Background: an optimization exercise with open tools, aiming at small area. Do not read the settings as production practice. Function was checked by simulation only, so behaviour that the tests miss may differ from the original. The series may have gaps, and a smaller design here may also do less where the tests do not look. Power figures rest on the tool's default switching activity, not on a simulated workload.

File: design/flow/run.sh
#!/bin/bash
# synth_recipe.tcl (not shown) runs the flow's synth.tcl, then flattens the netlist and writes it again
# the make line also repeats each setting of config.mk as NAME=value (left out here)
make -C /OpenROAD-flow-scripts/flow DESIGN_CONFIG=/design/flow/config.mk WORK_HOME=/design/flow/orfs CLKGATE_MAP_FILE= SYNTH_SCRIPT=/design/flow/synth_recipe.tcl finish
File: design/flow/config.mk
export PLATFORM = sky130hd
export DESIGN_NAME = uart16550
export DESIGN_NICKNAME = uart16550
export VERILOG_FILES = /design/flow/design.v
export SDC_FILE = /design/flow/constraint.sdc
export NUM_CORES = 4
export LEC_CHECK = 0
export CAP_MARGIN = 20
export CORE_MARGIN = 2
export CORE_UTILIZATION = 40
export PLACE_DENSITY = 0.6
export SLEW_MARGIN = 20
File: design/flow/constraint.sdc
create_clock -name core_clock -period 10.0 [get_ports {clk}]
set_input_delay 2.0000 -clock core_clock [delete_from_list [all_inputs] [get_ports {clk}]]
set_output_delay 2.0000 -clock core_clock [all_outputs]
set_load 0.01 [all_outputs]
File: design/flow/design.v
module fifo(
    input rst, clk, clr, en,
    input push_in, pop_in,
    input [7:0] din,
    input [3:0] threshold,
    output [7:0] dout,
    output reg empty, full, overrun, underrun, threshold_trigger
);
    reg [7:0] mem [0:15];  
    reg [3:0] waddr;
    logic push, pop;  
    logic temp_full, temp_empty;
    assign temp_empty = ~|(waddr);  
    assign temp_full  = &(waddr);   
    assign push = push_in & ~temp_full  & ~pop_in & en;  
    assign pop  = pop_in  & ~temp_empty & ~push_in & en;  
    always@(posedge clk, posedge rst) begin
        if(rst) waddr <= 4'h0;
        else if(clr) waddr <= 4'h0;
        else begin
            case({push, pop})
                2'b10: waddr <= waddr + 1;
                2'b01: waddr <= waddr - 1;
                default: waddr <= waddr;
            endcase
        end
    end
    assign dout = mem[0];  
    always@(posedge clk, posedge rst) begin
        if(rst) for(int i=0; i<16; ++i) mem[i] <= 8'h00;
        else if(clr) for(int i=0; i<16; ++i) mem[i] <= 8'h00;
        else begin
            case({push, pop})
                2'b01: begin
                    for(int i=0; i<15; ++i) mem[i] <= mem[i+1];
                    mem[15] <= 8'h00;
                end
                2'b10: mem[waddr] <= din;
                default: ;
            endcase
        end
    end
    always@(posedge clk, posedge rst) begin
        if(rst) begin
            empty <= 1'b1;
            full <= 1'b0;
            underrun <= 1'b0;
            overrun <= 1'b0;
            threshold_trigger <= 1'b0;
        end
        else begin
            empty <= temp_empty;
            full <= temp_full;
            underrun <= pop_in & temp_empty;
            overrun <= push_in & temp_full;
            threshold_trigger <= (waddr >= threshold);
        end
    end
endmodule
module uart_tx_top(
    input clk, rst, baud_pulse, parity_enable, tx_hold_reg_empty, stop_bit, sticky_parity, even_parity_select, set_break,
    input [7:0] din,  
    input [1:0] wls,
    output reg pop, sreg_empty, tx
);
    typedef enum logic [1:0] { 
        idle,
        start,
        send,
        parity
    } state_type;
    state_type state;
    reg [7:0] shift_register;  
    reg tx_data;  
    reg d_parity;  
    reg [2:0] bit_count;  
    reg [4:0] count;  
    reg parity_out;  
    always@(posedge clk, posedge rst) begin
        if(rst) begin
            state <= idle;
            count <= 5'd15;
            bit_count <= 0;
            shift_register <= 8'h00;
            pop <= 1'b0;
            sreg_empty <= 1'b0;
            tx_data <= 1'b1;
            d_parity <= 1'b0;
            parity_out <= 1'b0;
        end
        else begin
            pop <= 1'b0;  
            if(baud_pulse) begin
            case(state)
                idle: begin
                    if(tx_hold_reg_empty == 1'b0) begin  
                        if(count != 0) begin  
                            count <= count - 1;
                            state <= idle;
                        end
                        else begin
                            count <= 5'd15;
                            state <= start;
                            bit_count <= {1'b1, wls};  
                            pop <= 1'b1;  
                            shift_register <= din;
                            sreg_empty <= 1'b0;
                            tx_data <= 1'b0;  
                        end
                    end
                end
                start: begin
                    case(wls)  
                        2'b00: d_parity <= ^shift_register[4:0];
                        2'b01: d_parity <= ^shift_register[5:0];
                        2'b10: d_parity <= ^shift_register[6:0];
                        2'b11: d_parity <= ^shift_register[7:0];
                    endcase
                    if(count !=0) begin  
                        count <= count -1;
                        state <= start;
                    end
                    else begin
                        count <= 5'd15;
                        state <= send;
                        tx_data <= shift_register[0];  
                        shift_register <= shift_register >> 1;  
                    end
                end
                send: begin
                    case({sticky_parity, even_parity_select})
                        2'b00: parity_out <= ~d_parity;  
                        2'b01: parity_out <= d_parity;  
                        2'b10: parity_out <= 1'b1;      
                        2'b11: parity_out <= 1'b0;      
                    endcase
                    if(bit_count != 0) begin
                        if(count != 0) begin
                            count <= count - 1;
                            state <= send;
                        end
                        else begin
                            count <= 5'd15;
                            bit_count <= bit_count - 1;
                            state <= send;
                            tx_data <= shift_register[0];  
                            shift_register <= shift_register >> 1;  
                        end
                    end
                    else begin
                        if(count != 0) begin 
                            count <= count -1;
                            state <= send;
                        end
                        else begin
                            count <= 5'd15;
                            sreg_empty <= 1'b1;
                            if(parity_enable == 1'b1) begin
                                state <= parity;
                                count <= 5'd15;
                                tx_data <= parity_out;
                            end
                            else begin
                                state <= idle;
                                tx_data <= 1'b1;
                                count <= (stop_bit == 1'b0) ? 5'd15 : (wls == 2'b00) ? 5'd23 : 5'd31;
                            end
                        end
                    end
                end
                parity: begin
                    if(count != 0) begin  
                        count <= count -1;
                        state <= parity;
                    end
                    else begin
                        state <= idle;
                        tx_data <= 1'b1;
                        count <= (stop_bit == 1'b0) ? 5'd15 : (wls == 2'b00) ? 5'd23 : 5'd31;
                    end
                end
                default: ;
            endcase
            end
        end
    end
    always@(posedge clk, posedge rst) begin 
        if(rst) tx <= 1'b1;
        else tx <= tx_data & ~set_break;
    end
endmodule
module uart_rx_top(
    input clk, rst, baud_pulse, rx, parity_enable, sticky_parity, even_parity_select,
    input [1:0] wls,
    output reg push, 
    output reg parity_error, frame_error, break_error,
    output reg [7:0] dout
);
    typedef enum logic [7:0] {
        idle,
        start,
        read,
        parity,
        stop
    } state_type;
    state_type state;
    reg rx_reg;  
    wire fall_edge;
    always@(posedge clk, posedge rst) begin
        if(rst) rx_reg <= 1'b1;
        else rx_reg <= rx;
    end
    assign fall_edge = rx_reg;
    reg [2:0] bit_count;  
    reg [3:0] count;  
    always@(posedge clk, posedge rst) begin
        if(rst) begin
            state <= idle;
            push <= 1'b0;
            parity_error <= 1'b0;
            frame_error <= 1'b0;
            break_error <= 1'b0;
            bit_count <= 3'h0;
            count <= 4'h0;
            dout <= 8'h00;
        end
        else begin
            push <= 1'b0;
            if (baud_pulse) begin
                case(state)
                    idle: begin
                        if(!fall_edge) begin
                            state <= start;
                            count <= 4'd15;
                        end
                        else state <= idle;
                    end
                    start: begin
                        count <= count -1;
                        if(count == 4'd7) begin  
                            if(rx==1'b1) begin  
                                state <= idle;
                                count <= 4'd15;
                            end
                            else state <= start;
                        end
                        else if(count == 0) begin
                            state <= read;
                            count <= 4'd15;
                            bit_count <= {1'b1, wls};  
                        end
                    end
                    read: begin
                        count <= count -1;
                        if(count == 4'd7) begin
                            case(wls)
                                2'b00: dout <= {3'b000, rx, dout[4:1]};  
                                2'b01: dout <= {2'b00 , rx, dout[5:1]};
                                2'b10: dout <= {1'b0  , rx, dout[6:1]};
                                2'b11: dout <= {        rx, dout[7:1]};
                            endcase
                            state <= read;
                        end
                        else if(count == 0) begin
                            if(bit_count == 0) begin
                                if(parity_enable == 1'b1) begin
                                    state <= parity;
                                    count <= 4'd15;
                                end
                                else begin
                                    state <= stop;
                                    count <= 4'd15;
                                end
                            end
                            else begin
                                bit_count <= bit_count -1;
                                state <= read;
                                count <= 4'd15;
                            end
                        end
                    end
                    parity: begin
                        count <= count -1;
                        if(count == 4'd7) begin
                            case({sticky_parity, even_parity_select})
                                2'b00: parity_error <= ~^{rx, dout};  
                                2'b01: parity_error <= ^{rx, dout};  
                                2'b10: parity_error <= ~rx;      
                                2'b11: parity_error <= rx;      
                            endcase
                            state <= parity;
                        end
                        else if(count == 0) begin
                            state <= stop;
                            count <= 4'd15;
                        end
                    end
                    stop: begin
                        count <= count -1;
                        if(count == 4'd7) begin
                            frame_error <= ~rx;  
                            push <= 1'b1;
                            state <= stop;
                        end
                        else if(count == 0) begin
                            state <= idle;
                            count <= 4'd15;
                        end
                    end
                    default: ;
                endcase
            end
        end
    end
endmodule
 module uart_registers(
    input clk, rst,
    input wr, rd,
    input rx_fifo_empty,
    input rx_output_error, rx_parity_error, rx_frame_error, rx_break_error,
    input [2:0] addr,   
    input [7:0] din,
    input [7:0] rx_fifo_in,
    output tx_push, rx_pop, tx_rst, rx_rst,
    output [3:0] rx_fifo_threshold,
    output reg [7:0] dout,
    output [7:0] fcr_out, lcr_out, lsr_out,
    output baud_out
 );
    reg [7:0] lcr;
    wire lcr_dlab = lcr[7];  
    reg [1:0] fcr_rx_trigger;  
    reg       fcr_dma_mode;    
    reg       fcr_tx_rst;      
    reg       fcr_rx_rst;      
    reg       fcr_fifo_ena;    
    reg [7:0] lsr;
    reg [7:0] scr;  
    wire [3:0] dlab_addr;
    assign dlab_addr = {lcr_dlab, addr};
    wire tx_fifo_wr;
    assign tx_fifo_wr = wr & (dlab_addr == 4'b0000);  
    assign tx_push = tx_fifo_wr;  
    wire rx_fifo_rd;
    assign rx_fifo_rd = rd & (dlab_addr == 4'b0000);
    assign rx_pop = rx_fifo_rd;
    reg [7:0] rx_data;  
    always@(posedge clk, posedge rst) begin
        if(rst) rx_data <= 8'h00;
        else if(rx_pop) rx_data <= rx_fifo_in;  
    end
    reg [7:0] dmsb;  
    reg [7:0] dlsb;  
    wire [15:0] divisor = {dmsb, dlsb};
    reg update_baud;
    reg baud_pulse;
    reg [15:0] baud_count;
    always@(posedge clk, posedge rst) begin
        if(rst) begin
            dlsb <= 8'h00;
            dmsb <= 8'h00;
            update_baud <= 1'b0;
        end
        else begin
            update_baud <= 1'b0;
            if(wr & (dlab_addr == 4'b1000)) begin
                dlsb <= din;  
                update_baud <= 1'b1;  
            end
            if(wr & (dlab_addr == 4'b1001)) begin
                dmsb <= din;  
                update_baud <= 1'b1;  
            end
        end
    end
    always @(posedge clk, posedge rst) begin
        if (rst) baud_count  <= 16'h0;
        else if (update_baud || baud_count == 16'h0000) baud_count <= divisor;  
        else baud_count <= baud_count -1;
    end
    always @(posedge clk, posedge rst) begin
        if(rst) baud_pulse <= 1'b0;
        else baud_pulse <= |divisor & ~|baud_count;  
    end
    assign baud_out = baud_pulse;  
    always @(posedge clk, posedge rst) begin
        if(rst) begin
            fcr_rx_trigger <= 2'b00;
            fcr_dma_mode   <= 1'b0;
            fcr_tx_rst     <= 1'b0;
            fcr_rx_rst     <= 1'b0;
            fcr_fifo_ena   <= 1'b0;
        end
        else if (wr == 1'b1 && addr == 3'b010) begin
            fcr_rx_trigger <= din[7:6];
            fcr_dma_mode   <= din[3];
            fcr_tx_rst     <= din[2];
            fcr_rx_rst     <= din[1];
            fcr_fifo_ena   <= din[0];
        end
        else begin
            fcr_tx_rst     <= 1'b0;
            fcr_rx_rst     <= 1'b0;
        end
    end
    assign tx_rst = fcr_tx_rst;   
    assign rx_rst = fcr_rx_rst;
    assign fcr_out = {fcr_rx_trigger, 2'b00, fcr_dma_mode, fcr_tx_rst, fcr_rx_rst, fcr_fifo_ena};
    reg [3:0] rx_fifo_th_count;
    always@(*) begin
        if(fcr_fifo_ena == 1'b0) rx_fifo_th_count = 0;
        else begin
            case(fcr_rx_trigger)
                2'b00: rx_fifo_th_count = 4'd1;
                2'b01: rx_fifo_th_count = 4'd4;
                2'b10: rx_fifo_th_count = 4'd8;
                2'b11: rx_fifo_th_count = 4'd14;
            endcase
        end
    end
    assign rx_fifo_threshold = rx_fifo_th_count;    
    reg [7:0] lcr_temp;
    always @(posedge clk, posedge rst) begin
        if(rst) lcr <= 8'h00;
        else if (wr == 1'b1 && addr == 3'b011) lcr <= din;
    end
    assign lcr_out = lcr;
    wire read_lcr;
    assign read_lcr = (rd == 1) & (addr == 3'b011);
    always@(posedge clk, posedge rst) begin
        if(rst) lcr_temp <= 8'h00;
        else if(read_lcr) lcr_temp <= lcr;
    end
    always@(posedge clk, posedge rst) begin
        if(rst) lsr <= 8'b01100000;  
        else begin
            lsr[0] <=  ~rx_fifo_empty;
            lsr[1] <=   rx_output_error;
            lsr[2] <=   rx_parity_error;
            lsr[3] <=   rx_frame_error;
            lsr[4] <=   rx_break_error;
        end
    end
    assign lsr_out = lsr;
    reg [7:0] lsr_temp; 
    wire read_lsr;
    assign read_lsr = (rd == 1) & (addr == 3'b101);
    always@(posedge clk, posedge rst) begin
        if(rst) lsr_temp <= 8'h00;
        else if(read_lsr) lsr_temp <= lsr;
    end
    always@(posedge clk, posedge rst) begin
        if(rst) scr <= 8'h00;
        else if(wr == 1'b1 && addr == 3'b111) scr <= din;
    end 
    reg [7:0] scr_temp; 
    wire read_scr;
    assign read_scr = (rd == 1) & (addr == 3'b111);
    always@(posedge clk, posedge rst) begin
        if(rst) scr_temp <= 8'h00;
        else if(read_scr) scr_temp <= scr;
    end
    always@(posedge clk, posedge rst) begin
        if(rst) dout <= 8'h00;
        else begin
            case(addr)
                0: dout <= lcr_dlab ? dlsb : rx_data;
                1: dout <= lcr_dlab ? dmsb : 8'h00;  
                2: dout <= 8'h00;  
                3: dout <= lcr_temp;
                4: dout <= 8'h00;  
                5: dout <= lsr_temp;
                6: dout <= 8'h00;  
                7: dout <= scr_temp;
                default: ;
            endcase
        end
    end
    endmodule
module uart16550(
    input clk, rst,
    input wr, rd,
    input [2:0] addr,
    input [7:0] din,
    input rx,
    output [7:0] dout,
    output tx
);
    wire tx_push, rx_pop, tx_rst, rx_rst, baud_pulse;
    wire [3:0] rx_fifo_threshold;
    wire [7:0] fcr, lcr, lsr;
    wire [7:0] tx_fifo_out, rx_fifo_out, rx_data;
    wire tx_fifo_empty, tx_pop, tx_sreg_empty;
    wire rx_push, rx_parity_error, rx_frame_error, rx_break_error;
    wire rx_fifo_empty, rx_fifo_overrun;
    wire tx_fifo_full, tx_fifo_overrun, tx_fifo_underrun, tx_fifo_trigger;
    wire rx_fifo_full, rx_fifo_underrun, rx_fifo_trigger;
    uart_registers regs (
        .clk(clk), .rst(rst), .wr(wr), .rd(rd),
        .rx_fifo_empty(rx_fifo_empty),
        .rx_output_error(rx_fifo_overrun),
        .rx_parity_error(rx_parity_error),
        .rx_frame_error(rx_frame_error),
        .rx_break_error(rx_break_error),
        .addr(addr), .din(din), .rx_fifo_in(rx_fifo_out),
        .tx_push(tx_push), .rx_pop(rx_pop), .tx_rst(tx_rst), .rx_rst(rx_rst),
        .rx_fifo_threshold(rx_fifo_threshold),
        .dout(dout), .fcr_out(fcr), .lcr_out(lcr), .lsr_out(lsr),
        .baud_out(baud_pulse)
    );
    fifo tx_fifo (
        .rst(rst), .clk(clk), .clr(tx_rst), .en(fcr[0]),
        .push_in(tx_push), .pop_in(tx_pop), .din(din), .threshold(4'd0),
        .dout(tx_fifo_out), .empty(tx_fifo_empty), .full(tx_fifo_full),
        .overrun(tx_fifo_overrun), .underrun(tx_fifo_underrun),
        .threshold_trigger(tx_fifo_trigger)
    );
    uart_tx_top utx (
        .clk(clk), .rst(rst), .baud_pulse(baud_pulse),
        .parity_enable(lcr[3]), .tx_hold_reg_empty(tx_fifo_empty),
        .stop_bit(lcr[2]), .sticky_parity(lcr[5]), .even_parity_select(lcr[4]),
        .set_break(lcr[6]), .din(tx_fifo_out), .wls(lcr[1:0]),
        .pop(tx_pop), .sreg_empty(tx_sreg_empty), .tx(tx)
    );
    uart_rx_top urx (
        .clk(clk), .rst(rst), .baud_pulse(baud_pulse), .rx(rx),
        .parity_enable(lcr[3]), .sticky_parity(lcr[5]), .even_parity_select(lcr[4]),
        .wls(lcr[1:0]),
        .push(rx_push), .parity_error(rx_parity_error), .frame_error(rx_frame_error),
        .break_error(rx_break_error), .dout(rx_data)
    );
    fifo rx_fifo (
        .rst(rst), .clk(clk), .clr(rx_rst), .en(fcr[0]),
        .push_in(rx_push), .pop_in(rx_pop), .din(rx_data), .threshold(rx_fifo_threshold),
        .dout(rx_fifo_out), .empty(rx_fifo_empty), .full(rx_fifo_full),
        .overrun(rx_fifo_overrun), .underrun(rx_fifo_underrun),
        .threshold_trigger(rx_fifo_trigger)
    );
endmodule
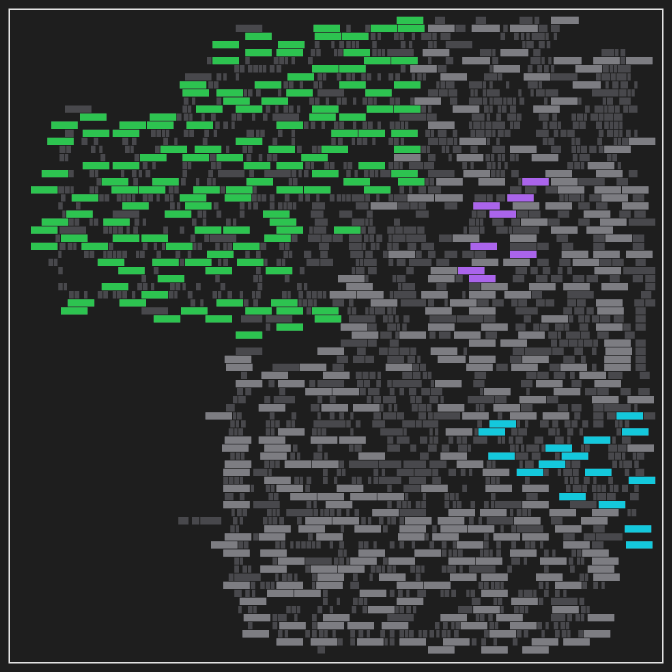
**Above:** run 1 (register map, names as in the netlist).
Other sequential cells in the stronger gray, the rest of the logic in the fainter gray.
tx_fifo.mem -> green  # flops 128
regs.lcr -> purple  # flops 8
regs.baud_count -> cyan  # flops 16
Final Core Density: 45.0%
Storage cell area: 10200 um^2

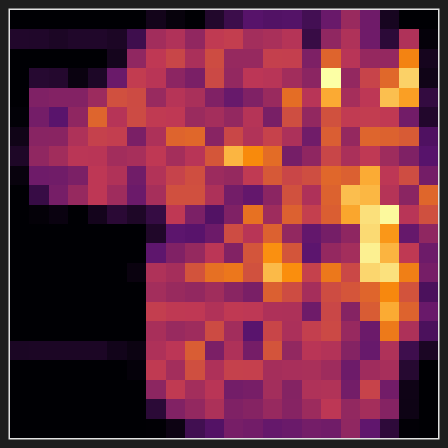
**Above:** run 1 (wiring heat map).
22 x 22 tiles, from black (low) to pale yellow (high), scaled to the fullest tile. Values are wire area over tile area, all layers added.
fullest tile = 0.38
emptiest ninth of the die = south-west
nearly empty tiles = 21%
Total GRT Usage: 16.9%
total number of vias: 13143
routed len/inst: 16.2 um
Routed Wire Length: 40100 um

==> summary.txt, run 1 <==
Pwr
  • Pleak: 8.70 nW
  • Clock share of power: 38.0%
  • Power Density: 209 nW/um^2
  • P_int: 3.13 mW
  • Switching Power: 1.21 mW

Yosys
  • Post-Synth XOR/XNOR Area: 1.60%
  • Main combinational cell family by area after synthesis: compound AO/OA/AOI/OAI gates
  • Number of synthesized flops with an enable pin: 0
  • Post-synthesis compound-gate area fraction: 20.0%
  • Largest cells by area after synthesis: dfrtp_1 53%, a21oi_1 8.8%, nand2_1 5.1%
  • Area share of fa/ha/maj cells after synthesis: 1.68%
  • Most used DFF post-synth: dfrtp_1
  • Synth Net Count: 1898
  • Cell with the most instances after synthesis: dfrtp_1

Final layout
  • Commonest non-fill, non-tap cell in the layout: dfrtp_1
  • Commonest cells after routing, fill and taps aside: 397 x dfrtp_1, 325 x a21oi_1, 252 x nand2_1

STA
  • Max Clock Freq: 207 MHz
  • Endpoints failing setup: 0
  • Final hold viol count: 0
  • Max_slew headroom: 28.5%
  • Max Transition Viols Final: 0

Critical path
  • Worst reg2reg path startpoint: tx_fifo.waddr[1]
  • R2R cell count: 7
  • Crit path largest cell delay: 800 ps
  • CP arrival: 5290 ps
  • Setup CP Type: input port to flop
  • Slowest cell on crit path: clkdlybuf4s50_1
  • Reg-to-reg setup timing slack: 6580 ps
  • CP Launch Point: addr[1]

Floorplanning
  • FP Rows: 79
  • Die width: 220 um
  • Initial Util: 40.2%

Route
  • Remaining DRCs: 0

Clock network
  • CTS tree: done
  • # hold bufs at CTS: 0
  • H-tree levels: 2
  • Max clock buf depth: 3
  • Clk sink count: 406
  • Clock-pin slew on the worst setup and hold paths: 60 ps
  • Clock Tree Root: clkbuf_16

Worst hold path
  • Hold Crit Class: flop to flop

Placement
  • Port Buf Inserts: 24

Run status
  • Status: no timing/DRC/antenna violations

GRT
  • Grt ovf: 0
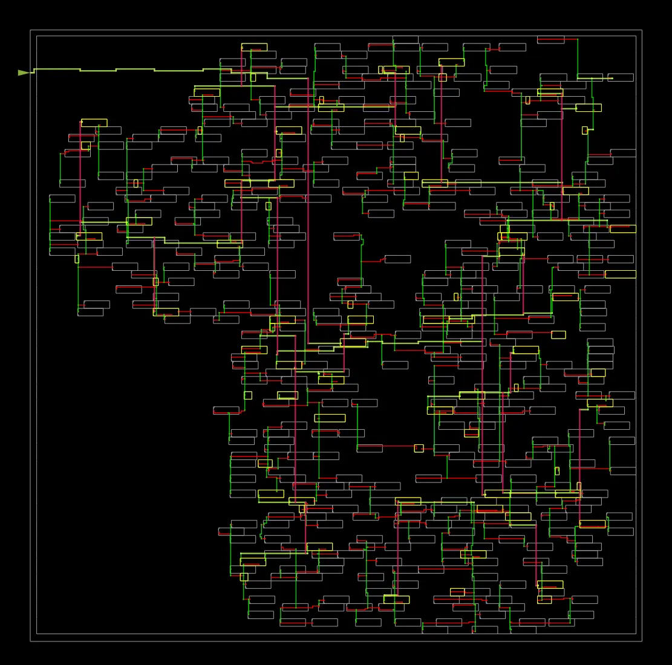
**Above:** run 1 (clock nets).
clk pwr: 1.65 mW
clock buffer count in the final layout: 67
CTS Buf Count: 46

## run 1: cell type report
cell class	count	area, um^2
clock inverters	17	169
multi-input cells	1294	7770
clock buffers	67	1320
fillers	4372	25500
flip-flops and latches	406	10200
well taps	607	759
diodes	1	2.50
inverters	35	135
repair buffers	49	473
## run 1: critical path, delay by kind of cell
kind	cells	cell delay, ps
simple gates	3	1310
buf+inv	2	1560
compound gates	2	370
## run 1: through the flow
step / area [um^2] / worst slack, ps
finish: 20800 / 5170
global route: 20800 / 4910
CTS: 20800 / 5220
detailed placement: 19300 / 4620
global placement: 19300 / 4550
floorplan: 18600 / 2540
## run 1: per-layer routing
| metal | vias up | global-route usage (%) | wire [um] |
|---|---|---|---|
| li1 | 6474 | - | - |
| met1 | 6424 | 23.5 | 19100 |
| met2 | 190 | 27.5 | 18800 |
| met3 | 55 | 2.50 | 1400 |
| met4 | 0 | 5.08 | 835 |
| met5 | - | 0 | 0 |
## run 1: power by group through the flow
stage	logic (mW)	registers, mW	clock network [mW]
finish	0.624	2.07	1.65
detailed placement	0.627	2.10	0
global route	0.703	2.10	1.76
CTS	0.630	2.07	1.69
floorplan	0.517	2.02	0
global placement	0.606	2.09	0
**Run 1: routing congestion**

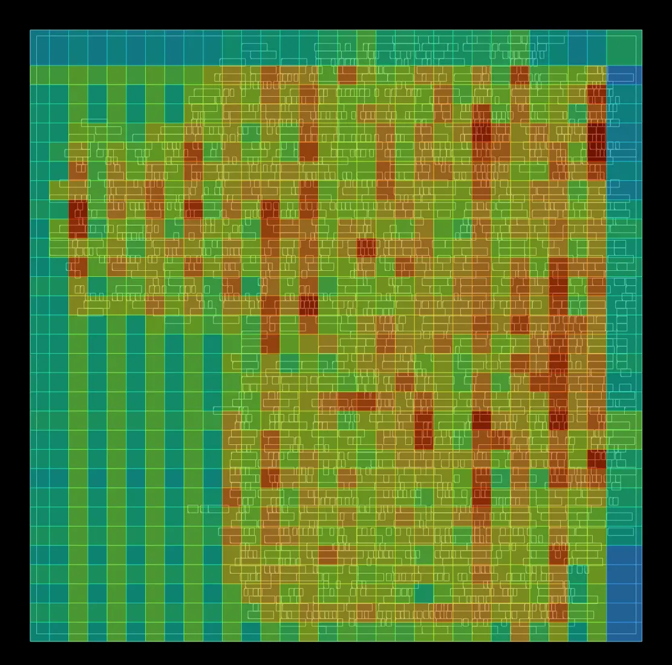

## Run 2: files that changed since run 1, shown whole
==> design/flow/design.v <==
module fifo(
    input rst, clk, clr, en,
    input push_in, pop_in,
    input [7:0] din,
    output [7:0] dout,           
    output reg empty,            
    output reg overrun           
);
    reg [7:0] mem [0:14];
    reg [3:0] cnt, rp, wp;
    wire temp_empty = (cnt == 4'd0);
    wire temp_full  = (cnt == 4'd15);
    wire push = push_in & ~temp_full  & ~pop_in  & en;
    wire pop  = pop_in  & ~temp_empty & ~push_in & en;
    wire [3:0] rp_inc = (rp == 4'd14) ? 4'd0 : rp + 4'd1;
    wire [3:0] wp_inc = (wp == 4'd14) ? 4'd0 : wp + 4'd1;
    always @(posedge clk, posedge rst) begin
        if (rst) begin
            cnt <= 4'd0;
            rp  <= 4'd0;
            wp  <= 4'd0;
        end
        else if (clr) begin
            cnt <= 4'd0;
            rp  <= wp;
        end
        else begin
            if (push) begin
                cnt <= cnt + 4'd1;
                wp  <= wp_inc;
            end
            if (pop) begin
                cnt <= cnt - 4'd1;
                rp  <= rp_inc;
            end
        end
    end
    genvar i;
    generate
        for (i = 0; i < 15; i = i + 1) begin : g_mem
            always @(posedge clk)
                if (push && wp == i) mem[i] <= din;
        end
    endgenerate
    assign dout = temp_empty ? 8'h00 : mem[rp];
    always @(posedge clk, posedge rst) begin
        if (rst) begin
            empty   <= 1'b1;
            overrun <= 1'b0;
        end
        else begin
            empty   <= temp_empty;
            overrun <= push_in & temp_full;
        end
    end
endmodule
module uart_tx_top(
    input clk, rst, baud_pulse, parity_enable, tx_hold_reg_empty, stop_bit, sticky_parity, even_parity_select, set_break,
    input [7:0] din,  
    input [1:0] wls,
    output reg pop, tx
);
    localparam [1:0] IDLE = 2'd0, START = 2'd1, SEND = 2'd2, PARITY = 2'd3;
    reg [1:0] state;
    reg [7:0] shift_register;
    reg tx_data;
    reg d_parity;
    reg [2:0] bit_count;
    reg [4:0] count;
    reg parity_out;
    wire [4:0] stop_count = (stop_bit == 1'b0) ? 5'd15 : (wls == 2'b00) ? 5'd23 : 5'd31;
    wire count_zero = (count == 5'd0);
    always @(posedge clk) begin
        if (baud_pulse) begin
            case (state)
                IDLE: if (!tx_hold_reg_empty && count_zero) begin
                    bit_count <= {1'b1, wls};
                    shift_register <= din;
                end
                START: begin
                    case (wls)
                        2'b00: d_parity <= ^shift_register[4:0];
                        2'b01: d_parity <= ^shift_register[5:0];
                        2'b10: d_parity <= ^shift_register[6:0];
                        2'b11: d_parity <= ^shift_register[7:0];
                    endcase
                    if (count_zero) shift_register <= shift_register >> 1;
                end
                SEND: begin
                    case ({sticky_parity, even_parity_select})
                        2'b00: parity_out <= ~d_parity;
                        2'b01: parity_out <= d_parity;
                        2'b10: parity_out <= 1'b1;
                        2'b11: parity_out <= 1'b0;
                    endcase
                    if (bit_count != 3'd0 && count_zero) begin
                        bit_count <= bit_count - 3'd1;
                        shift_register <= shift_register >> 1;
                    end
                end
                default: ;
            endcase
        end
    end
    always @(posedge clk, posedge rst) begin
        if (rst) begin
            state <= IDLE;
            count <= 5'd15;
            pop <= 1'b0;
            tx_data <= 1'b1;
        end
        else begin
            pop <= 1'b0;
            if (baud_pulse) begin
                case (state)
                    IDLE: if (!tx_hold_reg_empty) begin
                        if (!count_zero) count <= count - 5'd1;
                        else begin
                            count <= 5'd15;
                            state <= START;
                            pop <= 1'b1;
                            tx_data <= 1'b0;
                        end
                    end
                    START: begin
                        if (!count_zero) count <= count - 5'd1;
                        else begin
                            count <= 5'd15;
                            state <= SEND;
                            tx_data <= shift_register[0];
                        end
                    end
                    SEND: begin
                        if (!count_zero) count <= count - 5'd1;
                        else if (bit_count != 3'd0) begin
                            count <= 5'd15;
                            tx_data <= shift_register[0];
                        end
                        else if (parity_enable) begin
                            count <= 5'd15;
                            state <= PARITY;
                            tx_data <= parity_out;
                        end
                        else begin
                            count <= stop_count;
                            state <= IDLE;
                            tx_data <= 1'b1;
                        end
                    end
                    PARITY: begin
                        if (!count_zero) count <= count - 5'd1;
                        else begin
                            count <= stop_count;
                            state <= IDLE;
                            tx_data <= 1'b1;
                        end
                    end
                endcase
            end
        end
    end
    always @(posedge clk, posedge rst) begin
        if (rst) tx <= 1'b1;
        else tx <= tx_data & ~set_break;
    end
endmodule
module uart_rx_top(
    input clk, rst, baud_pulse, rx, parity_enable, sticky_parity, even_parity_select,
    input [1:0] wls,
    output reg push,
    output reg parity_error, frame_error,
    output reg [7:0] dout
);
    localparam [2:0] IDLE = 3'd0, START = 3'd1, READ = 3'd2, PARITY = 3'd3, STOP = 3'd4;
    reg [2:0] state;
    reg rx_reg;
    reg [2:0] bit_count;
    reg [3:0] count;
    always @(posedge clk) rx_reg <= rx;
    always @(posedge clk) begin
        if (baud_pulse) begin
            if (state == IDLE) count <= 4'd15;
            else count <= count - 4'd1;
            if (state == START && count == 4'd0) bit_count <= {1'b1, wls};
            if (state == READ && count == 4'd0) bit_count <= bit_count - 3'd1;
        end
    end
    wire mid = (count == 4'd7);
    wire last = (count == 4'd0);
    always @(posedge clk, posedge rst) begin
        if (rst) begin
            state <= IDLE;
            push <= 1'b0;
            parity_error <= 1'b0;
            frame_error <= 1'b0;
            dout <= 8'h00;
        end
        else begin
            push <= 1'b0;
            if (baud_pulse) begin
                case (state)
                    IDLE: if (!rx_reg) state <= START;
                    START: begin
                        if (mid) begin
                            if (rx) state <= IDLE;
                        end
                        else if (last) state <= READ;
                    end
                    READ: begin
                        if (mid) begin
                            case (wls)
                                2'b00: dout <= {3'b000, rx, dout[4:1]};
                                2'b01: dout <= {2'b00 , rx, dout[5:1]};
                                2'b10: dout <= {1'b0  , rx, dout[6:1]};
                                2'b11: dout <= {        rx, dout[7:1]};
                            endcase
                        end
                        else if (last && bit_count == 3'd0)
                            state <= parity_enable ? PARITY : STOP;
                    end
                    PARITY: begin
                        if (mid) begin
                            case ({sticky_parity, even_parity_select})
                                2'b00: parity_error <= ~^{rx, dout};
                                2'b01: parity_error <= ^{rx, dout};
                                2'b10: parity_error <= ~rx;
                                2'b11: parity_error <= rx;
                            endcase
                        end
                        else if (last) state <= STOP;
                    end
                    STOP: begin
                        if (mid) begin
                            frame_error <= ~rx;
                            push <= 1'b1;
                        end
                        else if (last) state <= IDLE;
                    end
                    default: ;
                endcase
            end
        end
    end
endmodule
module uart_registers(
    input clk, rst,
    input wr, rd,
    input rx_fifo_empty,
    input rx_output_error, rx_parity_error, rx_frame_error,
    input [2:0] addr,
    input [7:0] din,
    input [7:0] rx_fifo_in,
    output tx_push, rx_pop,
    output reg tx_rst, rx_rst, fifo_ena,
    output reg [7:0] dout,
    output reg [7:0] lcr,
    output reg baud_out
);
    wire dlab = lcr[7];
    wire a0 = (addr == 3'd0);
    wire a1 = (addr == 3'd1);
    assign tx_push = wr & ~dlab & a0;
    assign rx_pop  = rd & ~dlab & a0;
    reg [7:0] rx_data;
    always @(posedge clk, posedge rst) begin
        if (rst) rx_data <= 8'h00;
        else if (rx_pop) rx_data <= rx_fifo_in;
    end
    reg [7:0] dmsb, dlsb;
    wire [15:0] divisor = {dmsb, dlsb};
    reg update_baud;
    reg [15:0] baud_count;
    always @(posedge clk, posedge rst) begin
        if (rst) begin
            dlsb <= 8'h00;
            dmsb <= 8'h00;
            update_baud <= 1'b0;
        end
        else begin
            update_baud <= wr & dlab & (a0 | a1);
            if (wr & dlab & a0) dlsb <= din;
            if (wr & dlab & a1) dmsb <= din;
        end
    end
    wire count_zero = (baud_count == 16'h0000);
    always @(posedge clk, posedge rst) begin
        if (rst) baud_count <= 16'h0;
        else if (update_baud || count_zero) baud_count <= divisor;
        else baud_count <= baud_count - 16'd1;
    end
    always @(posedge clk, posedge rst) begin
        if (rst) baud_out <= 1'b0;
        else baud_out <= (|divisor) & count_zero;
    end
    always @(posedge clk, posedge rst) begin
        if (rst) begin
            tx_rst <= 1'b0;
            rx_rst <= 1'b0;
            fifo_ena <= 1'b0;
        end
        else if (wr && addr == 3'b010) begin
            tx_rst <= din[2];
            rx_rst <= din[1];
            fifo_ena <= din[0];
        end
        else begin
            tx_rst <= 1'b0;
            rx_rst <= 1'b0;
        end
    end
    reg [7:0] lcr_temp;
    always @(posedge clk, posedge rst) begin
        if (rst) lcr <= 8'h00;
        else if (wr && addr == 3'b011) lcr <= din;
    end
    always @(posedge clk, posedge rst) begin
        if (rst) lcr_temp <= 8'h00;
        else if (rd && addr == 3'b011) lcr_temp <= lcr;
    end
    reg [3:0] lsr;
    always @(posedge clk, posedge rst) begin
        if (rst) lsr <= 4'h0;
        else lsr <= {rx_frame_error, rx_parity_error, rx_output_error, ~rx_fifo_empty};
    end
    reg [3:0] lsr_temp;
    reg lsr_read;
    always @(posedge clk, posedge rst) begin
        if (rst) begin
            lsr_temp <= 4'h0;
            lsr_read <= 1'b0;
        end
        else if (rd && addr == 3'b101) begin
            lsr_temp <= lsr;
            lsr_read <= 1'b1;
        end
    end
    reg [7:0] scr, scr_temp;
    always @(posedge clk, posedge rst) begin
        if (rst) scr <= 8'h00;
        else if (wr && addr == 3'b111) scr <= din;
    end
    always @(posedge clk, posedge rst) begin
        if (rst) scr_temp <= 8'h00;
        else if (rd && addr == 3'b111) scr_temp <= scr;
    end
    always @(posedge clk, posedge rst) begin
        if (rst) dout <= 8'h00;
        else begin
            case (addr)
                3'd0: dout <= dlab ? dlsb : rx_data;
                3'd1: dout <= dlab ? dmsb : 8'h00;
                3'd3: dout <= lcr_temp;
                3'd5: dout <= {1'b0, lsr_read, lsr_read, 1'b0, lsr_temp};
                3'd7: dout <= scr_temp;
                default: dout <= 8'h00;
            endcase
        end
    end
endmodule
module uart16550(
    input clk, rst,
    input wr, rd,
    input [2:0] addr,
    input [7:0] din,
    input rx,
    output [7:0] dout,
    output tx
);
    wire tx_push, rx_pop, tx_rst, rx_rst, fifo_ena, baud_pulse;
    wire [7:0] lcr;
    wire [7:0] tx_fifo_out, rx_fifo_out, rx_data;
    wire tx_fifo_empty, tx_pop;
    wire rx_push, rx_parity_error, rx_frame_error;
    wire rx_fifo_empty, rx_fifo_overrun;
    wire tx_fifo_overrun;
    uart_registers regs (
        .clk(clk), .rst(rst), .wr(wr), .rd(rd),
        .rx_fifo_empty(rx_fifo_empty),
        .rx_output_error(rx_fifo_overrun),
        .rx_parity_error(rx_parity_error),
        .rx_frame_error(rx_frame_error),
        .addr(addr), .din(din), .rx_fifo_in(rx_fifo_out),
        .tx_push(tx_push), .rx_pop(rx_pop), .tx_rst(tx_rst), .rx_rst(rx_rst),
        .fifo_ena(fifo_ena), .dout(dout), .lcr(lcr), .baud_out(baud_pulse)
    );
    fifo tx_fifo (
        .rst(rst), .clk(clk), .clr(tx_rst), .en(fifo_ena),
        .push_in(tx_push), .pop_in(tx_pop), .din(din),
        .dout(tx_fifo_out), .empty(tx_fifo_empty), .overrun(tx_fifo_overrun)
    );
    uart_tx_top utx (
        .clk(clk), .rst(rst), .baud_pulse(baud_pulse),
        .parity_enable(lcr[3]), .tx_hold_reg_empty(tx_fifo_empty),
        .stop_bit(lcr[2]), .sticky_parity(lcr[5]), .even_parity_select(lcr[4]),
        .set_break(lcr[6]), .din(tx_fifo_out), .wls(lcr[1:0]),
        .pop(tx_pop), .tx(tx)
    );
    uart_rx_top urx (
        .clk(clk), .rst(rst), .baud_pulse(baud_pulse), .rx(rx),
        .parity_enable(lcr[3]), .sticky_parity(lcr[5]), .even_parity_select(lcr[4]),
        .wls(lcr[1:0]),
        .push(rx_push), .parity_error(rx_parity_error), .frame_error(rx_frame_error),
        .dout(rx_data)
    );
    fifo rx_fifo (
        .rst(rst), .clk(clk), .clr(rx_rst), .en(fifo_ena),
        .push_in(rx_push), .pop_in(rx_pop), .din(rx_data),
        .dout(rx_fifo_out), .empty(rx_fifo_empty), .overrun(rx_fifo_overrun)
    );
endmodule
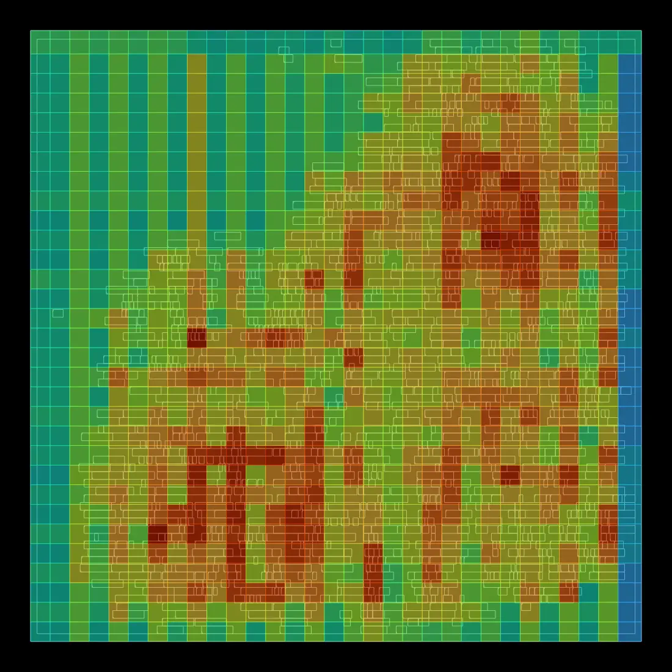
**Above:** run 2 (routing congestion).
GR Util met3: 4.42%
grt peak-use layer: met2
M2 GR Usage: 30.3%

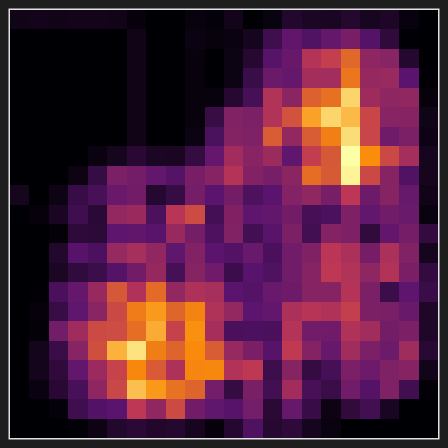
**Above:** run 2 (wiring heat map).
22 x 22 tiles, from black (low) to pale yellow (high), scaled to the fullest tile. Values are wire area over tile area, all layers added.
fullest tile = 0.67
densest ninth of the die = south
mean over tiles = 0.17
Total GRT Usage: 20.2%
Routed Wire Length: 46800 um
routed len/inst: 23.0 um

==> run 2 against run 1 <==
Against the previous run: clock power about the same; total power up 3.3%; fmax up 1.8%; highest routed layer unchanged; setup slack better by 87 ps; sequential share of layout area up 8.2 points; area after synthesis down 4.1%; first-iteration DRC count up 49%; combinational power up 27%; synthesized cell count down 25%; non-clock buffer count down 11; cell count down 18%; flip-flop and latch count unchanged; still clean on timing, DRC and antenna.
==> summary.txt, run 2 <==
STA
  • Max_slew headroom: 19.6% (-8.8 points)
  • Final hold viol count: 0 (unchanged)
  • Setup ws final: 5250 ps (+87.2 ps)
  • Max Clock Freq: 211 MHz (+1.8%)

Placement
  • Port Buf Inserts: 24 (unchanged)
  • Post-DP Area: 18600 um^2 (-3.5%)

Clock network
  • CTS tree: done
  • Clock-pin slew on the worst setup and hold paths: 60 ps (about the same)
  • H-tree levels: 2 (unchanged)
  • Max clock buf depth: 3 (unchanged)
  • Clk sink count: 406 (unchanged)
  • CTS Buf Count: 43 (-6.5%)
  • # hold bufs at CTS: 0 (unchanged)
  • Clock Tree Root: clkbuf_16

Pwr
  • Power Density: 223 nW/um^2 (+6.9%)
  • P_int: 3.18 mW (+1.4%)
  • Clock share of power: 36.1% (-1.9 points)

Final layout
  • Commonest cells after routing, fill and taps aside: 260 x edfxtp_1, 137 x dfrtp_1, 101 x nor2_1
  • Final Cell Area: 20100 um^2 (-3.4%)
  • Commonest non-fill, non-tap cell in the layout: edfxtp_1
  • N_diodes: 0 (-1)

Critical path
  • Worst reg2reg path startpoint: tx_fifo.rp[2]
  • CP Launch Point: addr[0]
  • CP bufs+invs: 1 (-1)
  • Cell family with most CP delay: simple AND/OR/NAND/NOR gates
  • Setup CP Type: input port to flop
  • Slowest cell on crit path: nor4_4
  • Crit path largest cell delay: 790 ps (about the same)
  • Crit path depth: 9 (+2)

GRT
  • Grt ovf: 0 (unchanged)
  • M1 GR Usage: 29.5% (+6.0 points)

Yosys
  • Largest cells by area after synthesis: edfxtp_1 44%, dfrtp_1 19%, mux2_2 3.2%
  • Number of synthesized flops with an enable pin: 260 (+260)
  • Synth Net Count: 1436 (-24%)
  • Most used DFF post-synth: edfxtp_1

Route
  • Highest routed metal layer: met4
  • Met3 routed WL: 3820 um (+170%)
  • Met2 wire length: 20900 um (+11%)

Worst hold path
  • Hold Crit Class: flop to flop

Run status
  • Status: no timing/DRC/antenna violations
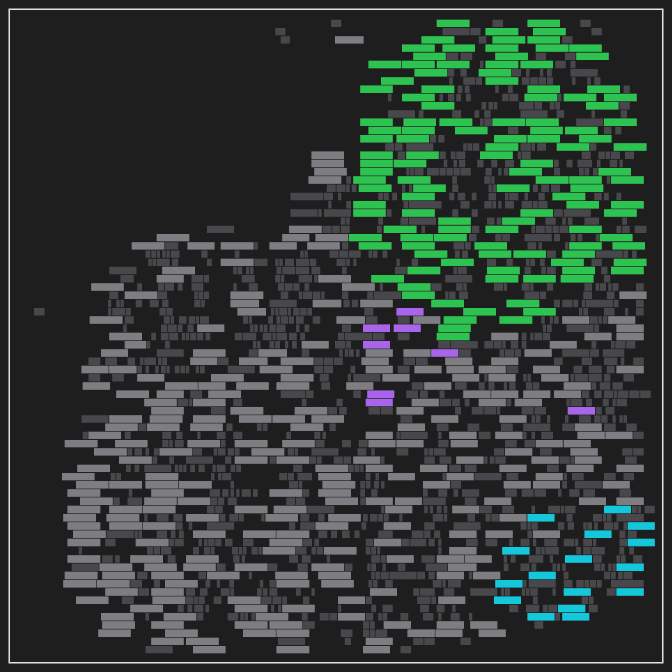
**Above:** run 2 (register map, names as in the netlist).
Other sequential cells in the stronger gray, the rest of the logic in the fainter gray.
Final Core Density: 45.5%
Storage cell area: 11500 um^2

==> run 2: cell types whose count changed after synthesis, sizes merged, moves of 19 or more <==
| cell | delta |
|---|---|
| buf | -25 |
| edfxtp | +260 |
| a22oi | +23 |
| dfrtp | -260 |
| nand3 | +22 |
| a21oi | -269 |
| nand2b | +21 |
| nand2 | -152 |
| nor2b | +26 |
| clkbuf | -19 |
| o21ai | -170 |
==> run 2: layout make-up <==
class | instances | area [um^2]
Fill cell | 3996 | 24000
Clock inverter | 14 | 168
Clock buffer | 66 | 1280
Tap cell | 592 | 741
Inverter | 33 | 129
Sequential cell | 406 | 11500
Multi-Input combinational cell | 884 | 5960
Timing Repair Buffer | 38 | 343
==> run 2: cell families after synthesis <==
group,count (synthesis),synth area share (%)
flops,406,64.3
fa+ha+maj,19,1.42
compound gates,298,11.3
buf+inv,111,2.46
simple gates,419,12.0
mux,107,6.60
xor+xnor,41,2.01
==> run 2: power by group through the flow <==
stage	Combinational, mW	Sequential, mW	Clock [mW]
floorplan	0.563	2.04	0
global placement	0.769	2.10	0
detailed placement	0.776	2.11	0
CTS	0.782	2.08	1.65
global route	0.860	2.09	1.71
finish	0.794	2.08	1.62
**Run 2: clock nets**

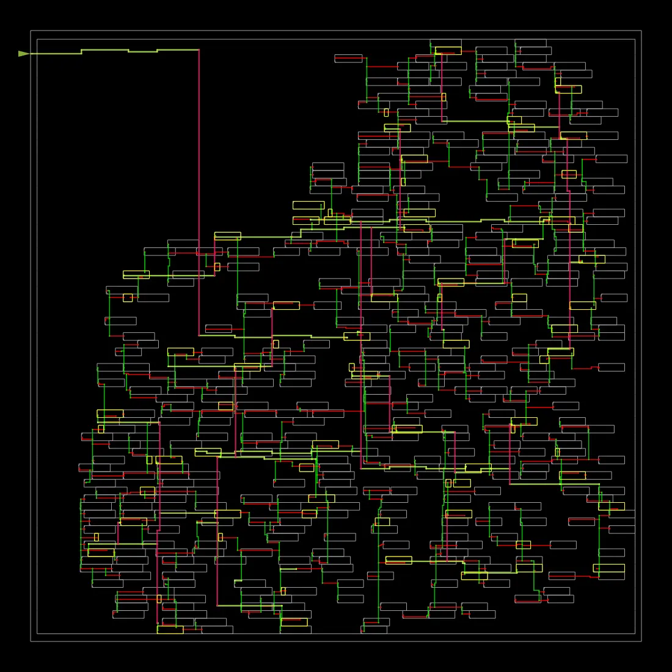

==> run 3, diff against run 2 <==
--- a/design/flow/design.v
+++ b/design/flow/design.v
@@ -8,4 +8,4 @@
 );
-    reg [7:0] mem [0:14];
-    reg [3:0] cnt, rp, wp;
+    reg [7:0] mem [1:15];
+    reg [3:0] cnt;
     wire temp_empty = (cnt == 4'd0);
@@ -14,33 +14,22 @@
     wire pop  = pop_in  & ~temp_empty & ~push_in & en;
-    wire [3:0] rp_inc = (rp == 4'd14) ? 4'd0 : rp + 4'd1;
-    wire [3:0] wp_inc = (wp == 4'd14) ? 4'd0 : wp + 4'd1;
     always @(posedge clk, posedge rst) begin
-        if (rst) begin
-            cnt <= 4'd0;
-            rp  <= 4'd0;
-            wp  <= 4'd0;
-        end
-        else if (clr) begin
-            cnt <= 4'd0;
-            rp  <= wp;
-        end
-        else begin
-            if (push) begin
-                cnt <= cnt + 4'd1;
-                wp  <= wp_inc;
-            end
-            if (pop) begin
-                cnt <= cnt - 4'd1;
-                rp  <= rp_inc;
-            end
-        end
+        if (rst) cnt <= 4'd0;
+        else if (clr) cnt <= 4'd0;
+        else if (push) cnt <= cnt + 4'd1;
+        else if (pop) cnt <= cnt - 4'd1;
     end
-    genvar i;
-    generate
-        for (i = 0; i < 15; i = i + 1) begin : g_mem
-            always @(posedge clk)
-                if (push && wp == i) mem[i] <= din;
+    integer i;
+    always @(posedge clk) begin
+        if (push) begin
+            mem[1] <= din;
+            for (i = 2; i <= 15; i = i + 1) mem[i] <= mem[i-1];
         end
-    endgenerate
-    assign dout = temp_empty ? 8'h00 : mem[rp];
+    end
+    reg [7:0] head;
+    always @(*) begin
+        head = 8'h00;
+        for (i = 1; i <= 15; i = i + 1)
+            if (cnt == i) head = mem[i];
+    end
+    assign dout = head;
     always @(posedge clk, posedge rst) begin
--- a/design/flow/config.mk
+++ b/design/flow/config.mk
@@ -7,2 +7,3 @@
 export LEC_CHECK = 0
+export ABC_AREA = 1
 export CAP_MARGIN = 20
@@ -10,2 +11,4 @@
 export CORE_UTILIZATION = 40
+export CTS_BUF_LIST = sky130_fd_sc_hd__clkbuf_4
+export CTS_CLUSTER_SIZE = 30
 export PLACE_DENSITY = 0.6
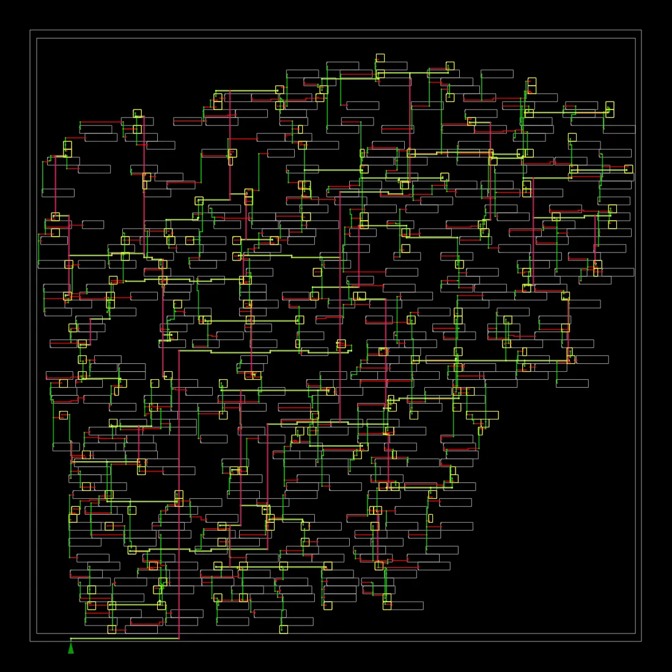
**Above:** run 3 (clock nets).
clock buffer count in the final layout: 169
Worst-Skew Late Latency: 820 ps
clk pwr: 1.45 mW
CTS Buf Count: 104
clk sink count: 390

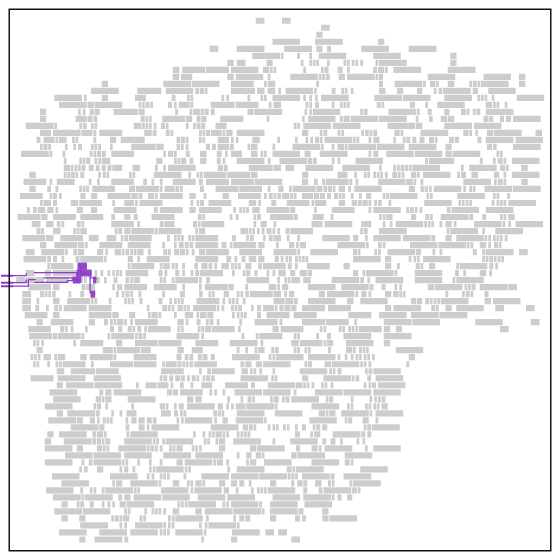
**Above:** run 3 (nets reached from selected ports).
addr -> purple  # bits 3, direction input, edge west, end cells 9, wire 108 um
I/O Pins: 25
Port Buf Inserts: 24

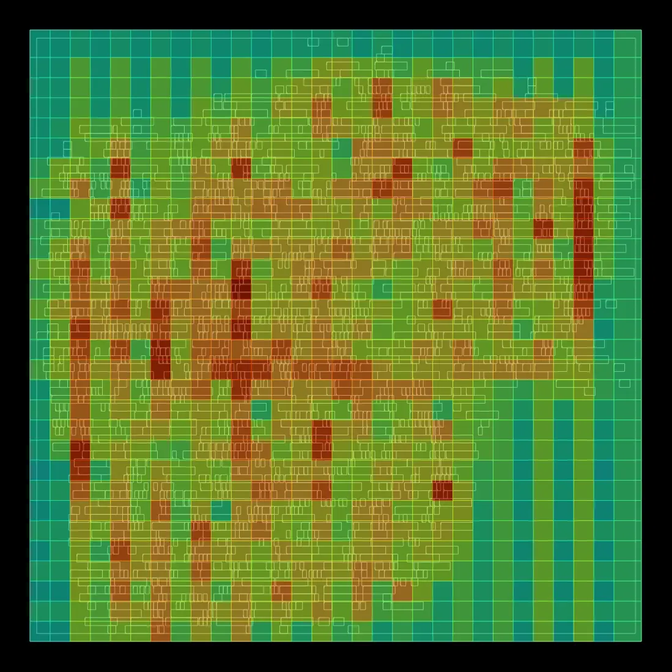
**Above:** run 3 (routing congestion).
M2 GR Usage: 25.7%
Total GRT Usage: 17.6%
GR Util met3: 4.28%
routed len/inst: 15.8 um

==> run 3 against run 2 <==
Against the previous run: still clean on timing, DRC and antenna; synthesized cell count grew 18%; area after synthesis shrank 5.3%; first-iteration DRC count shrank 37%; clock-buffer cell count grew 103; clock skew grew 16 ps; largest cell class unchanged.
==> summary.txt, run 3 <==
Yosys
  • Number of synthesized flops with an enable pin: 260 (unchanged)
  • Post-synthesis compound-gate area fraction: 5.48% (-5.8 points)
  • Synth Area in Simple Gates: 21.3% (+9.4 points)
  • Post-Synth XOR/XNOR Area: 1.50% (-0.51 points)
  • Main combinational cell family by area after synthesis: simple AND/OR/NAND/NOR gates
  • Synth Net Count: 1684 (+17%)
  • Post-synthesis mux area share: 0.526% (-6.1 points)
  • Area share of fa/ha/maj cells after synthesis: 1.56% (+0.14 points)

Final layout
  • Fraction of area in multi-input gates: 26.9% (-2.8 points)
  • Register share of the cell area: 57.8% (+0.78 points)
  • Bufs w/o clock: 28 (-26%)
  • Final Core Density: 45.7% (+0.17 points)
  • # fillers: 3943 (-1.3%)
  • Storage cell area: 11100 um^2 (-3.5%)
  • Multi-input gate area: 5150 um^2 (-14%)
  • N_diodes: 1 (+1)
  • Signal buffers share of area: 1.52% (-0.19 points)
  • Final clock-cell share: 7.24% (+0.018 points)
  • Multi-In Gates: 1078 (+22%)

Critical path
  • CP bufs+invs: 6 (+5)
  • Worst reg2reg path startpoint: regs.lcr[7]
  • Slowest cell on crit path: buf_4

Floorplanning
  • N_taps: 539 (-9.0%)

Clock network
  • CTS tree: done
  • H-tree levels: 3 (+1)
  • # hold bufs at CTS: 0 (unchanged)

Pwr
  • P_int: 3.04 mW (-4.4%)
  • P_seq: 2.00 mW (-4%)
  • Clock share of power: 31.7% (-4.4 points)
  • Power Density: 239 nW/um^2 (+6.9%)
  • Combinational power: 1.12 mW (+41%)

Run status
  • Status: no timing/DRC/antenna violations

Worst hold path
  • Hold Crit Class: flop to flop

STA
  • Final hold viol count: 0 (unchanged)
## run 3: cell count changes after synthesis, moves of 34 or more
| cell | change |
|---|---|
| nand3_1 | +49 |
| clkbuf_1 | -42 |
| nand2_1 | +385 |
| o21ai_0 | +72 |
| mux2_2 | -43 |
| nor2b_1 | -37 |
| o21ai_1 | -34 |
| nor2_1 | +66 |
| inv_1 | +98 |
## run 3: routing by layer
metal  share of wire [%]  track usage (%)  vias up
li1                    -                -     5792
met1                  48             25.6     5522
met2                  43             25.7      305
met3                 6.1             4.28       74
met4                 2.5             6.46        0
met5                   0                0        -
## run 3: through the flow
stage          hold slack [ps]  std cells  worst slack (ps)  area [um^2]
2_1_floorplan              331       1647              4570        16900
3_3_place_gp               333       2181              4340        17700
3_5_place_dp               335       2181              4260        17700
4_1_cts                    349       2372              5170        19100
5_1_grt                    368       2374              5040        19100
6_report                   347       2374              5320        19100
## run 3: worst max-delay path by stage
stage	endpoint	slack [ps]	cells past startpoint
floorplan	regs.baud_count[0]	4570	1
global placement	tx_fifo.cnt[3]	4340	11
detailed placement	tx_fifo.cnt[3]	4260	11
CTS	tx_fifo.cnt[3]	5170	11
global route	rx_fifo.cnt[3]	5040	13
finish	rx_fifo.cnt[3]	5320	13
**Run 3: a small window of the routed layout**

The bar under the picture is 10 um long. Region (92, 134) to (117, 159) um. Cells in gray, sequential cells in the stronger gray; small squares are vias.
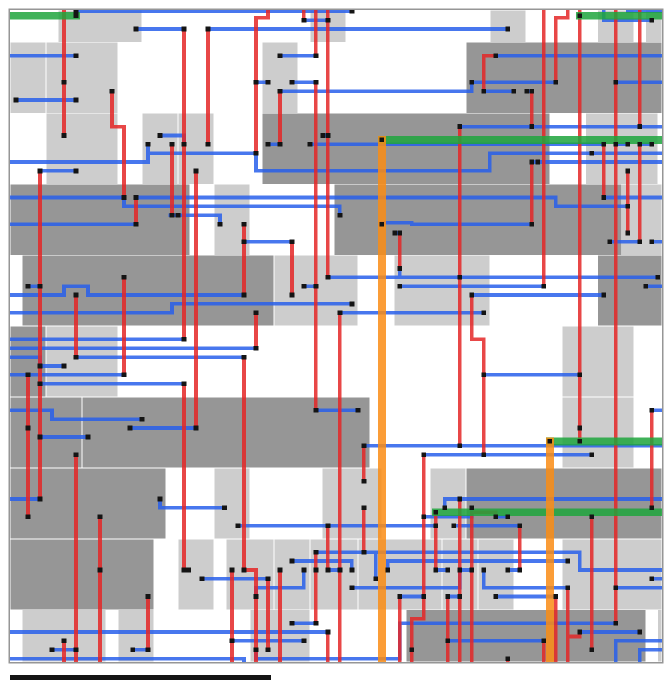

==> run 4, diff against run 3 <==
--- a/design/flow/config.mk
+++ b/design/flow/config.mk
@@ -10,6 +10,6 @@
 export CORE_MARGIN = 2
-export CORE_UTILIZATION = 40
-export CTS_BUF_LIST = sky130_fd_sc_hd__clkbuf_4
-export CTS_CLUSTER_SIZE = 30
-export PLACE_DENSITY = 0.6
+export CORE_UTILIZATION = 60
+export CTS_BUF_LIST = sky130_fd_sc_hd__clkbuf_8
+export CTS_CLUSTER_SIZE = 40
+export PLACE_DENSITY = 0.7
 export SLEW_MARGIN = 20
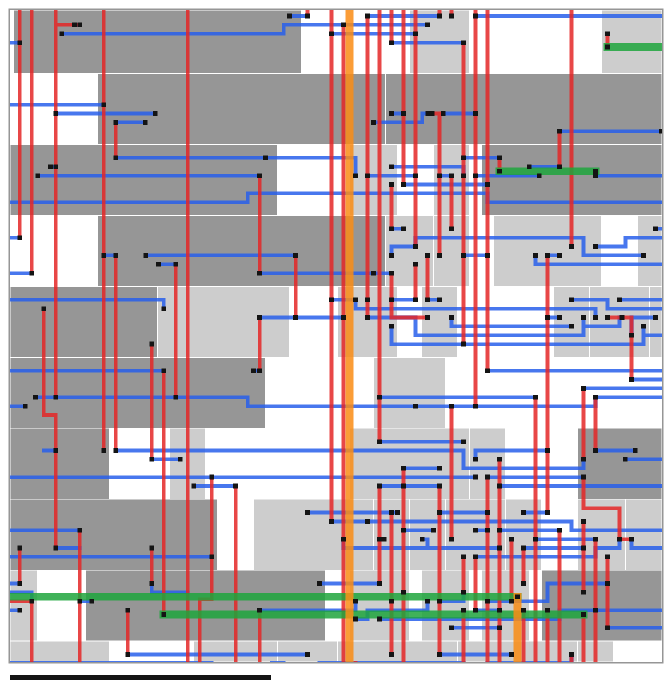
**Above:** run 4 (a small window of the routed layout).
The bar under the picture is 10 um long. Region (73, 108) to (98, 133) um. Cells in gray, sequential cells in the stronger gray; small squares are vias.
met4 -> orange
met2 -> red
met3 -> green
met1 -> blue
most frequent = edfxtp_1 (7), nand2_1 (6), dfrtp_1 (4)
cells with their middle in the window = 38
netlist names of flops here include = tx_fifo.mem (7), tx_fifo.cnt (2)
sequential cells in the window = 11

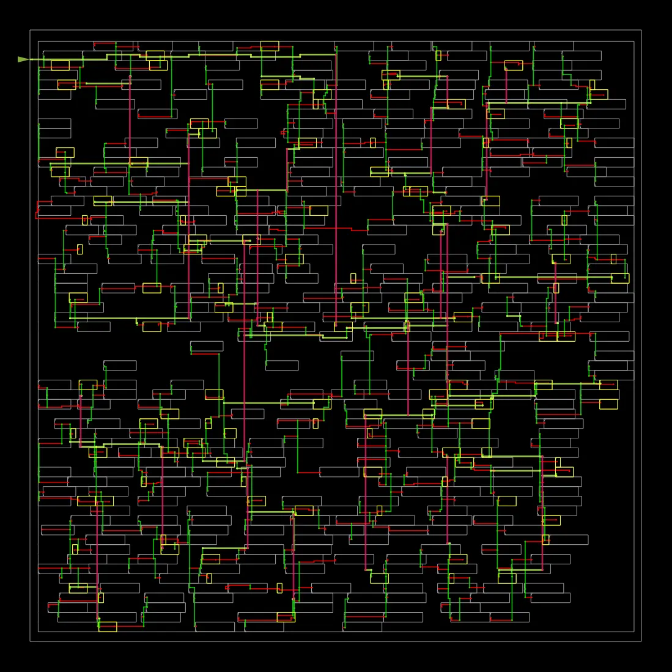
**Above:** run 4 (clock nets).
clock buffer count in the final layout: 82
Worst-Skew Late Latency: 600 ps

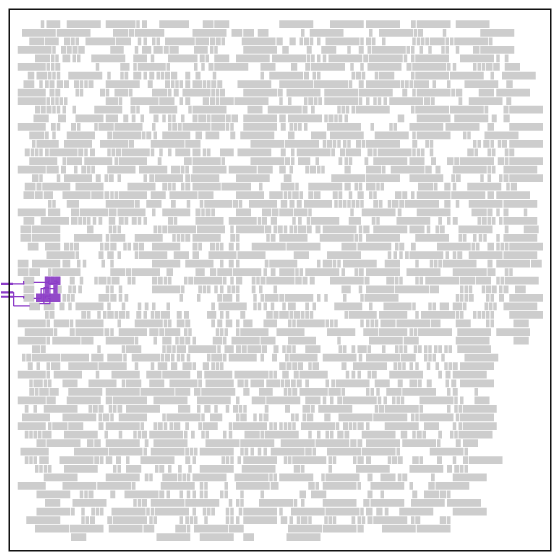
**Above:** run 4 (nets reached from selected ports).

==> run 4 against run 3 <==
Against the previous run: cell count is 9.8% lower; total power is 1.2% lower; critical path depth is 2 lower; still clean; fmax is 6.0% lower; routed wire length is 4.9% lower; critical path type unchanged; via count is 0.53% lower; flip-flop and latch count stayed put; clock-buffer cell count is 87 lower.
==> summary.txt, run 4 <==
Run status
  • Status: no timing/DRC/antenna violations

Final layout
  • N_diodes: 0 (-1)
  • Storage cell area: 11100 um^2 (unchanged)
  • Bufs w/o clock: 28 (unchanged)
  • Final Cell Area: 18800 um^2 (-1.6%)
  • Multi-In Gates: 1078 (unchanged)
  • Finished Layout Cells: 2142 (-9.8%)
  • Multi-input gate area: 5140 um^2 (about the same)
  • Signal buffers share of area: 1.44% (-0.081 points)
  • # fillers: 2124 (-46%)
  • Final Core Density: 67.7% (+22 points)
  • Final clock-cell share: 6.92% (-0.32 points)

Pwr
  • Power Density: 240 nW/um^2 (+0.47%)

Placement
  • Dpl cells: 2021 (-7.3%)
  • Post-DP Area: 17500 um^2 (-1.1%)
  • Port Buf Inserts: 24 (unchanged)

Clock network
  • H-tree levels: 3 (unchanged)
  • CTS Buf Count: 66 (-37%)
  • # hold bufs at CTS: 0 (unchanged)
  • CTS tree: done
  • Clk sink count: 390 (unchanged)

Route
  • Routed len/inst: 16.6 um (+5.3%)

Yosys
  • Post-synthesis mux area share: 0.526% (unchanged)
  • Synth Net Count: 1684 (unchanged)
  • Number of synthesized flops with an enable pin: 260 (unchanged)
  • Main combinational cell family by area after synthesis: simple AND/OR/NAND/NOR gates
  • Post-synthesis compound-gate area fraction: 5.48% (unchanged)
  • Area share of fa/ha/maj cells after synthesis: 1.56% (unchanged)

STA
  • Setup ws final: 5020 ps (-299 ps)
  • Final hold viol count: 0 (unchanged)

Floorplanning
  • N_taps: 378 (-30%)

Critical path
  • Worst reg2reg path startpoint: tx_fifo.cnt[0]
  • Slowest cell on crit path: buf_4
  • CP bufs+invs: 3 (-3)

GRT
  • Total GRT Usage: 24.7% (+7.1 points)
==> run 4: power breakdown <==
part,switching (mW),leakage (nW),internal [mW]
clock network,0.638,0.750,0.743
logic,0.744,3.05,0.378
registers,0.136,3.94,1.88
total,1.52,7.75,3.00
==> run 4: routing by layer <==
metal | routed length [um] | up-vias | global-route usage [%]
li1 | - | 5655 | -
met4 | 952 | 0 | 8.59
met2 | 16100 | 371 | 37.7
met5 | 0 | - | 0
met3 | 2050 | 78 | 3.84
met1 | 16500 | 5527 | 36.6
==> run 4: path summary, 6_finish.rpt <==
check,cells after the start,slack [ps],endpoint
setup / recovery,11,5020,tx_fifo.cnt[3]
hold / removal,0,350,regs.lsr[1]
setup reg to reg,11,6550,tx_fifo.cnt[3]
hold reg to reg,0,350,regs.lsr[1]
max in group asynchronous,3,6720,regs.rx_data[1]
min in group asynchronous,2,1910,urx.state[2]
**Run 4: wiring heat map**

34 x 34 tiles, from black (low) to pale yellow (high), scaled to the fullest tile. Values are wire area over tile area, all layers added.
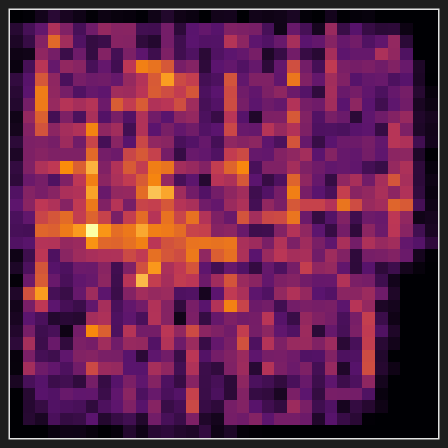

==> run 5, diff against run 4 <==
--- a/design/flow/config.mk
+++ b/design/flow/config.mk
@@ -11,4 +11,5 @@
 export CORE_UTILIZATION = 60
-export CTS_BUF_LIST = sky130_fd_sc_hd__clkbuf_8
-export CTS_CLUSTER_SIZE = 40
+export CTS_BUF_LIST = sky130_fd_sc_hd__clkbuf_8 sky130_fd_sc_hd__clkbuf_16
+export CTS_CLUSTER_DIAMETER = 100
+export CTS_CLUSTER_SIZE = 30
 export PLACE_DENSITY = 0.7
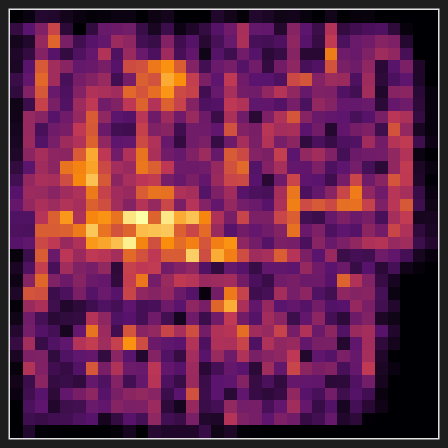
**Above:** run 5 (wiring heat map).
34 x 34 tiles, from black (low) to pale yellow (high), scaled to the fullest tile. Values are wire area over tile area, all layers added.
tiles over half the peak = 16%
mean over tiles = 0.19
fullest tile = 0.61
emptiest ninth of the die = south-east
densest ninth of the die = west
routed len/inst: 16.9 um
total number of vias: 11268
Routed Wire Length: 34600 um
Total GRT Usage: 23.7%

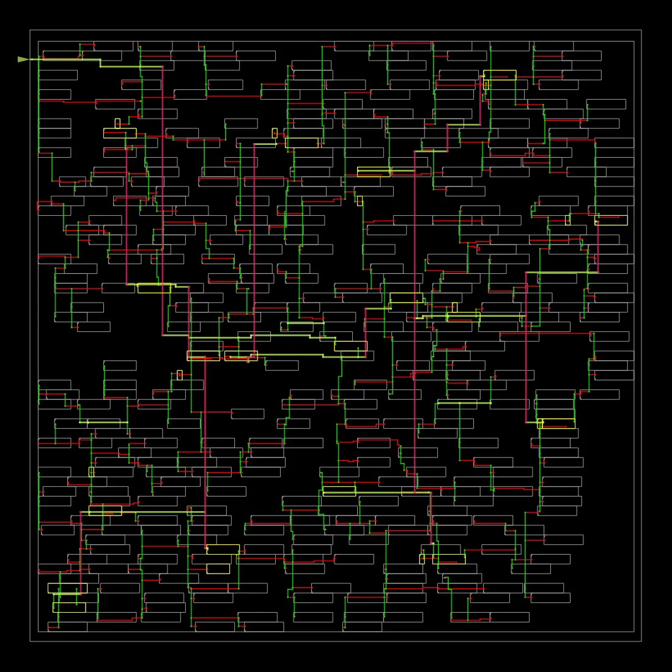
**Above:** run 5 (clock nets).
CTS Buf Count: 17
seq_cells: 390

==> run 5 against run 4 <==
Against the previous run: sequential power about the same; via count decreased by 3.1%; worst hold slack got worse by 11 ps; largest cell class unchanged; clock-buffer cell count decreased by 65; synthesized cell count unchanged; global-route usage decreased by 1.1 points; highest routed layer unchanged; die area unchanged; first-iteration DRC count decreased by 6.4%; routed wire length decreased by 3.0%.
==> summary.txt, run 5 <==
STA
  • Slew @ Worst Pin: 1090 ps
  • Final hold viol count: 0 (unchanged)
  • Max Clock Freq: 200 MHz
  • Setup ws final: 4990 ps (-33.4 ps)

Critical path
  • Cell family with most CP delay: buffers and inverters
  • Worst reg2reg path startpoint: tx_fifo.cnt[0]
  • R2R cell count: 11 (unchanged)
  • CP bufs+invs: 3 (unchanged)
  • Capture point of the worst reg-to-reg path: tx_fifo.cnt[3]
  • Slowest cell on crit path: buf_4
  • Reg-to-reg setup timing slack: 6560 ps (about the same)
  • Crit path depth: 11 (unchanged)
  • Worst setup endpoint: tx_fifo.cnt[3]

Clock network
  • # hold bufs at CTS: 0 (unchanged)
  • Worst-Skew Late Latency: 530 ps (-70 ps)
  • Clk sink count: 390 (unchanged)
  • H-tree levels: 1 (-2)
  • CTS tree: done
  • Post_cts resized: 0

Placement
  • Dpl cells: 2021 (unchanged)
  • Port Buf Inserts: 24 (unchanged)
  • Hpwl dp: 24300 um
  • Post-DP Area: 17500 um^2 (unchanged)

Pwr
  • Gate power share: 28.4% (+3.5 points)
  • Switching Fraction: 34.6% (+1.0 points)
  • Clk pwr: 0.825 mW (-40%)
  • Sequential power share: 50.7% (+6.1 points)
  • Clock share of power: 20.9% (-9.7 points)
  • Top power group: registers
  • VDD IR-drop max: 0.158 mV
  • Switching Power: 1.37 mW (-9.8%)
  • P_int: 2.58 mW (-14%)
  • Combinational power: 1.12 mW (about the same)
  • Power Density: 219 nW/um^2 (-8.6%)

Yosys
  • Synth Net Count: 1684 (unchanged)
  • Number of synthesized flops with an enable pin: 260 (unchanged)
  • Sequential area share after synthesis: 65.5%

Final layout
  • Finished Layout Cells: 2050 (-4.3%)
  • Storage cell area: 11100 um^2 (unchanged)
  • Final Cell Area: 18000 um^2 (-4.2%)
  • # nets final: 1699
  • Final Core Density: 64.9% (-2.8 points)
  • Multi-In Gates: 1078 (unchanged)
  • Clock buffer count in the final layout: 17 (-79%)
  • Multi-input gate area: 5140 um^2 (unchanged)
  • N_diodes: 0 (unchanged)
  • Commonest cells after routing, fill and taps aside: 485 x nand2_1, 260 x edfxtp_1, 167 x nor2_1
  • Signal buffers share of area: 1.50% (+0.063 points)
  • Final clock-cell share: 2.83% (-4.1 points)
  • # fillers: 2172 (+2.3%)
  • Bufs w/o clock: 28 (unchanged)

Floorplanning
  • Die height: 172 um
  • N_taps: 378 (unchanged)

Route
  • Initial DRC Count: 1003

Worst hold path
  • Hold path cells: 0 (unchanged)
  • Hold endpoint: regs.lsr[1]

Run status
  • Status: no timing/DRC/antenna violations
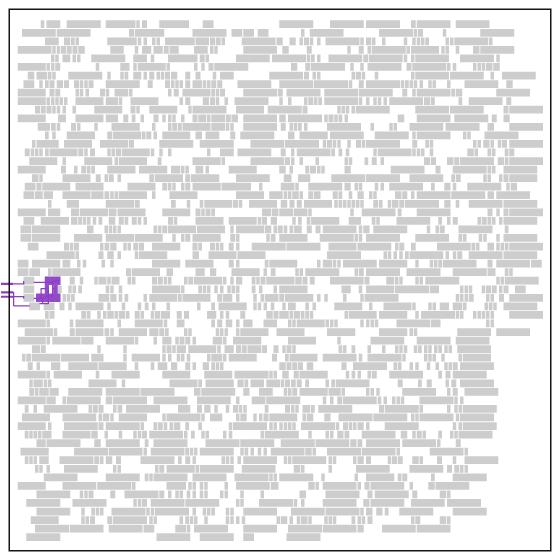
**Above:** run 5 (nets reached from selected ports).
addr -> purple  # bits 3, direction input, edge west, end cells 9, wire 52.3 um

-- run 5: cell count changes in the layout (fill, tap and decap cells not counted) --
| cell | before | now |
|---|---|---|
| clkbuf_8 | 82 | 0 |
| clkinv_16 | 0 | 1 |
| clkinv_2 | 3 | 0 |
| inv_6 | 3 | 0 |
| clkinv_1 | 9 | 1 |
| clkbuf_16 | 0 | 17 |
| inv_1 | 149 | 136 |
| clkinvlp_4 | 2 | 0 |
| bufinv_8 | 0 | 1 |
-- run 5: logic make-up (layout without fill, tap and decap cells) --
family / after synthesis / count (layout) / share of synthesized area (%)
AOI/OAI and AO/OA: 171 / 171 / 5.48
xor gates and xnor gates: 29 / 29 / 1.50
adders and majority gates: 21 / 21 / 1.56
buffers and inverters: 179 / 204 / 4.10
DFF: 390 / 390 / 65.5
muxes: 8 / 8 / 0.526
and+or+nand+nor: 849 / 849 / 21.3
-- run 5: routing by layer --
metal  GRT usage, %  vias up  share of wire (%)
li1               -     5513                  -
met1           36.0     5417                 47
met2           37.2      285                 46
met3           2.44       53                4.8
met4           5.66        0                2.3
met5              0        -                  0
**Run 5: register map, names as in the netlist**

Other sequential cells in the stronger gray, the rest of the logic in the fainter gray.
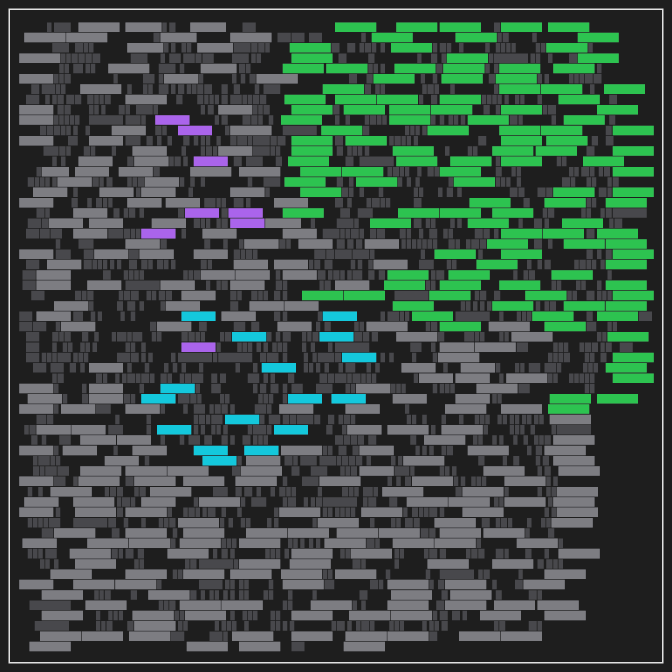

==> run 6, diff against run 5 <==
--- a/design/flow/design.v
+++ b/design/flow/design.v
@@ -27,7 +27,25 @@
     end
+    wire [7:0] m [0:15];
+    assign m[0] = 8'h00;
+    genvar g;
+    generate for (g = 1; g < 16; g = g + 1) begin : gm
+        assign m[g] = mem[g];
+    end endgenerate
+    reg [7:0] q [0:3];
     reg [7:0] head;
+    integer k;
     always @(*) begin
-        head = 8'h00;
-        for (i = 1; i <= 15; i = i + 1)
-            if (cnt == i) head = mem[i];
+        for (k = 0; k < 4; k = k + 1)
+            case (cnt[1:0])
+                2'd0: q[k] = m[4*k];
+                2'd1: q[k] = m[4*k+1];
+                2'd2: q[k] = m[4*k+2];
+                default: q[k] = m[4*k+3];
+            endcase
+        case (cnt[3:2])
+            2'd0: head = q[0];
+            2'd1: head = q[1];
+            2'd2: head = q[2];
+            default: head = q[3];
+        endcase
     end
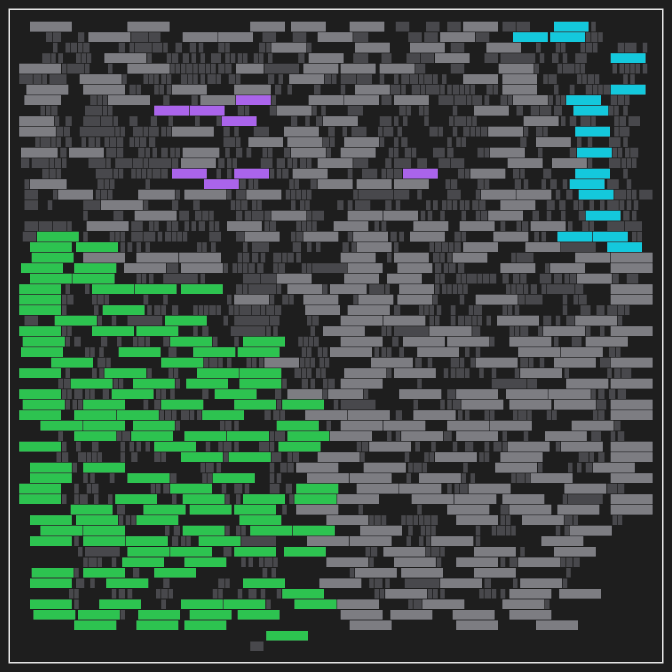
**Above:** run 6 (register map, names as in the netlist).
Other sequential cells in the stronger gray, the rest of the logic in the fainter gray.
regs.baud_count -> cyan  # flops 16, where north-east
tx_fifo.mem -> green  # flops 120
regs.lcr -> purple  # flops 8
not colored = 246
Storage cell area: 11100 um^2
Final Core Density: 64.7%

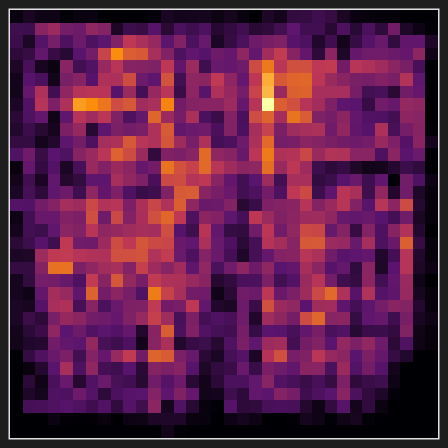
**Above:** run 6 (wiring heat map).
34 x 34 tiles, from black (low) to pale yellow (high), scaled to the fullest tile. Values are wire area over tile area, all layers added.
tiles over half the peak = 9.3%
fullest tile = 0.66
nearly empty tiles = 9.2%
mean over tiles = 0.18
routed len/inst: 17.3 um
Routed Wire Length: 32400 um

==> run 6 against run 5 <==
Against the previous run: still clean on timing, DRC and antenna; sequential power is 3% lower; area after synthesis is 3.5% lower; first-iteration DRC count is 4.3% lower; total power is 14% lower; clock power is 5.5% lower; cell count is 8.6% lower; via count is 5.4% lower; worst hold slack better by 22 ps; fmax is 9.4% higher; global-route usage is 0.34 points lower; critical path type unchanged; critical endpoint is now tx_fifo.mem[8][5].
==> summary.txt, run 6 <==
Run status
  • Status: no timing/DRC/antenna violations

Final layout
  • # nets final: 1557 (-8.4%)
  • Commonest cells after routing, fill and taps aside: 508 x nand2_1, 260 x edfxtp_1, 121 x dfrtp_1
  • Final clock-cell share: 2.69% (-0.14 points)
  • Signal buffers share of area: 1.77% (+0.27 points)
  • Finished Layout Cells: 1873 (-8.6%)
  • Multi-input gate area: 4670 um^2 (-9.3%)
  • Seq_cells: 390 (unchanged)
  • # fillers: 2083 (-4.1%)
  • Multi-In Gates: 972 (-9.8%)
  • Final Cell Area: 17300 um^2 (-3.7%)

Route
  • Wl on met1: 15000 um (-8.0%)
  • Total number of vias: 10664 (-5.4%)

Yosys
  • Synth Area in Simple Gates: 19.1% (-2.2 points)
  • Synth Net Count: 1541 (-8.5%)

Floorplanning
  • N_taps: 341 (-9.8%)
  • Die height: 169 um (-1.7%)

Placement
  • Port Buf Inserts: 24 (unchanged)
  • Dpl cells: 1845 (-8.7%)

Pwr
  • P_int: 2.38 mW (-7.8%)
  • Gate power share: 19.5% (-8.9 points)
  • Switching Power: 0.998 mW (-27%)
  • VDD IR-drop max: 0.170 mV (+7.2%)

Clock network
  • H-tree levels: 1 (unchanged)
  • CTS Buf Count: 16 (-1)
  • Worst-Skew Late Latency: 520 ps (about the same)
  • CTS tree: done

Critical path
  • Reg-to-reg setup timing slack: 6770 ps (+210 ps)

GRT
  • Total GRT Usage: 23.3% (-0.34 points)
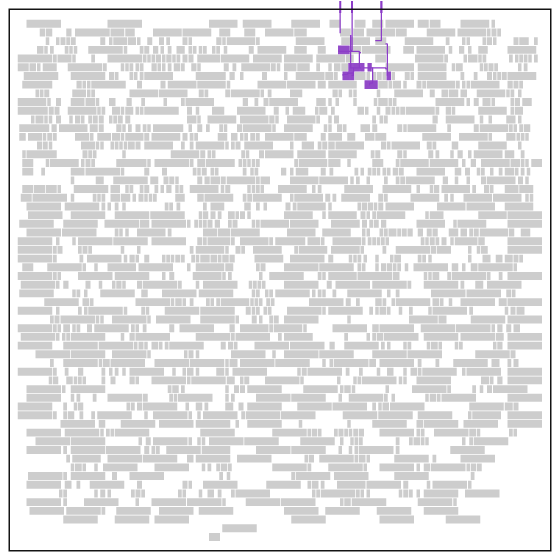
**Above:** run 6 (nets reached from selected ports).

[run 6: power by group through the flow]
| stage | clock [mW] | sequential (mW) | combinational [mW] |
|---|---|---|---|
| detailed placement | 0 | 1.97 | 0.664 |
| global route | 0.842 | 1.95 | 0.761 |
| finish | 0.780 | 1.94 | 0.660 |
| global placement | 0 | 1.97 | 0.647 |
| floorplan | 0 | 1.94 | 0.484 |
| CTS | 0.802 | 1.94 | 0.668 |
[run 6: worst max-delay path, stage by stage]
cell	delay, ps
clkdlybuf4s50_1	440
inv_1	180
nand2_1	140
nor2_4	210
nand4_2	310
inv_4	590
buf_4	810
[run 6: path summary, 6_finish.rpt]
| path | from | to | cells past startpoint |
|---|---|---|---|
| min | rx_fifo.overrun | regs.lsr[1] | 0 |
| min reg2reg | rx_fifo.overrun | regs.lsr[1] | 0 |
| max reg2reg | tx_fifo.cnt[0] | tx_fifo.mem[8][5] | 6 |
| max in group asynchronous | rst | regs.baud_count[2] | 3 |
| min in group asynchronous | rst | utx.count[4] | 2 |
| max | addr[2] | tx_fifo.mem[8][5] | 7 |
**Run 6: a small window of the routed layout**

The bar under the picture is 10 um long. Region (72, 106) to (97, 131) um. Cells in gray, sequential cells in the stronger gray; small squares are vias.
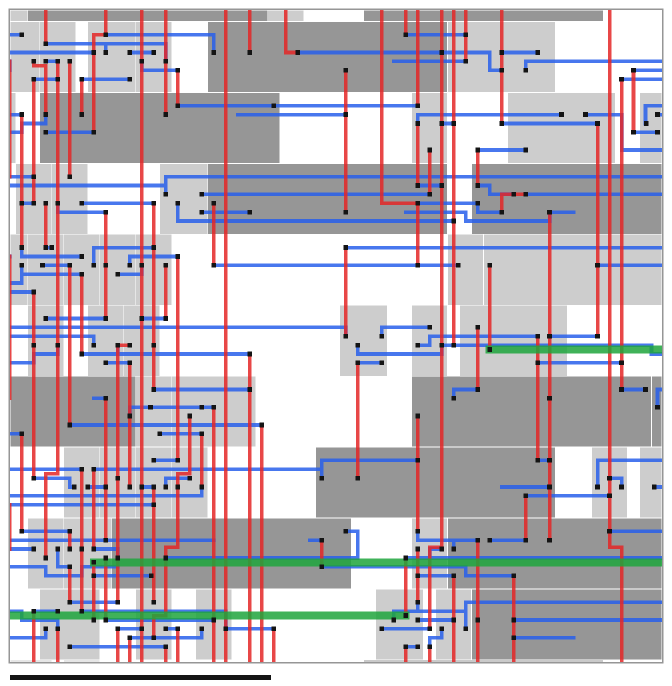

==> run 7, diff against run 6 <==
==> design/flow/flow/run.sh (new file) <==
#!/bin/bash
# Own layout flow: the standard ORFS flow with two changes:
#  - the port buffers are buf_1 cells instead of the default choice
#  - clock tree synthesis clusters the register clock pins into larger
#    groups driven by clkbuf_16 and inserts no dummy loads
# Every step's full output is in the ORFS logs under orfs/logs; make's own
# output is in flow_make.log.
set -euo pipefail
bash standard.sh \
  BUFFER_PORTS_ARGS="-buffer_cell sky130_fd_sc_hd__buf_1" \
  CTS_ARGS="-sink_clustering_enable -repair_clock_nets -sink_clustering_size 30 -sink_clustering_max_diameter 100 -buf_list {sky130_fd_sc_hd__clkbuf_8 sky130_fd_sc_hd__clkbuf_16} -dont_use_dummy_load" \
  finish > flow_make.log 2>&1
==> design/flow/standard.sh (new file) <==
#!/bin/bash
# synth_recipe.tcl (not shown) runs the flow's synth.tcl, then flattens the netlist and writes it again
# the make line also repeats each setting of config.mk as NAME=value (left out here)
make -C /OpenROAD-flow-scripts/flow DESIGN_CONFIG=/design/flow/config.mk WORK_HOME=/design/flow/orfs CLKGATE_MAP_FILE= SYNTH_SCRIPT=/design/flow/synth_recipe.tcl "${@:-finish}"
removed: design/flow/run.sh
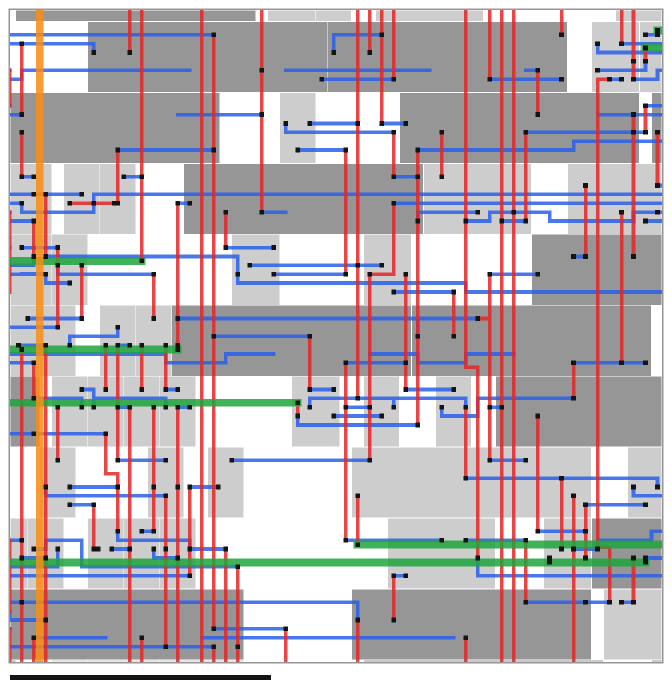
**Above:** run 7 (a small window of the routed layout).
The bar under the picture is 10 um long. Region (72, 106) to (97, 131) um. Cells in gray, sequential cells in the stronger gray; small squares are vias.
met1 -> blue
met4 -> orange
met2 -> red
met3 -> green
cells with their middle in the window = 45
netlist names of flops here include = regs.scr (4), regs.scr_temp (4)
most frequent = nand2_1 (16), dfrtp_1 (11), o21ai_0 (5)
sequential cells in the window = 11

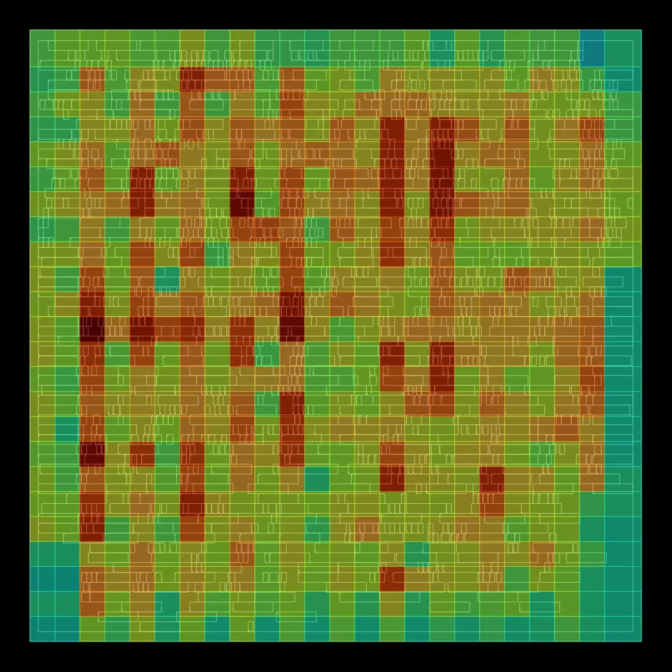
**Above:** run 7 (routing congestion).
GR Util met3: 2.78%
routed len/inst: 17.7 um
Total GRT Usage: 23.6%

==> run 7 against run 6 <==
Against the previous run: largest cell class unchanged; clock-buffer cell count decreased by 1; non-clock buffer count decreased by 1; via count decreased by 1.4%; critical endpoint is now tx_fifo.mem[1][5]; first-iteration DRC count increased by 21%; total power decreased by 1.0%; sequential share of layout area increased by 0.79 points.
==> summary.txt, run 7 <==
Run status
  • Status: no timing/DRC/antenna violations

Final layout
  • Commonest cells after routing, fill and taps aside: 508 x nand2_1, 260 x edfxtp_1, 121 x dfrtp_1
  • Final Cell Area: 17100 um^2 (-1.2%)
  • # fillers: 2108 (+1.2%)
  • # nets final: 1556 (-0.064%)
  • Final Core Density: 63.9% (-0.79 points)
  • Multi-input gate area: 4670 um^2 (+0.11%)
  • Finished Layout Cells: 1860 (-0.69%)
  • Storage cell area: 11100 um^2 (unchanged)

Placement
  • Port Buf Inserts: 24 (unchanged)

Critical path
  • Cell family with most CP delay: buffers and inverters
  • Cells along the critical path: buf_1 -> inv_1 -> nand2_1 -> nor2_4 -> nand4_2 -> inv_4 -> buf_4
  • CP bufs+invs: 4 (unchanged)
  • Slowest cell on crit path: buf_4
  • Setup CP Type: input port to flop
  • Crit path largest cell delay: 720 ps (-90 ps)

Floorplanning
  • Die height: 169 um (unchanged)

Clock network
  • CTS tree: done
  • Worst-Skew Late Latency: 520 ps (about the same)
  • H-tree levels: 1 (unchanged)
  • CTS Buf Count: 16 (unchanged)

Pwr
  • Clk pwr: 0.747 mW (-4.2%)
  • VDD IR-drop max: 0.179 mV (+5.3%)
  • Top power group: registers
  • Combinational power: 0.656 mW (-0.6%)
  • P_seq: 1.94 mW (about the same)
  • P_int: 2.35 mW (-1.3%)
  • Gate power share: 19.6% (about the same)

Worst hold path
  • Hold Crit Class: flop to flop

Yosys
  • Synth Net Count: 1541 (unchanged)
  • Largest cells by area after synthesis: edfxtp_1 48%, dfrtp_1 19%, nand2_1 12%

Route
  • Routed Wire Length: 33000 um (+1.7%)
  • Total number of vias: 10520 (-1.4%)
  • Remaining antenna violation count: 0
  • Wl on met1: 15400 um (+2.3%)

GRT
  • First-pass GRT wire length: 53500 um
  • Vias in the first global route: 10282
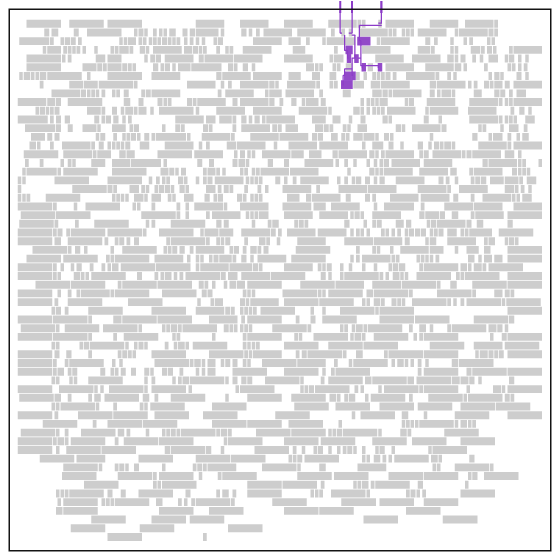
**Above:** run 7 (nets reached from selected ports).
addr -> purple  # bits 3, direction input, edge north, end cells 9, wire 78.7 um

## run 7: worst paths after layout
kind,from,to,slack [ps],cells past startpoint
min in group asynchronous,rst,utx.count[4],1560,2
max in group asynchronous,rst,regs.lsr[3],7300,3
worst min-delay path,rx_fifo.overrun,regs.lsr[1],360,0
worst max register to register,tx_fifo.cnt[3],tx_fifo.mem[1][5],6800,6
worst min register to register,rx_fifo.overrun,regs.lsr[1],360,0
worst max-delay path,addr[2],tx_fifo.mem[1][5],5760,7
## run 7: logic make-up (layout without fill, tap and decap cells)
family / after synthesis / in the layout / synth area share, %
AO/OA/AOI/OAI: 167 / 167 / 5.73
XOR/XNOR: 22 / 22 / 1.18
adder cells (fa/ha/maj): 19 / 19 / 1.55
buffers and inverters: 144 / 157 / 3.60
flip-flops: 390 / 390 / 67.9
multiplexers: 14 / 14 / 0.951
AND/OR/NAND/NOR: 750 / 750 / 19.1
## run 7: area by class of cell
| type | count | area share, % |
|---|---|---|
| repair buffers | 32 | 0.920 |
| flip-flops and latches | 390 | 64.6 |
| inverters | 109 | 2.43 |
| multi-input cells | 972 | 27.3 |
| clock buffers | 16 | 2.34 |
| well taps | 341 | 2.49 |
**Run 7: wiring heat map**

34 x 34 tiles, from black (low) to pale yellow (high), scaled to the fullest tile. Values are wire area over tile area, all layers added.
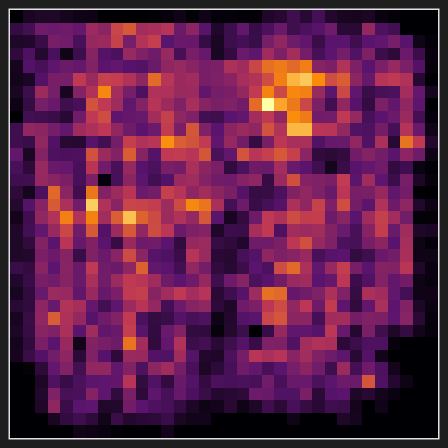

==> run 8, diff against run 7 <==
--- a/design/flow/flow/run.sh
+++ b/design/flow/flow/run.sh
@@ -10,3 +10,3 @@
   BUFFER_PORTS_ARGS="-buffer_cell sky130_fd_sc_hd__buf_1" \
-  CTS_ARGS="-sink_clustering_enable -repair_clock_nets -sink_clustering_size 30 -sink_clustering_max_diameter 100 -buf_list {sky130_fd_sc_hd__clkbuf_8 sky130_fd_sc_hd__clkbuf_16} -dont_use_dummy_load" \
+  CTS_ARGS="-sink_clustering_enable -repair_clock_nets -sink_clustering_size 20 -sink_clustering_max_diameter 80 -buf_list {sky130_fd_sc_hd__clkbuf_8} -dont_use_dummy_load" \
   finish > flow_make.log 2>&1
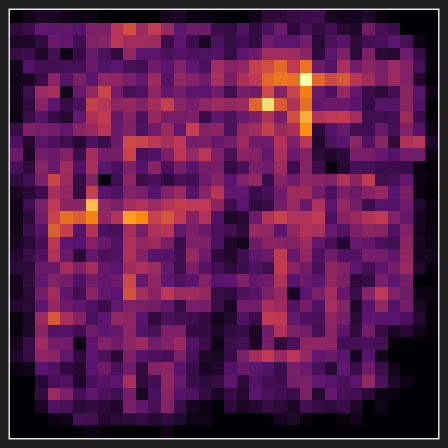
**Above:** run 8 (wiring heat map).
34 x 34 tiles, from black (low) to pale yellow (high), scaled to the fullest tile. Values are wire area over tile area, all layers added.
mean over tiles = 0.18
fullest tile = 0.74
emptiest ninth of the die = south-east
nearly empty tiles = 9.0%
tiles over half the peak = 5.6%
routed len/inst: 17.7 um
total number of vias: 10565
Routed Wire Length: 33100 um
Total GRT Usage: 23.8%

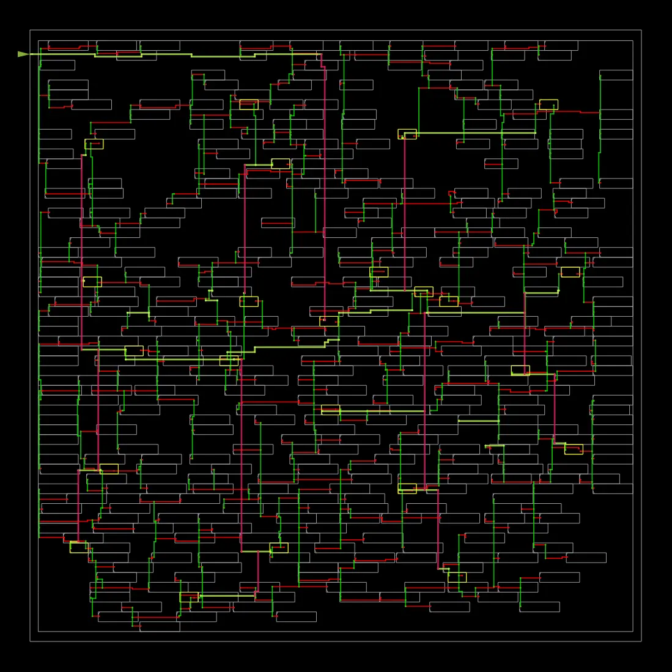
**Above:** run 8 (clock nets).
Layout Skew: 43.6 ps
CTS Buf Count: 23

==> run 8 against run 7 <==
Against the previous run: still clean on timing, DRC and antenna; via count rose by 0.43%; core utilization fell by 0.31 points; combinational power rose by 0.6%; setup slack improved by 42 ps; cell area fell by 0.49%; first-iteration DRC count rose by 0.34%; clock power fell by 12%; non-clock buffer count did not move; critical path type unchanged; largest cell class unchanged; largest power group unchanged.
==> summary.txt, run 8 <==
Final layout
  • Multi-input gate area: 4670 um^2 (unchanged)
  • # nets final: 1563 (+0.45%)
  • Finished Layout Cells: 1867 (+0.38%)
  • # fillers: 2125 (+0.81%)
  • Storage cell area: 11100 um^2 (unchanged)
  • Commonest cells after routing, fill and taps aside: 508 x nand2_1, 260 x edfxtp_1, 121 x dfrtp_1
  • Final Cell Area: 17100 um^2 (-0.49%)

Yosys
  • Largest cells by area after synthesis: edfxtp_1 48%, dfrtp_1 19%, nand2_1 12%
  • Synth Net Count: 1541 (unchanged)
  • Most frequent cells after synthesis: 508 x nand2_1, 260 x edfxtp_1, 121 x dfrtp_1
  • Cell with the most instances after synthesis: nand2_1

Critical path
  • Worst reg2reg path startpoint: tx_fifo.cnt[3]
  • Crit path largest cell delay: 730 ps (about the same)
  • Crit path depth: 7 (unchanged)
  • CP Capture Type: flop
  • Cells along the critical path: buf_1 -> inv_1 -> nand2_1 -> nor2_4 -> nand4_2 -> inv_4 -> buf_4
  • Capture point of the worst reg-to-reg path: tx_fifo.mem[10][5]
  • Setup CP Type: input port to flop
  • CP Launch Point: addr[2]
  • R2R cell count: 6 (unchanged)
  • Worst setup endpoint: tx_fifo.mem[10][5]
  • Cell family with most CP delay: buffers and inverters
  • Slowest cell on crit path: buf_4
  • CP bufs+invs: 4 (unchanged)
  • Reg-to-reg setup timing slack: 6750 ps (-50 ps)

Floorplanning
  • Die height: 169 um (unchanged)

Clock network
  • CTS tree: done
  • Post_cts resized: 0
  • H-tree levels: 1 (unchanged)
  • Worst-Skew Late Latency: 580 ps (+60 ps)
  • Clock-pin slew on the worst setup and hold paths: 120 ps

Worst hold path
  • Hold_sp: rx_fifo.overrun
  • Hold Crit Class: flop to flop
  • Hold path cells: 0 (unchanged)

GRT
  • Initial antenna violation count: 0
  • GR Util met3: 2.92% (+0.14 points)
  • First-pass GRT wire length: 53800 um (+0.58%)
  • Vias in the first global route: 10381 (+0.96%)

STA
  • Fin crit share: 42.0%
  • RSZ-0062 raised after global routing: no

Run status
  • Status: no timing/DRC/antenna violations

Route
  • Wl on met1: 15300 um (-0.39%)
  • Remaining antenna violation count: 0 (unchanged)

Placement
  • Port Buf Inserts: 24 (unchanged)

Pwr
  • VDD IR-drop max: 0.140 mV (-22%)
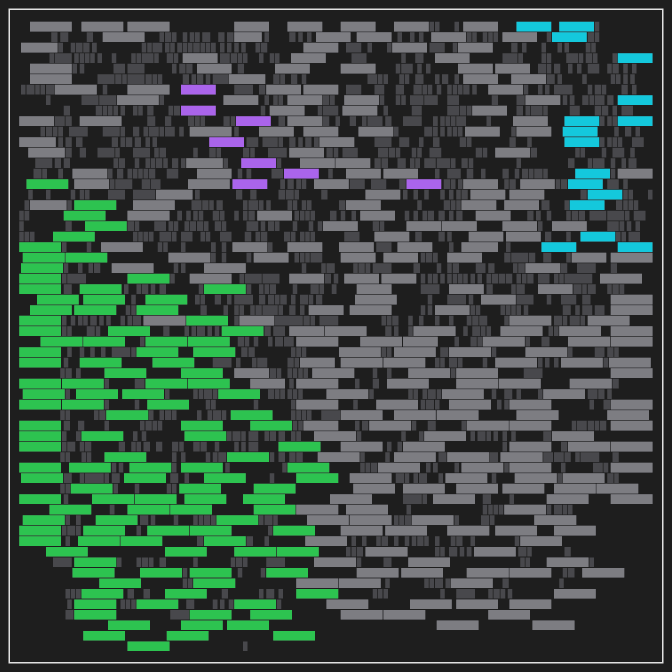
**Above:** run 8 (register map, names as in the netlist).
Other sequential cells in the stronger gray, the rest of the logic in the fainter gray.
tx_fifo.mem -> green  # flops 120
regs.baud_count -> cyan  # flops 16, where north-east
regs.lcr -> purple  # flops 8
not colored = 246
Final Core Density: 63.6%
P_seq: 1.94 mW
register share of the cell area: 64.9%

[run 8: cell counts after synthesis]
Identical to the previous run, type by type.
[run 8: stage by stage]
stage          hold WS, ps  setup slack, ps  power, mW
3_3_place_gp           335             5320       2.61
4_1_cts                365             5820       3.29
3_5_place_dp           338             5230       2.63
5_1_grt                379             5600       3.44
6_report               362             5800       3.26
2_1_floorplan          331             3920       2.42
[run 8: area by class of cell]
class	instances	share of cell area [%]
Clock buffer	23	1.86
Multi-Input combinational cell	972	27.4
Sequential cell	390	64.9
Tap cell	341	2.50
Inverter	109	2.44
Timing Repair Buffer	32	0.924
[run 8: power breakdown]
group / switching (mW) / total (mW) / internal [mW]
clock: 0.452 / 0.660 / 0.208
sequential: 0.104 / 1.94 / 1.84
combinational: 0.440 / 0.660 / 0.220
[run 8: logic make-up after synthesis]
logic type      after synthesis  share of synthesized area (%)
compound gates              167                           5.73
xor+xnor                     22                           1.18
fa+ha+maj                    19                           1.55
buf+inv                     144                           3.60
flops                       390                           67.9
mux                          14                          0.951
simple gates                750                           19.1
**Run 8: a small window of the routed layout**

The bar under the picture is 10 um long. Region (72, 106) to (97, 131) um. Cells in gray, sequential cells in the stronger gray; small squares are vias.
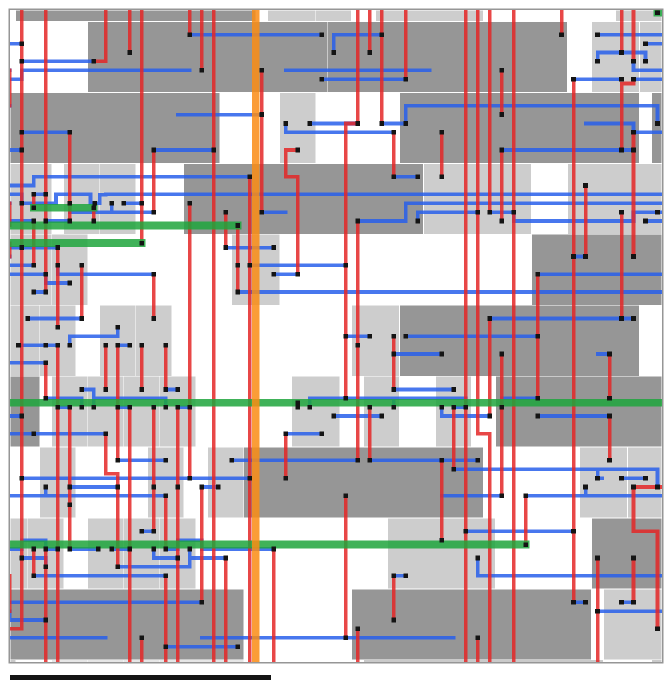

==> run 9, diff against run 8 <==
--- a/design/flow/flow/run.sh
+++ b/design/flow/flow/run.sh
@@ -10,3 +10,3 @@
   BUFFER_PORTS_ARGS="-buffer_cell sky130_fd_sc_hd__buf_1" \
-  CTS_ARGS="-sink_clustering_enable -repair_clock_nets -sink_clustering_size 20 -sink_clustering_max_diameter 80 -buf_list {sky130_fd_sc_hd__clkbuf_8} -dont_use_dummy_load" \
+  CTS_ARGS="-sink_clustering_enable -repair_clock_nets -sink_clustering_size 20 -sink_clustering_max_diameter 50 -buf_list {sky130_fd_sc_hd__clkbuf_8} -dont_use_dummy_load" \
   finish > flow_make.log 2>&1
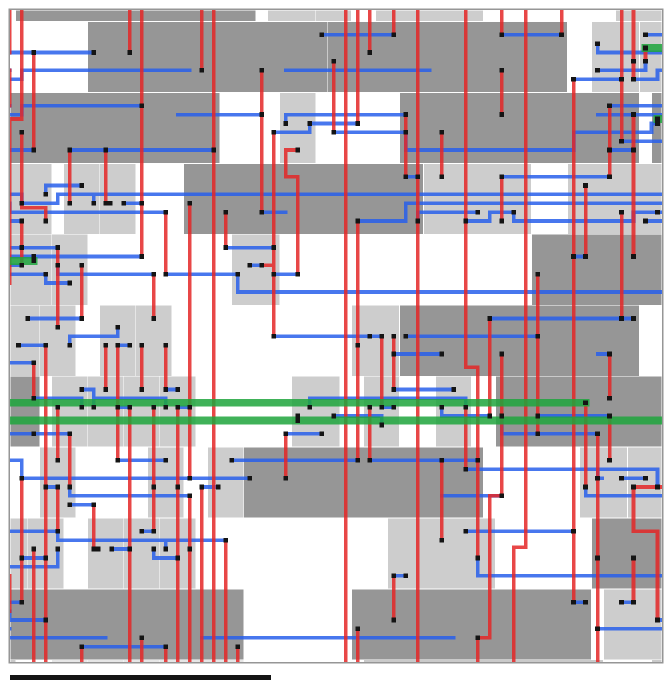
**Above:** run 9 (a small window of the routed layout).
The bar under the picture is 10 um long. Region (72, 106) to (97, 131) um. Cells in gray, sequential cells in the stronger gray; small squares are vias.

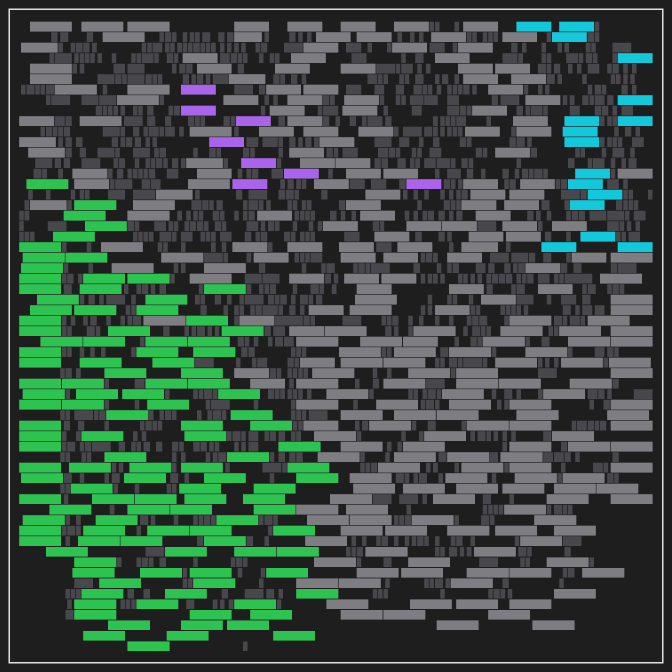
**Above:** run 9 (register map, names as in the netlist).
Other sequential cells in the stronger gray, the rest of the logic in the fainter gray.
regs.lcr -> purple  # flops 8
tx_fifo.mem -> green  # flops 120
regs.baud_count -> cyan  # flops 16, where north-east
Final Core Density: 64.4%
register share of the cell area: 64.2%

==> run 9 against run 8 <==
Against the previous run: still clean on timing, DRC and antenna; first-iteration DRC count decreased by 0.77%; critical endpoint is now tx_fifo.mem[3][7]; critical path depth stayed put; total power grew 5.0%; cell area is 1.1% higher; combinational power about the same; core utilization is 0.72 points higher; worst hold slack got worse by 3.2 ps; routed wire length is 0.77% higher; largest power group unchanged.
==> summary.txt, run 9 <==
Pwr
  • Clock share of power: 24.1% (+3.9 points)
  • Clk pwr: 0.824 mW (+25%)
  • Switching Power: 1.03 mW (+3.9%)
  • Power, Total: 3.42 mW (+5.0%)
  • Gate power share: 19.2% (-1.0 points)
  • P_int: 2.39 mW (+5.5%)
  • Combinational power: 0.658 mW (about the same)
  • Top power group: registers
  • P_seq: 1.94 mW (about the same)
  • VDD IR-drop max: 0.116 mV (-17%)
  • Sequential power share: 56.7% (-2.8 points)
  • Switching Fraction: 30.2% (-0.31 points)

Floorplanning
  • Die height: 169 um (unchanged)

Critical path
  • Crit path largest cell delay: 720 ps (about the same)
  • Setup CP Type: input port to flop
  • CP bufs+invs: 4 (unchanged)
  • Cell family with most CP delay: buffers and inverters
  • Worst path required time: 10160 ps
  • CP Capture Type: flop
  • Worst Path Max Fanout: 62

STA
  • Final hold viol count: 0
  • Worst Hold Slack: 358 ps (-3.21 ps)
  • RSZ-0062 raised after global routing: no
  • Fin crit share: 42.1% (+0.11 points)
  • Setup ws final: 5790 ps (-11.5 ps)

Route
  • Routed len/inst: 17.7 um (about the same)
  • Total number of vias: 10616 (+0.48%)
  • Routed Wire Length: 33300 um (+0.77%)

Final layout
  • # fillers: 2100 (-1.2%)
  • Final Cell Area: 17200 um^2 (+1.1%)
  • # nets final: 1577 (+0.90%)
  • Finished Layout Cells: 1881 (+0.75%)
  • Commonest cells after routing, fill and taps aside: 508 x nand2_1, 260 x edfxtp_1, 121 x dfrtp_1

Clock network
  • Clock-pin slew on the worst setup and hold paths: 90 ps (-30 ps)
  • H-tree levels: 2 (+1)
  • CTS tree: done
  • Post_cts resized: 0 (unchanged)

Yosys
  • Mean Syn Cell Area: 10.8 um^2
  • Largest cells by area after synthesis: edfxtp_1 48%, dfrtp_1 19%, nand2_1 12%
  • Cell with the most instances after synthesis: nand2_1
  • Post-synthesis compound-gate area fraction: 5.73% (unchanged)
  • Post-Synth XOR/XNOR Area: 1.18% (unchanged)
  • Main combinational cell family by area after synthesis: simple AND/OR/NAND/NOR gates
  • Synth Area in Simple Gates: 19.1% (unchanged)

GRT
  • Vias in the first global route: 10446 (+0.63%)
  • Initial antenna violation count: 0 (unchanged)

Run status
  • Status: no timing/DRC/antenna violations

Placement
  • Port Buf Inserts: 24 (unchanged)

Worst hold path
  • Hold Crit Class: flop to flop
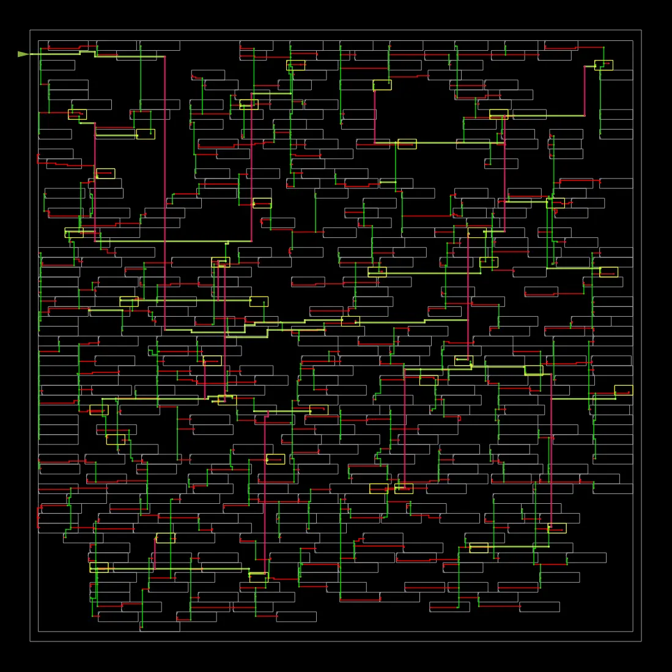
**Above:** run 9 (clock nets).
CTS Buf Count: 37
clock buffer count in the final layout: 37
Layout Skew: 50.7 ps
Worst-Skew Late Latency: 550 ps

## run 9: cell count changes in the layout (fill, tap and decap cells not counted)
cell / previous run / this run
clkbuf_8: 23 / 37
## run 9: routing by layer
layer	GRT usage (%)	wire length (um)
met1	34.6	15200
met2	38.3	15600
met3	3.95	1670
met4	7.57	810
met5	0	0
## run 9: final timing paths
| path | slack, ps | to | startpoint | cells after the start |
|---|---|---|---|---|
| max | 5790 | tx_fifo.mem[3][7] | addr[2] | 7 |
| min | 360 | regs.lsr[1] | rx_fifo.overrun | 0 |
| max reg2reg | 6830 | tx_fifo.mem[3][7] | tx_fifo.cnt[0] | 6 |
| min reg2reg | 360 | regs.lsr[1] | rx_fifo.overrun | 0 |
| max in group asynchronous | 7280 | regs.baud_count[11] | rst | 3 |
| min in group asynchronous | 1520 | utx.state[0] | rst | 2 |
## run 9: final cells by class
class	instances	area, um^2	area share [%]
flip-flops and latches	390	11100	64.2
repair buffers	32	158	0.914
inverters	109	417	2.42
multi-input cells	972	4670	27.1
well taps	341	427	2.47
clock buffers	37	509	2.95
## run 9: worst register-to-register path: stages (launching register included)
cell	delay, ps
dfrtp_1	510
nand2_1	230
nor2_1	100
nor2_1	210
nand4_2	290
inv_4	670
buf_4	750
**Run 9: routing congestion**

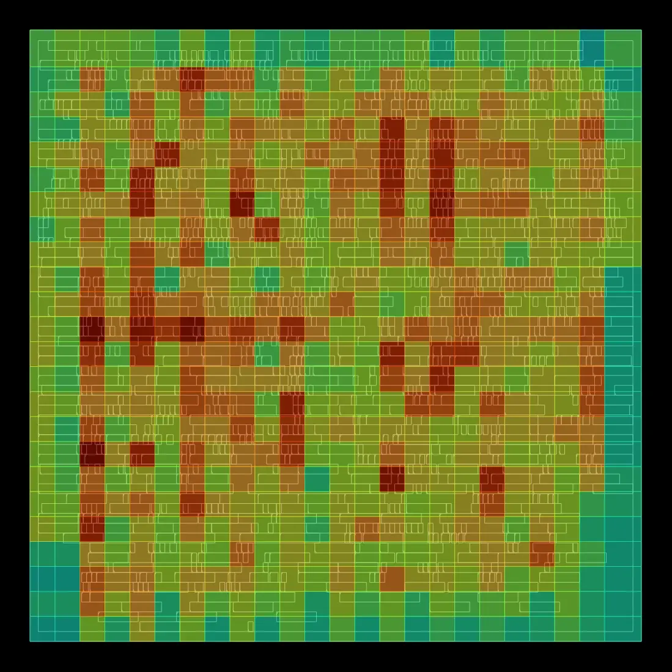

==> run 10, diff against run 9 <==
--- a/design/flow/flow/run.sh
+++ b/design/flow/flow/run.sh
@@ -10,3 +10,3 @@
   BUFFER_PORTS_ARGS="-buffer_cell sky130_fd_sc_hd__buf_1" \
-  CTS_ARGS="-sink_clustering_enable -repair_clock_nets -sink_clustering_size 20 -sink_clustering_max_diameter 50 -buf_list {sky130_fd_sc_hd__clkbuf_8} -dont_use_dummy_load" \
+  CTS_ARGS="-sink_clustering_enable -repair_clock_nets -sink_clustering_size 18 -sink_clustering_max_diameter 80 -buf_list {sky130_fd_sc_hd__clkbuf_8} -dont_use_dummy_load" \
   finish > flow_make.log 2>&1
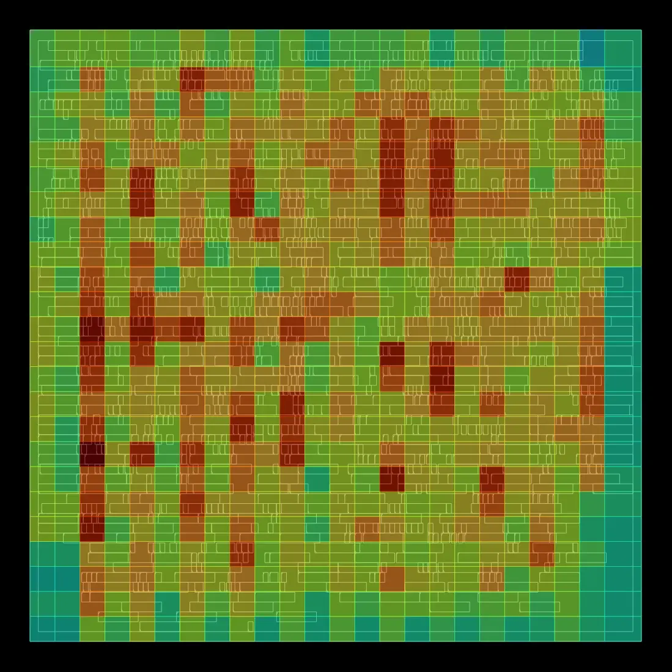
**Above:** run 10 (routing congestion).
routed len/inst: 17.6 um
GR Util met3: 2.76%

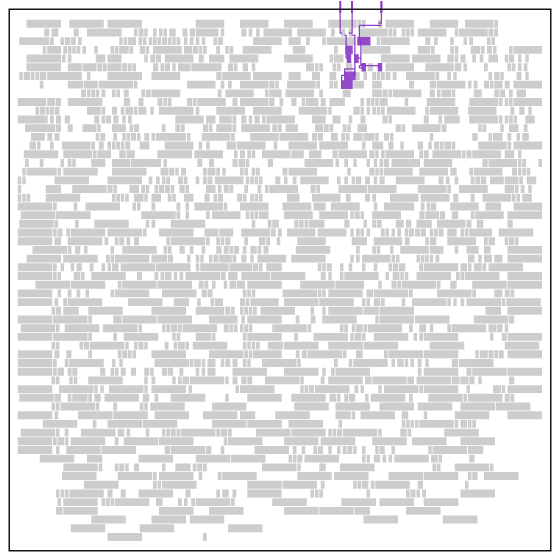
**Above:** run 10 (nets reached from selected ports).

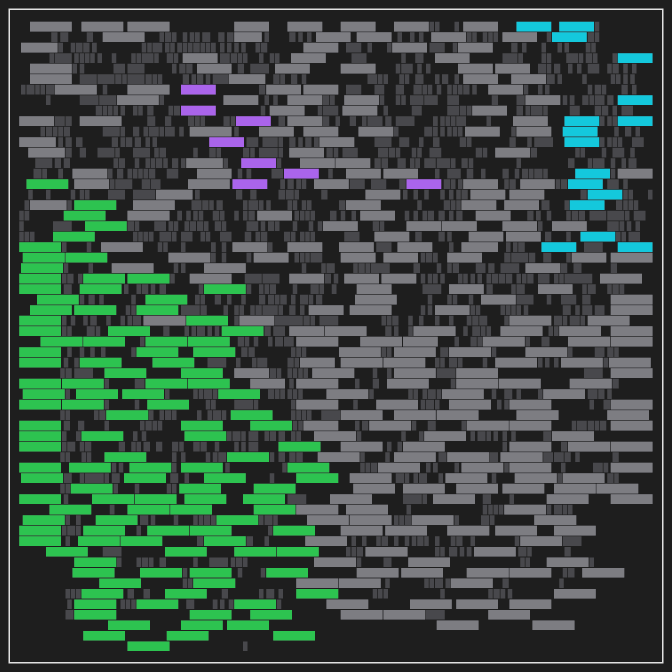
**Above:** run 10 (register map, names as in the netlist).
Other sequential cells in the stronger gray, the rest of the logic in the fainter gray.
register share of the cell area: 64.8%
Final Core Density: 63.7%

==> run 10 against run 9 <==
Against the previous run: largest power group unchanged; highest routed layer unchanged; clock power is 17% lower; critical path depth stayed put; die area stayed put; flip-flop and latch count stayed put; largest cell class unchanged; global-route usage is 0.29 points lower; register-to-register slack worse by 20 ps; still clean on timing, DRC and antenna; sequential power hardly changed; cell area is 0.96% lower; via count hardly changed; clock-buffer cell count is 12 lower.
==> summary.txt, run 10 <==
Run status
  • Status: no timing/DRC/antenna violations

Critical path
  • Worst reg2reg path startpoint: tx_fifo.cnt[0]
  • R2R cell count: 6 (unchanged)
  • Setup CP Type: input port to flop
  • CP bufs+invs: 4 (unchanged)
  • Reg-to-reg setup timing slack: 6810 ps (-20 ps)
  • CP Launch Point: addr[2]
  • Crit path largest cell delay: 730 ps (about the same)
  • Worst Path Max Fanout: 62 (unchanged)
  • CP Capture Type: flop
  • Crit path depth: 7 (unchanged)
  • Worst setup endpoint: tx_fifo.mem[10][5]
  • Cell family with most CP delay: buffers and inverters
  • Worst path required time: 10200 ps (+40 ps)
  • Capture point of the worst reg-to-reg path: tx_fifo.mem[10][5]

Yosys
  • Mean Syn Cell Area: 10.8 um^2 (unchanged)
  • Cell with the most instances after synthesis: nand2_1
  • Largest cells by area after synthesis: edfxtp_1 48%, dfrtp_1 19%, nand2_1 12%

Route
  • Highest routed metal layer: met4
  • Routed Wire Length: 33000 um (-1.0%)
  • Total number of vias: 10623 (+0.066%)
  • Met3 routed WL: 1550 um (-7.2%)
  • Wl on met1: 14900 um (-1.9%)
  • Met2 wire length: 15700 um (+0.40%)

Clock network
  • Clock-pin slew on the worst setup and hold paths: 110 ps (+20 ps)
  • Clock Tree Root: clkbuf_8
  • H-tree levels: 1 (-1)
  • Max clock buf depth: 3
  • CTS tree: done
  • CTS Buf Count: 25 (-32%)

STA
  • Setup ws final: 5810 ps (+18.2 ps)
  • Layout Skew: 30.0 ps (-20.7 ps)
  • RSZ-0062 raised after global routing: no
  • Final hold viol count: 0 (unchanged)
  • Fin crit share: 41.9% (-0.18 points)

Pwr
  • Clk pwr: 0.685 mW (-17%)
  • Clock share of power: 20.9% (-3.2 points)
  • P_seq: 1.94 mW (about the same)
  • Top power group: registers
  • Power, Total: 3.28 mW (-4.1%)
  • Pleak: 6.61 nW
  • P_int: 2.28 mW (-4.5%)
  • Combinational power: 0.656 mW (about the same)
  • Gate power share: 20.0% (+0.8 points)
  • VDD IR-drop max: 0.121 mV (+4.0%)
  • Switching Fraction: 30.4% (+0.24 points)

GRT
  • M2 GR Usage: 38.8% (+0.45 points)
  • M1 GR Usage: 34.4% (-0.18 points)
  • Initial antenna violation count: 0 (unchanged)
  • Vias in the first global route: 10367 (-0.76%)

Final layout
  • # nets final: 1565 (-0.76%)
  • Commonest cells after routing, fill and taps aside: 508 x nand2_1, 260 x edfxtp_1, 121 x dfrtp_1
  • Final Cell Area: 17100 um^2 (-0.96%)
  • # fillers: 2123 (+1.1%)
  • Multi-input gate area: 4670 um^2 (unchanged)
  • Storage cell area: 11100 um^2 (unchanged)

Worst hold path
  • Hold Crit Class: flop to flop

Placement
  • Port Buf Inserts: 24 (unchanged)

Floorplanning
  • Die height: 169 um (unchanged)
## run 10: kinds of logic after synthesis
group | after synthesis | share of synthesized area, %
and+or+nand+nor | 750 | 19.1
DFF | 390 | 67.9
AOI/OAI and AO/OA | 167 | 5.73
buffers and inverters | 144 | 3.60
xor gates and xnor gates | 22 | 1.18
adders and majority gates | 19 | 1.55
muxes | 14 | 0.951
## run 10: final cells by class
type,count,area share [%]
Sequential cell,390,64.8
Multi-Input combinational cell,972,27.3
Inverter,109,2.44
Clock buffer,25,2.01
Timing Repair Buffer,32,0.923
Tap cell,341,2.50
## run 10: worst min-delay path by stage
stage / start / end / depth (start not counted)
2_1_floorplan: rx_fifo.overrun / regs.lsr[1] / 0
3_3_place_gp: rx_fifo.overrun / regs.lsr[1] / 0
3_5_place_dp: rx_fifo.overrun / regs.lsr[1] / 0
4_1_cts: rx_fifo.overrun / regs.lsr[1] / 0
5_1_grt: rx_fifo.overrun / regs.lsr[1] / 0
6_report: rx_fifo.overrun / regs.lsr[1] / 0
## run 10: through the flow
stage          cells  hold slack (ps)
2_1_floorplan   1506              331
3_3_place_gp    1844              335
3_5_place_dp    1844              338
4_1_cts         1869              363
5_1_grt         1869              378
6_report        1869              363

## Gallery

Routing congestion.
image #1
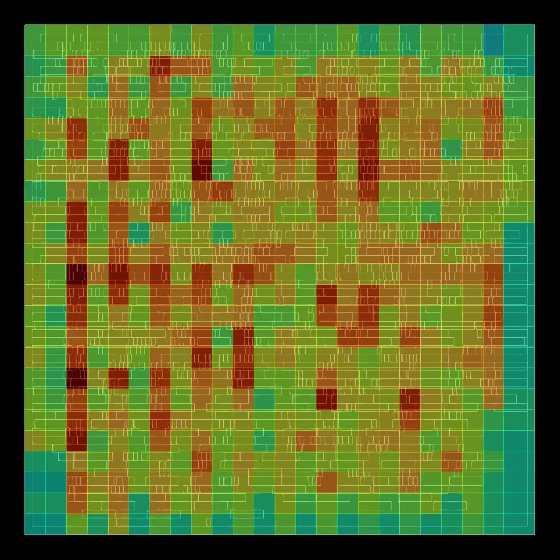
image #2
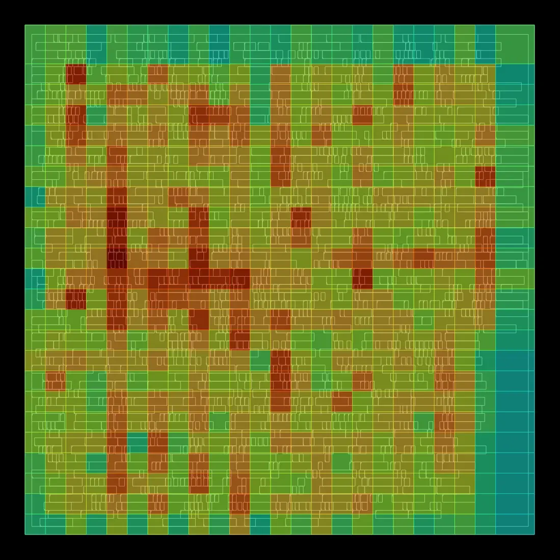
- image #1 = run 8
- image #2 = run 5


==> notes/layouts.md <==
Pictures saved along the way, in no particular order.

Clock nets.
panel A
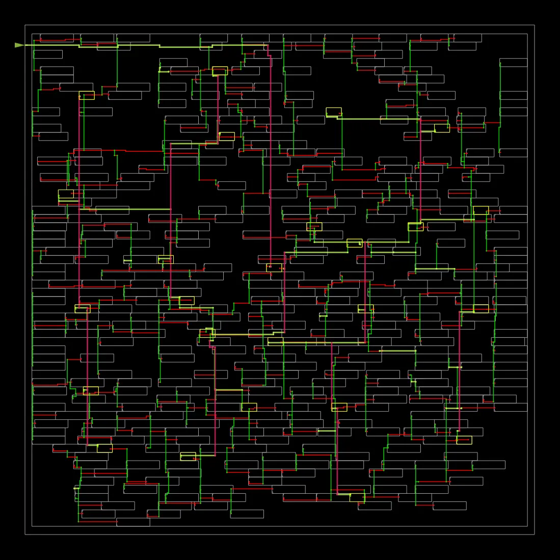
panel B
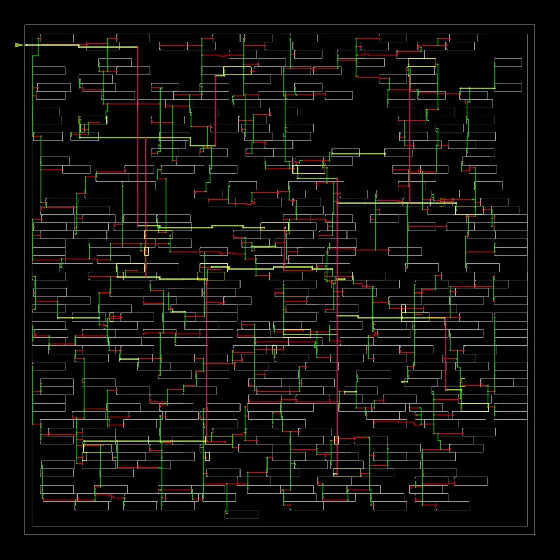
- most clock buffers: panel A
Run 6 is panel B.
Run 10 is panel A.

## static timing again, ports no longer ideal
In the flow no input, the clock included, has a driving cell. The finished layouts below were timed again as built, in two steps. Step 1 (the two cells are an assumption about what drives the block):
set clk [get_ports {clk}]
set_driving_cell -lib_cell sky130_fd_sc_hd__clkbuf_16 $clk
set_driving_cell -lib_cell sky130_fd_sc_hd__buf_2 [delete_from_list [all_inputs] $clk]
Step 2 moves the port delays by t, midway between the first and last clock arrival at a register: inputs arrive t later, outputs are due t later. That takes back most of the time a late clock gives input paths. a / b / c = no drivers / after step 1 / after step 2; a / b = the first two.
| run | t (ns) | setup slack, ns | hold WS [ns] | worst slew at a driven data input, ns |
|---|---|---|---|---|
| run 1 | 0.611 | 5.166 / 5.187 / 4.576 | 0.354 / 0.354 / 0.354 | 0.07 |
| run 2 | 0.630 | 5.253 / 5.279 / 4.649 | 0.345 / 0.345 / 0.345 | 0.04 |
| run 3 | 0.839 | 5.322 / 5.349 / 4.511 | 0.347 / 0.347 / 0.347 | 0.06 |
| run 4 | 0.629 | 5.023 / 5.050 / 4.421 | 0.353 / 0.353 / 0.353 | 0.05 |
| run 5 | 0.562 | 4.990 / 5.019 / 4.456 | 0.343 / 0.343 / 0.343 | 0.05 |
| run 6 | 0.564 | 5.422 / 5.449 / 4.885 | 0.365 / 0.365 / 0.365 | 0.03 |
| run 7 | 0.557 | 5.760 / 5.791 / 5.233 | 0.362 / 0.362 / 0.362 | 0.03 |
| run 8 | 0.605 | 5.803 / 5.828 / 5.223 | 0.362 / 0.362 / 0.362 | 0.03 |
| run 9 | 0.583 | 5.791 / 5.818 / 5.235 | 0.358 / 0.358 / 0.358 | 0.04 |
| run 10 | 0.625 | 5.810 / 5.835 / 5.210 | 0.363 / 0.363 / 0.363 | 0.03 |
After both steps every run listed still meets setup and hold. The setup slack of run 3, which loses most, moves by +0.027 ns with the drivers and by -0.811 ns with both steps.
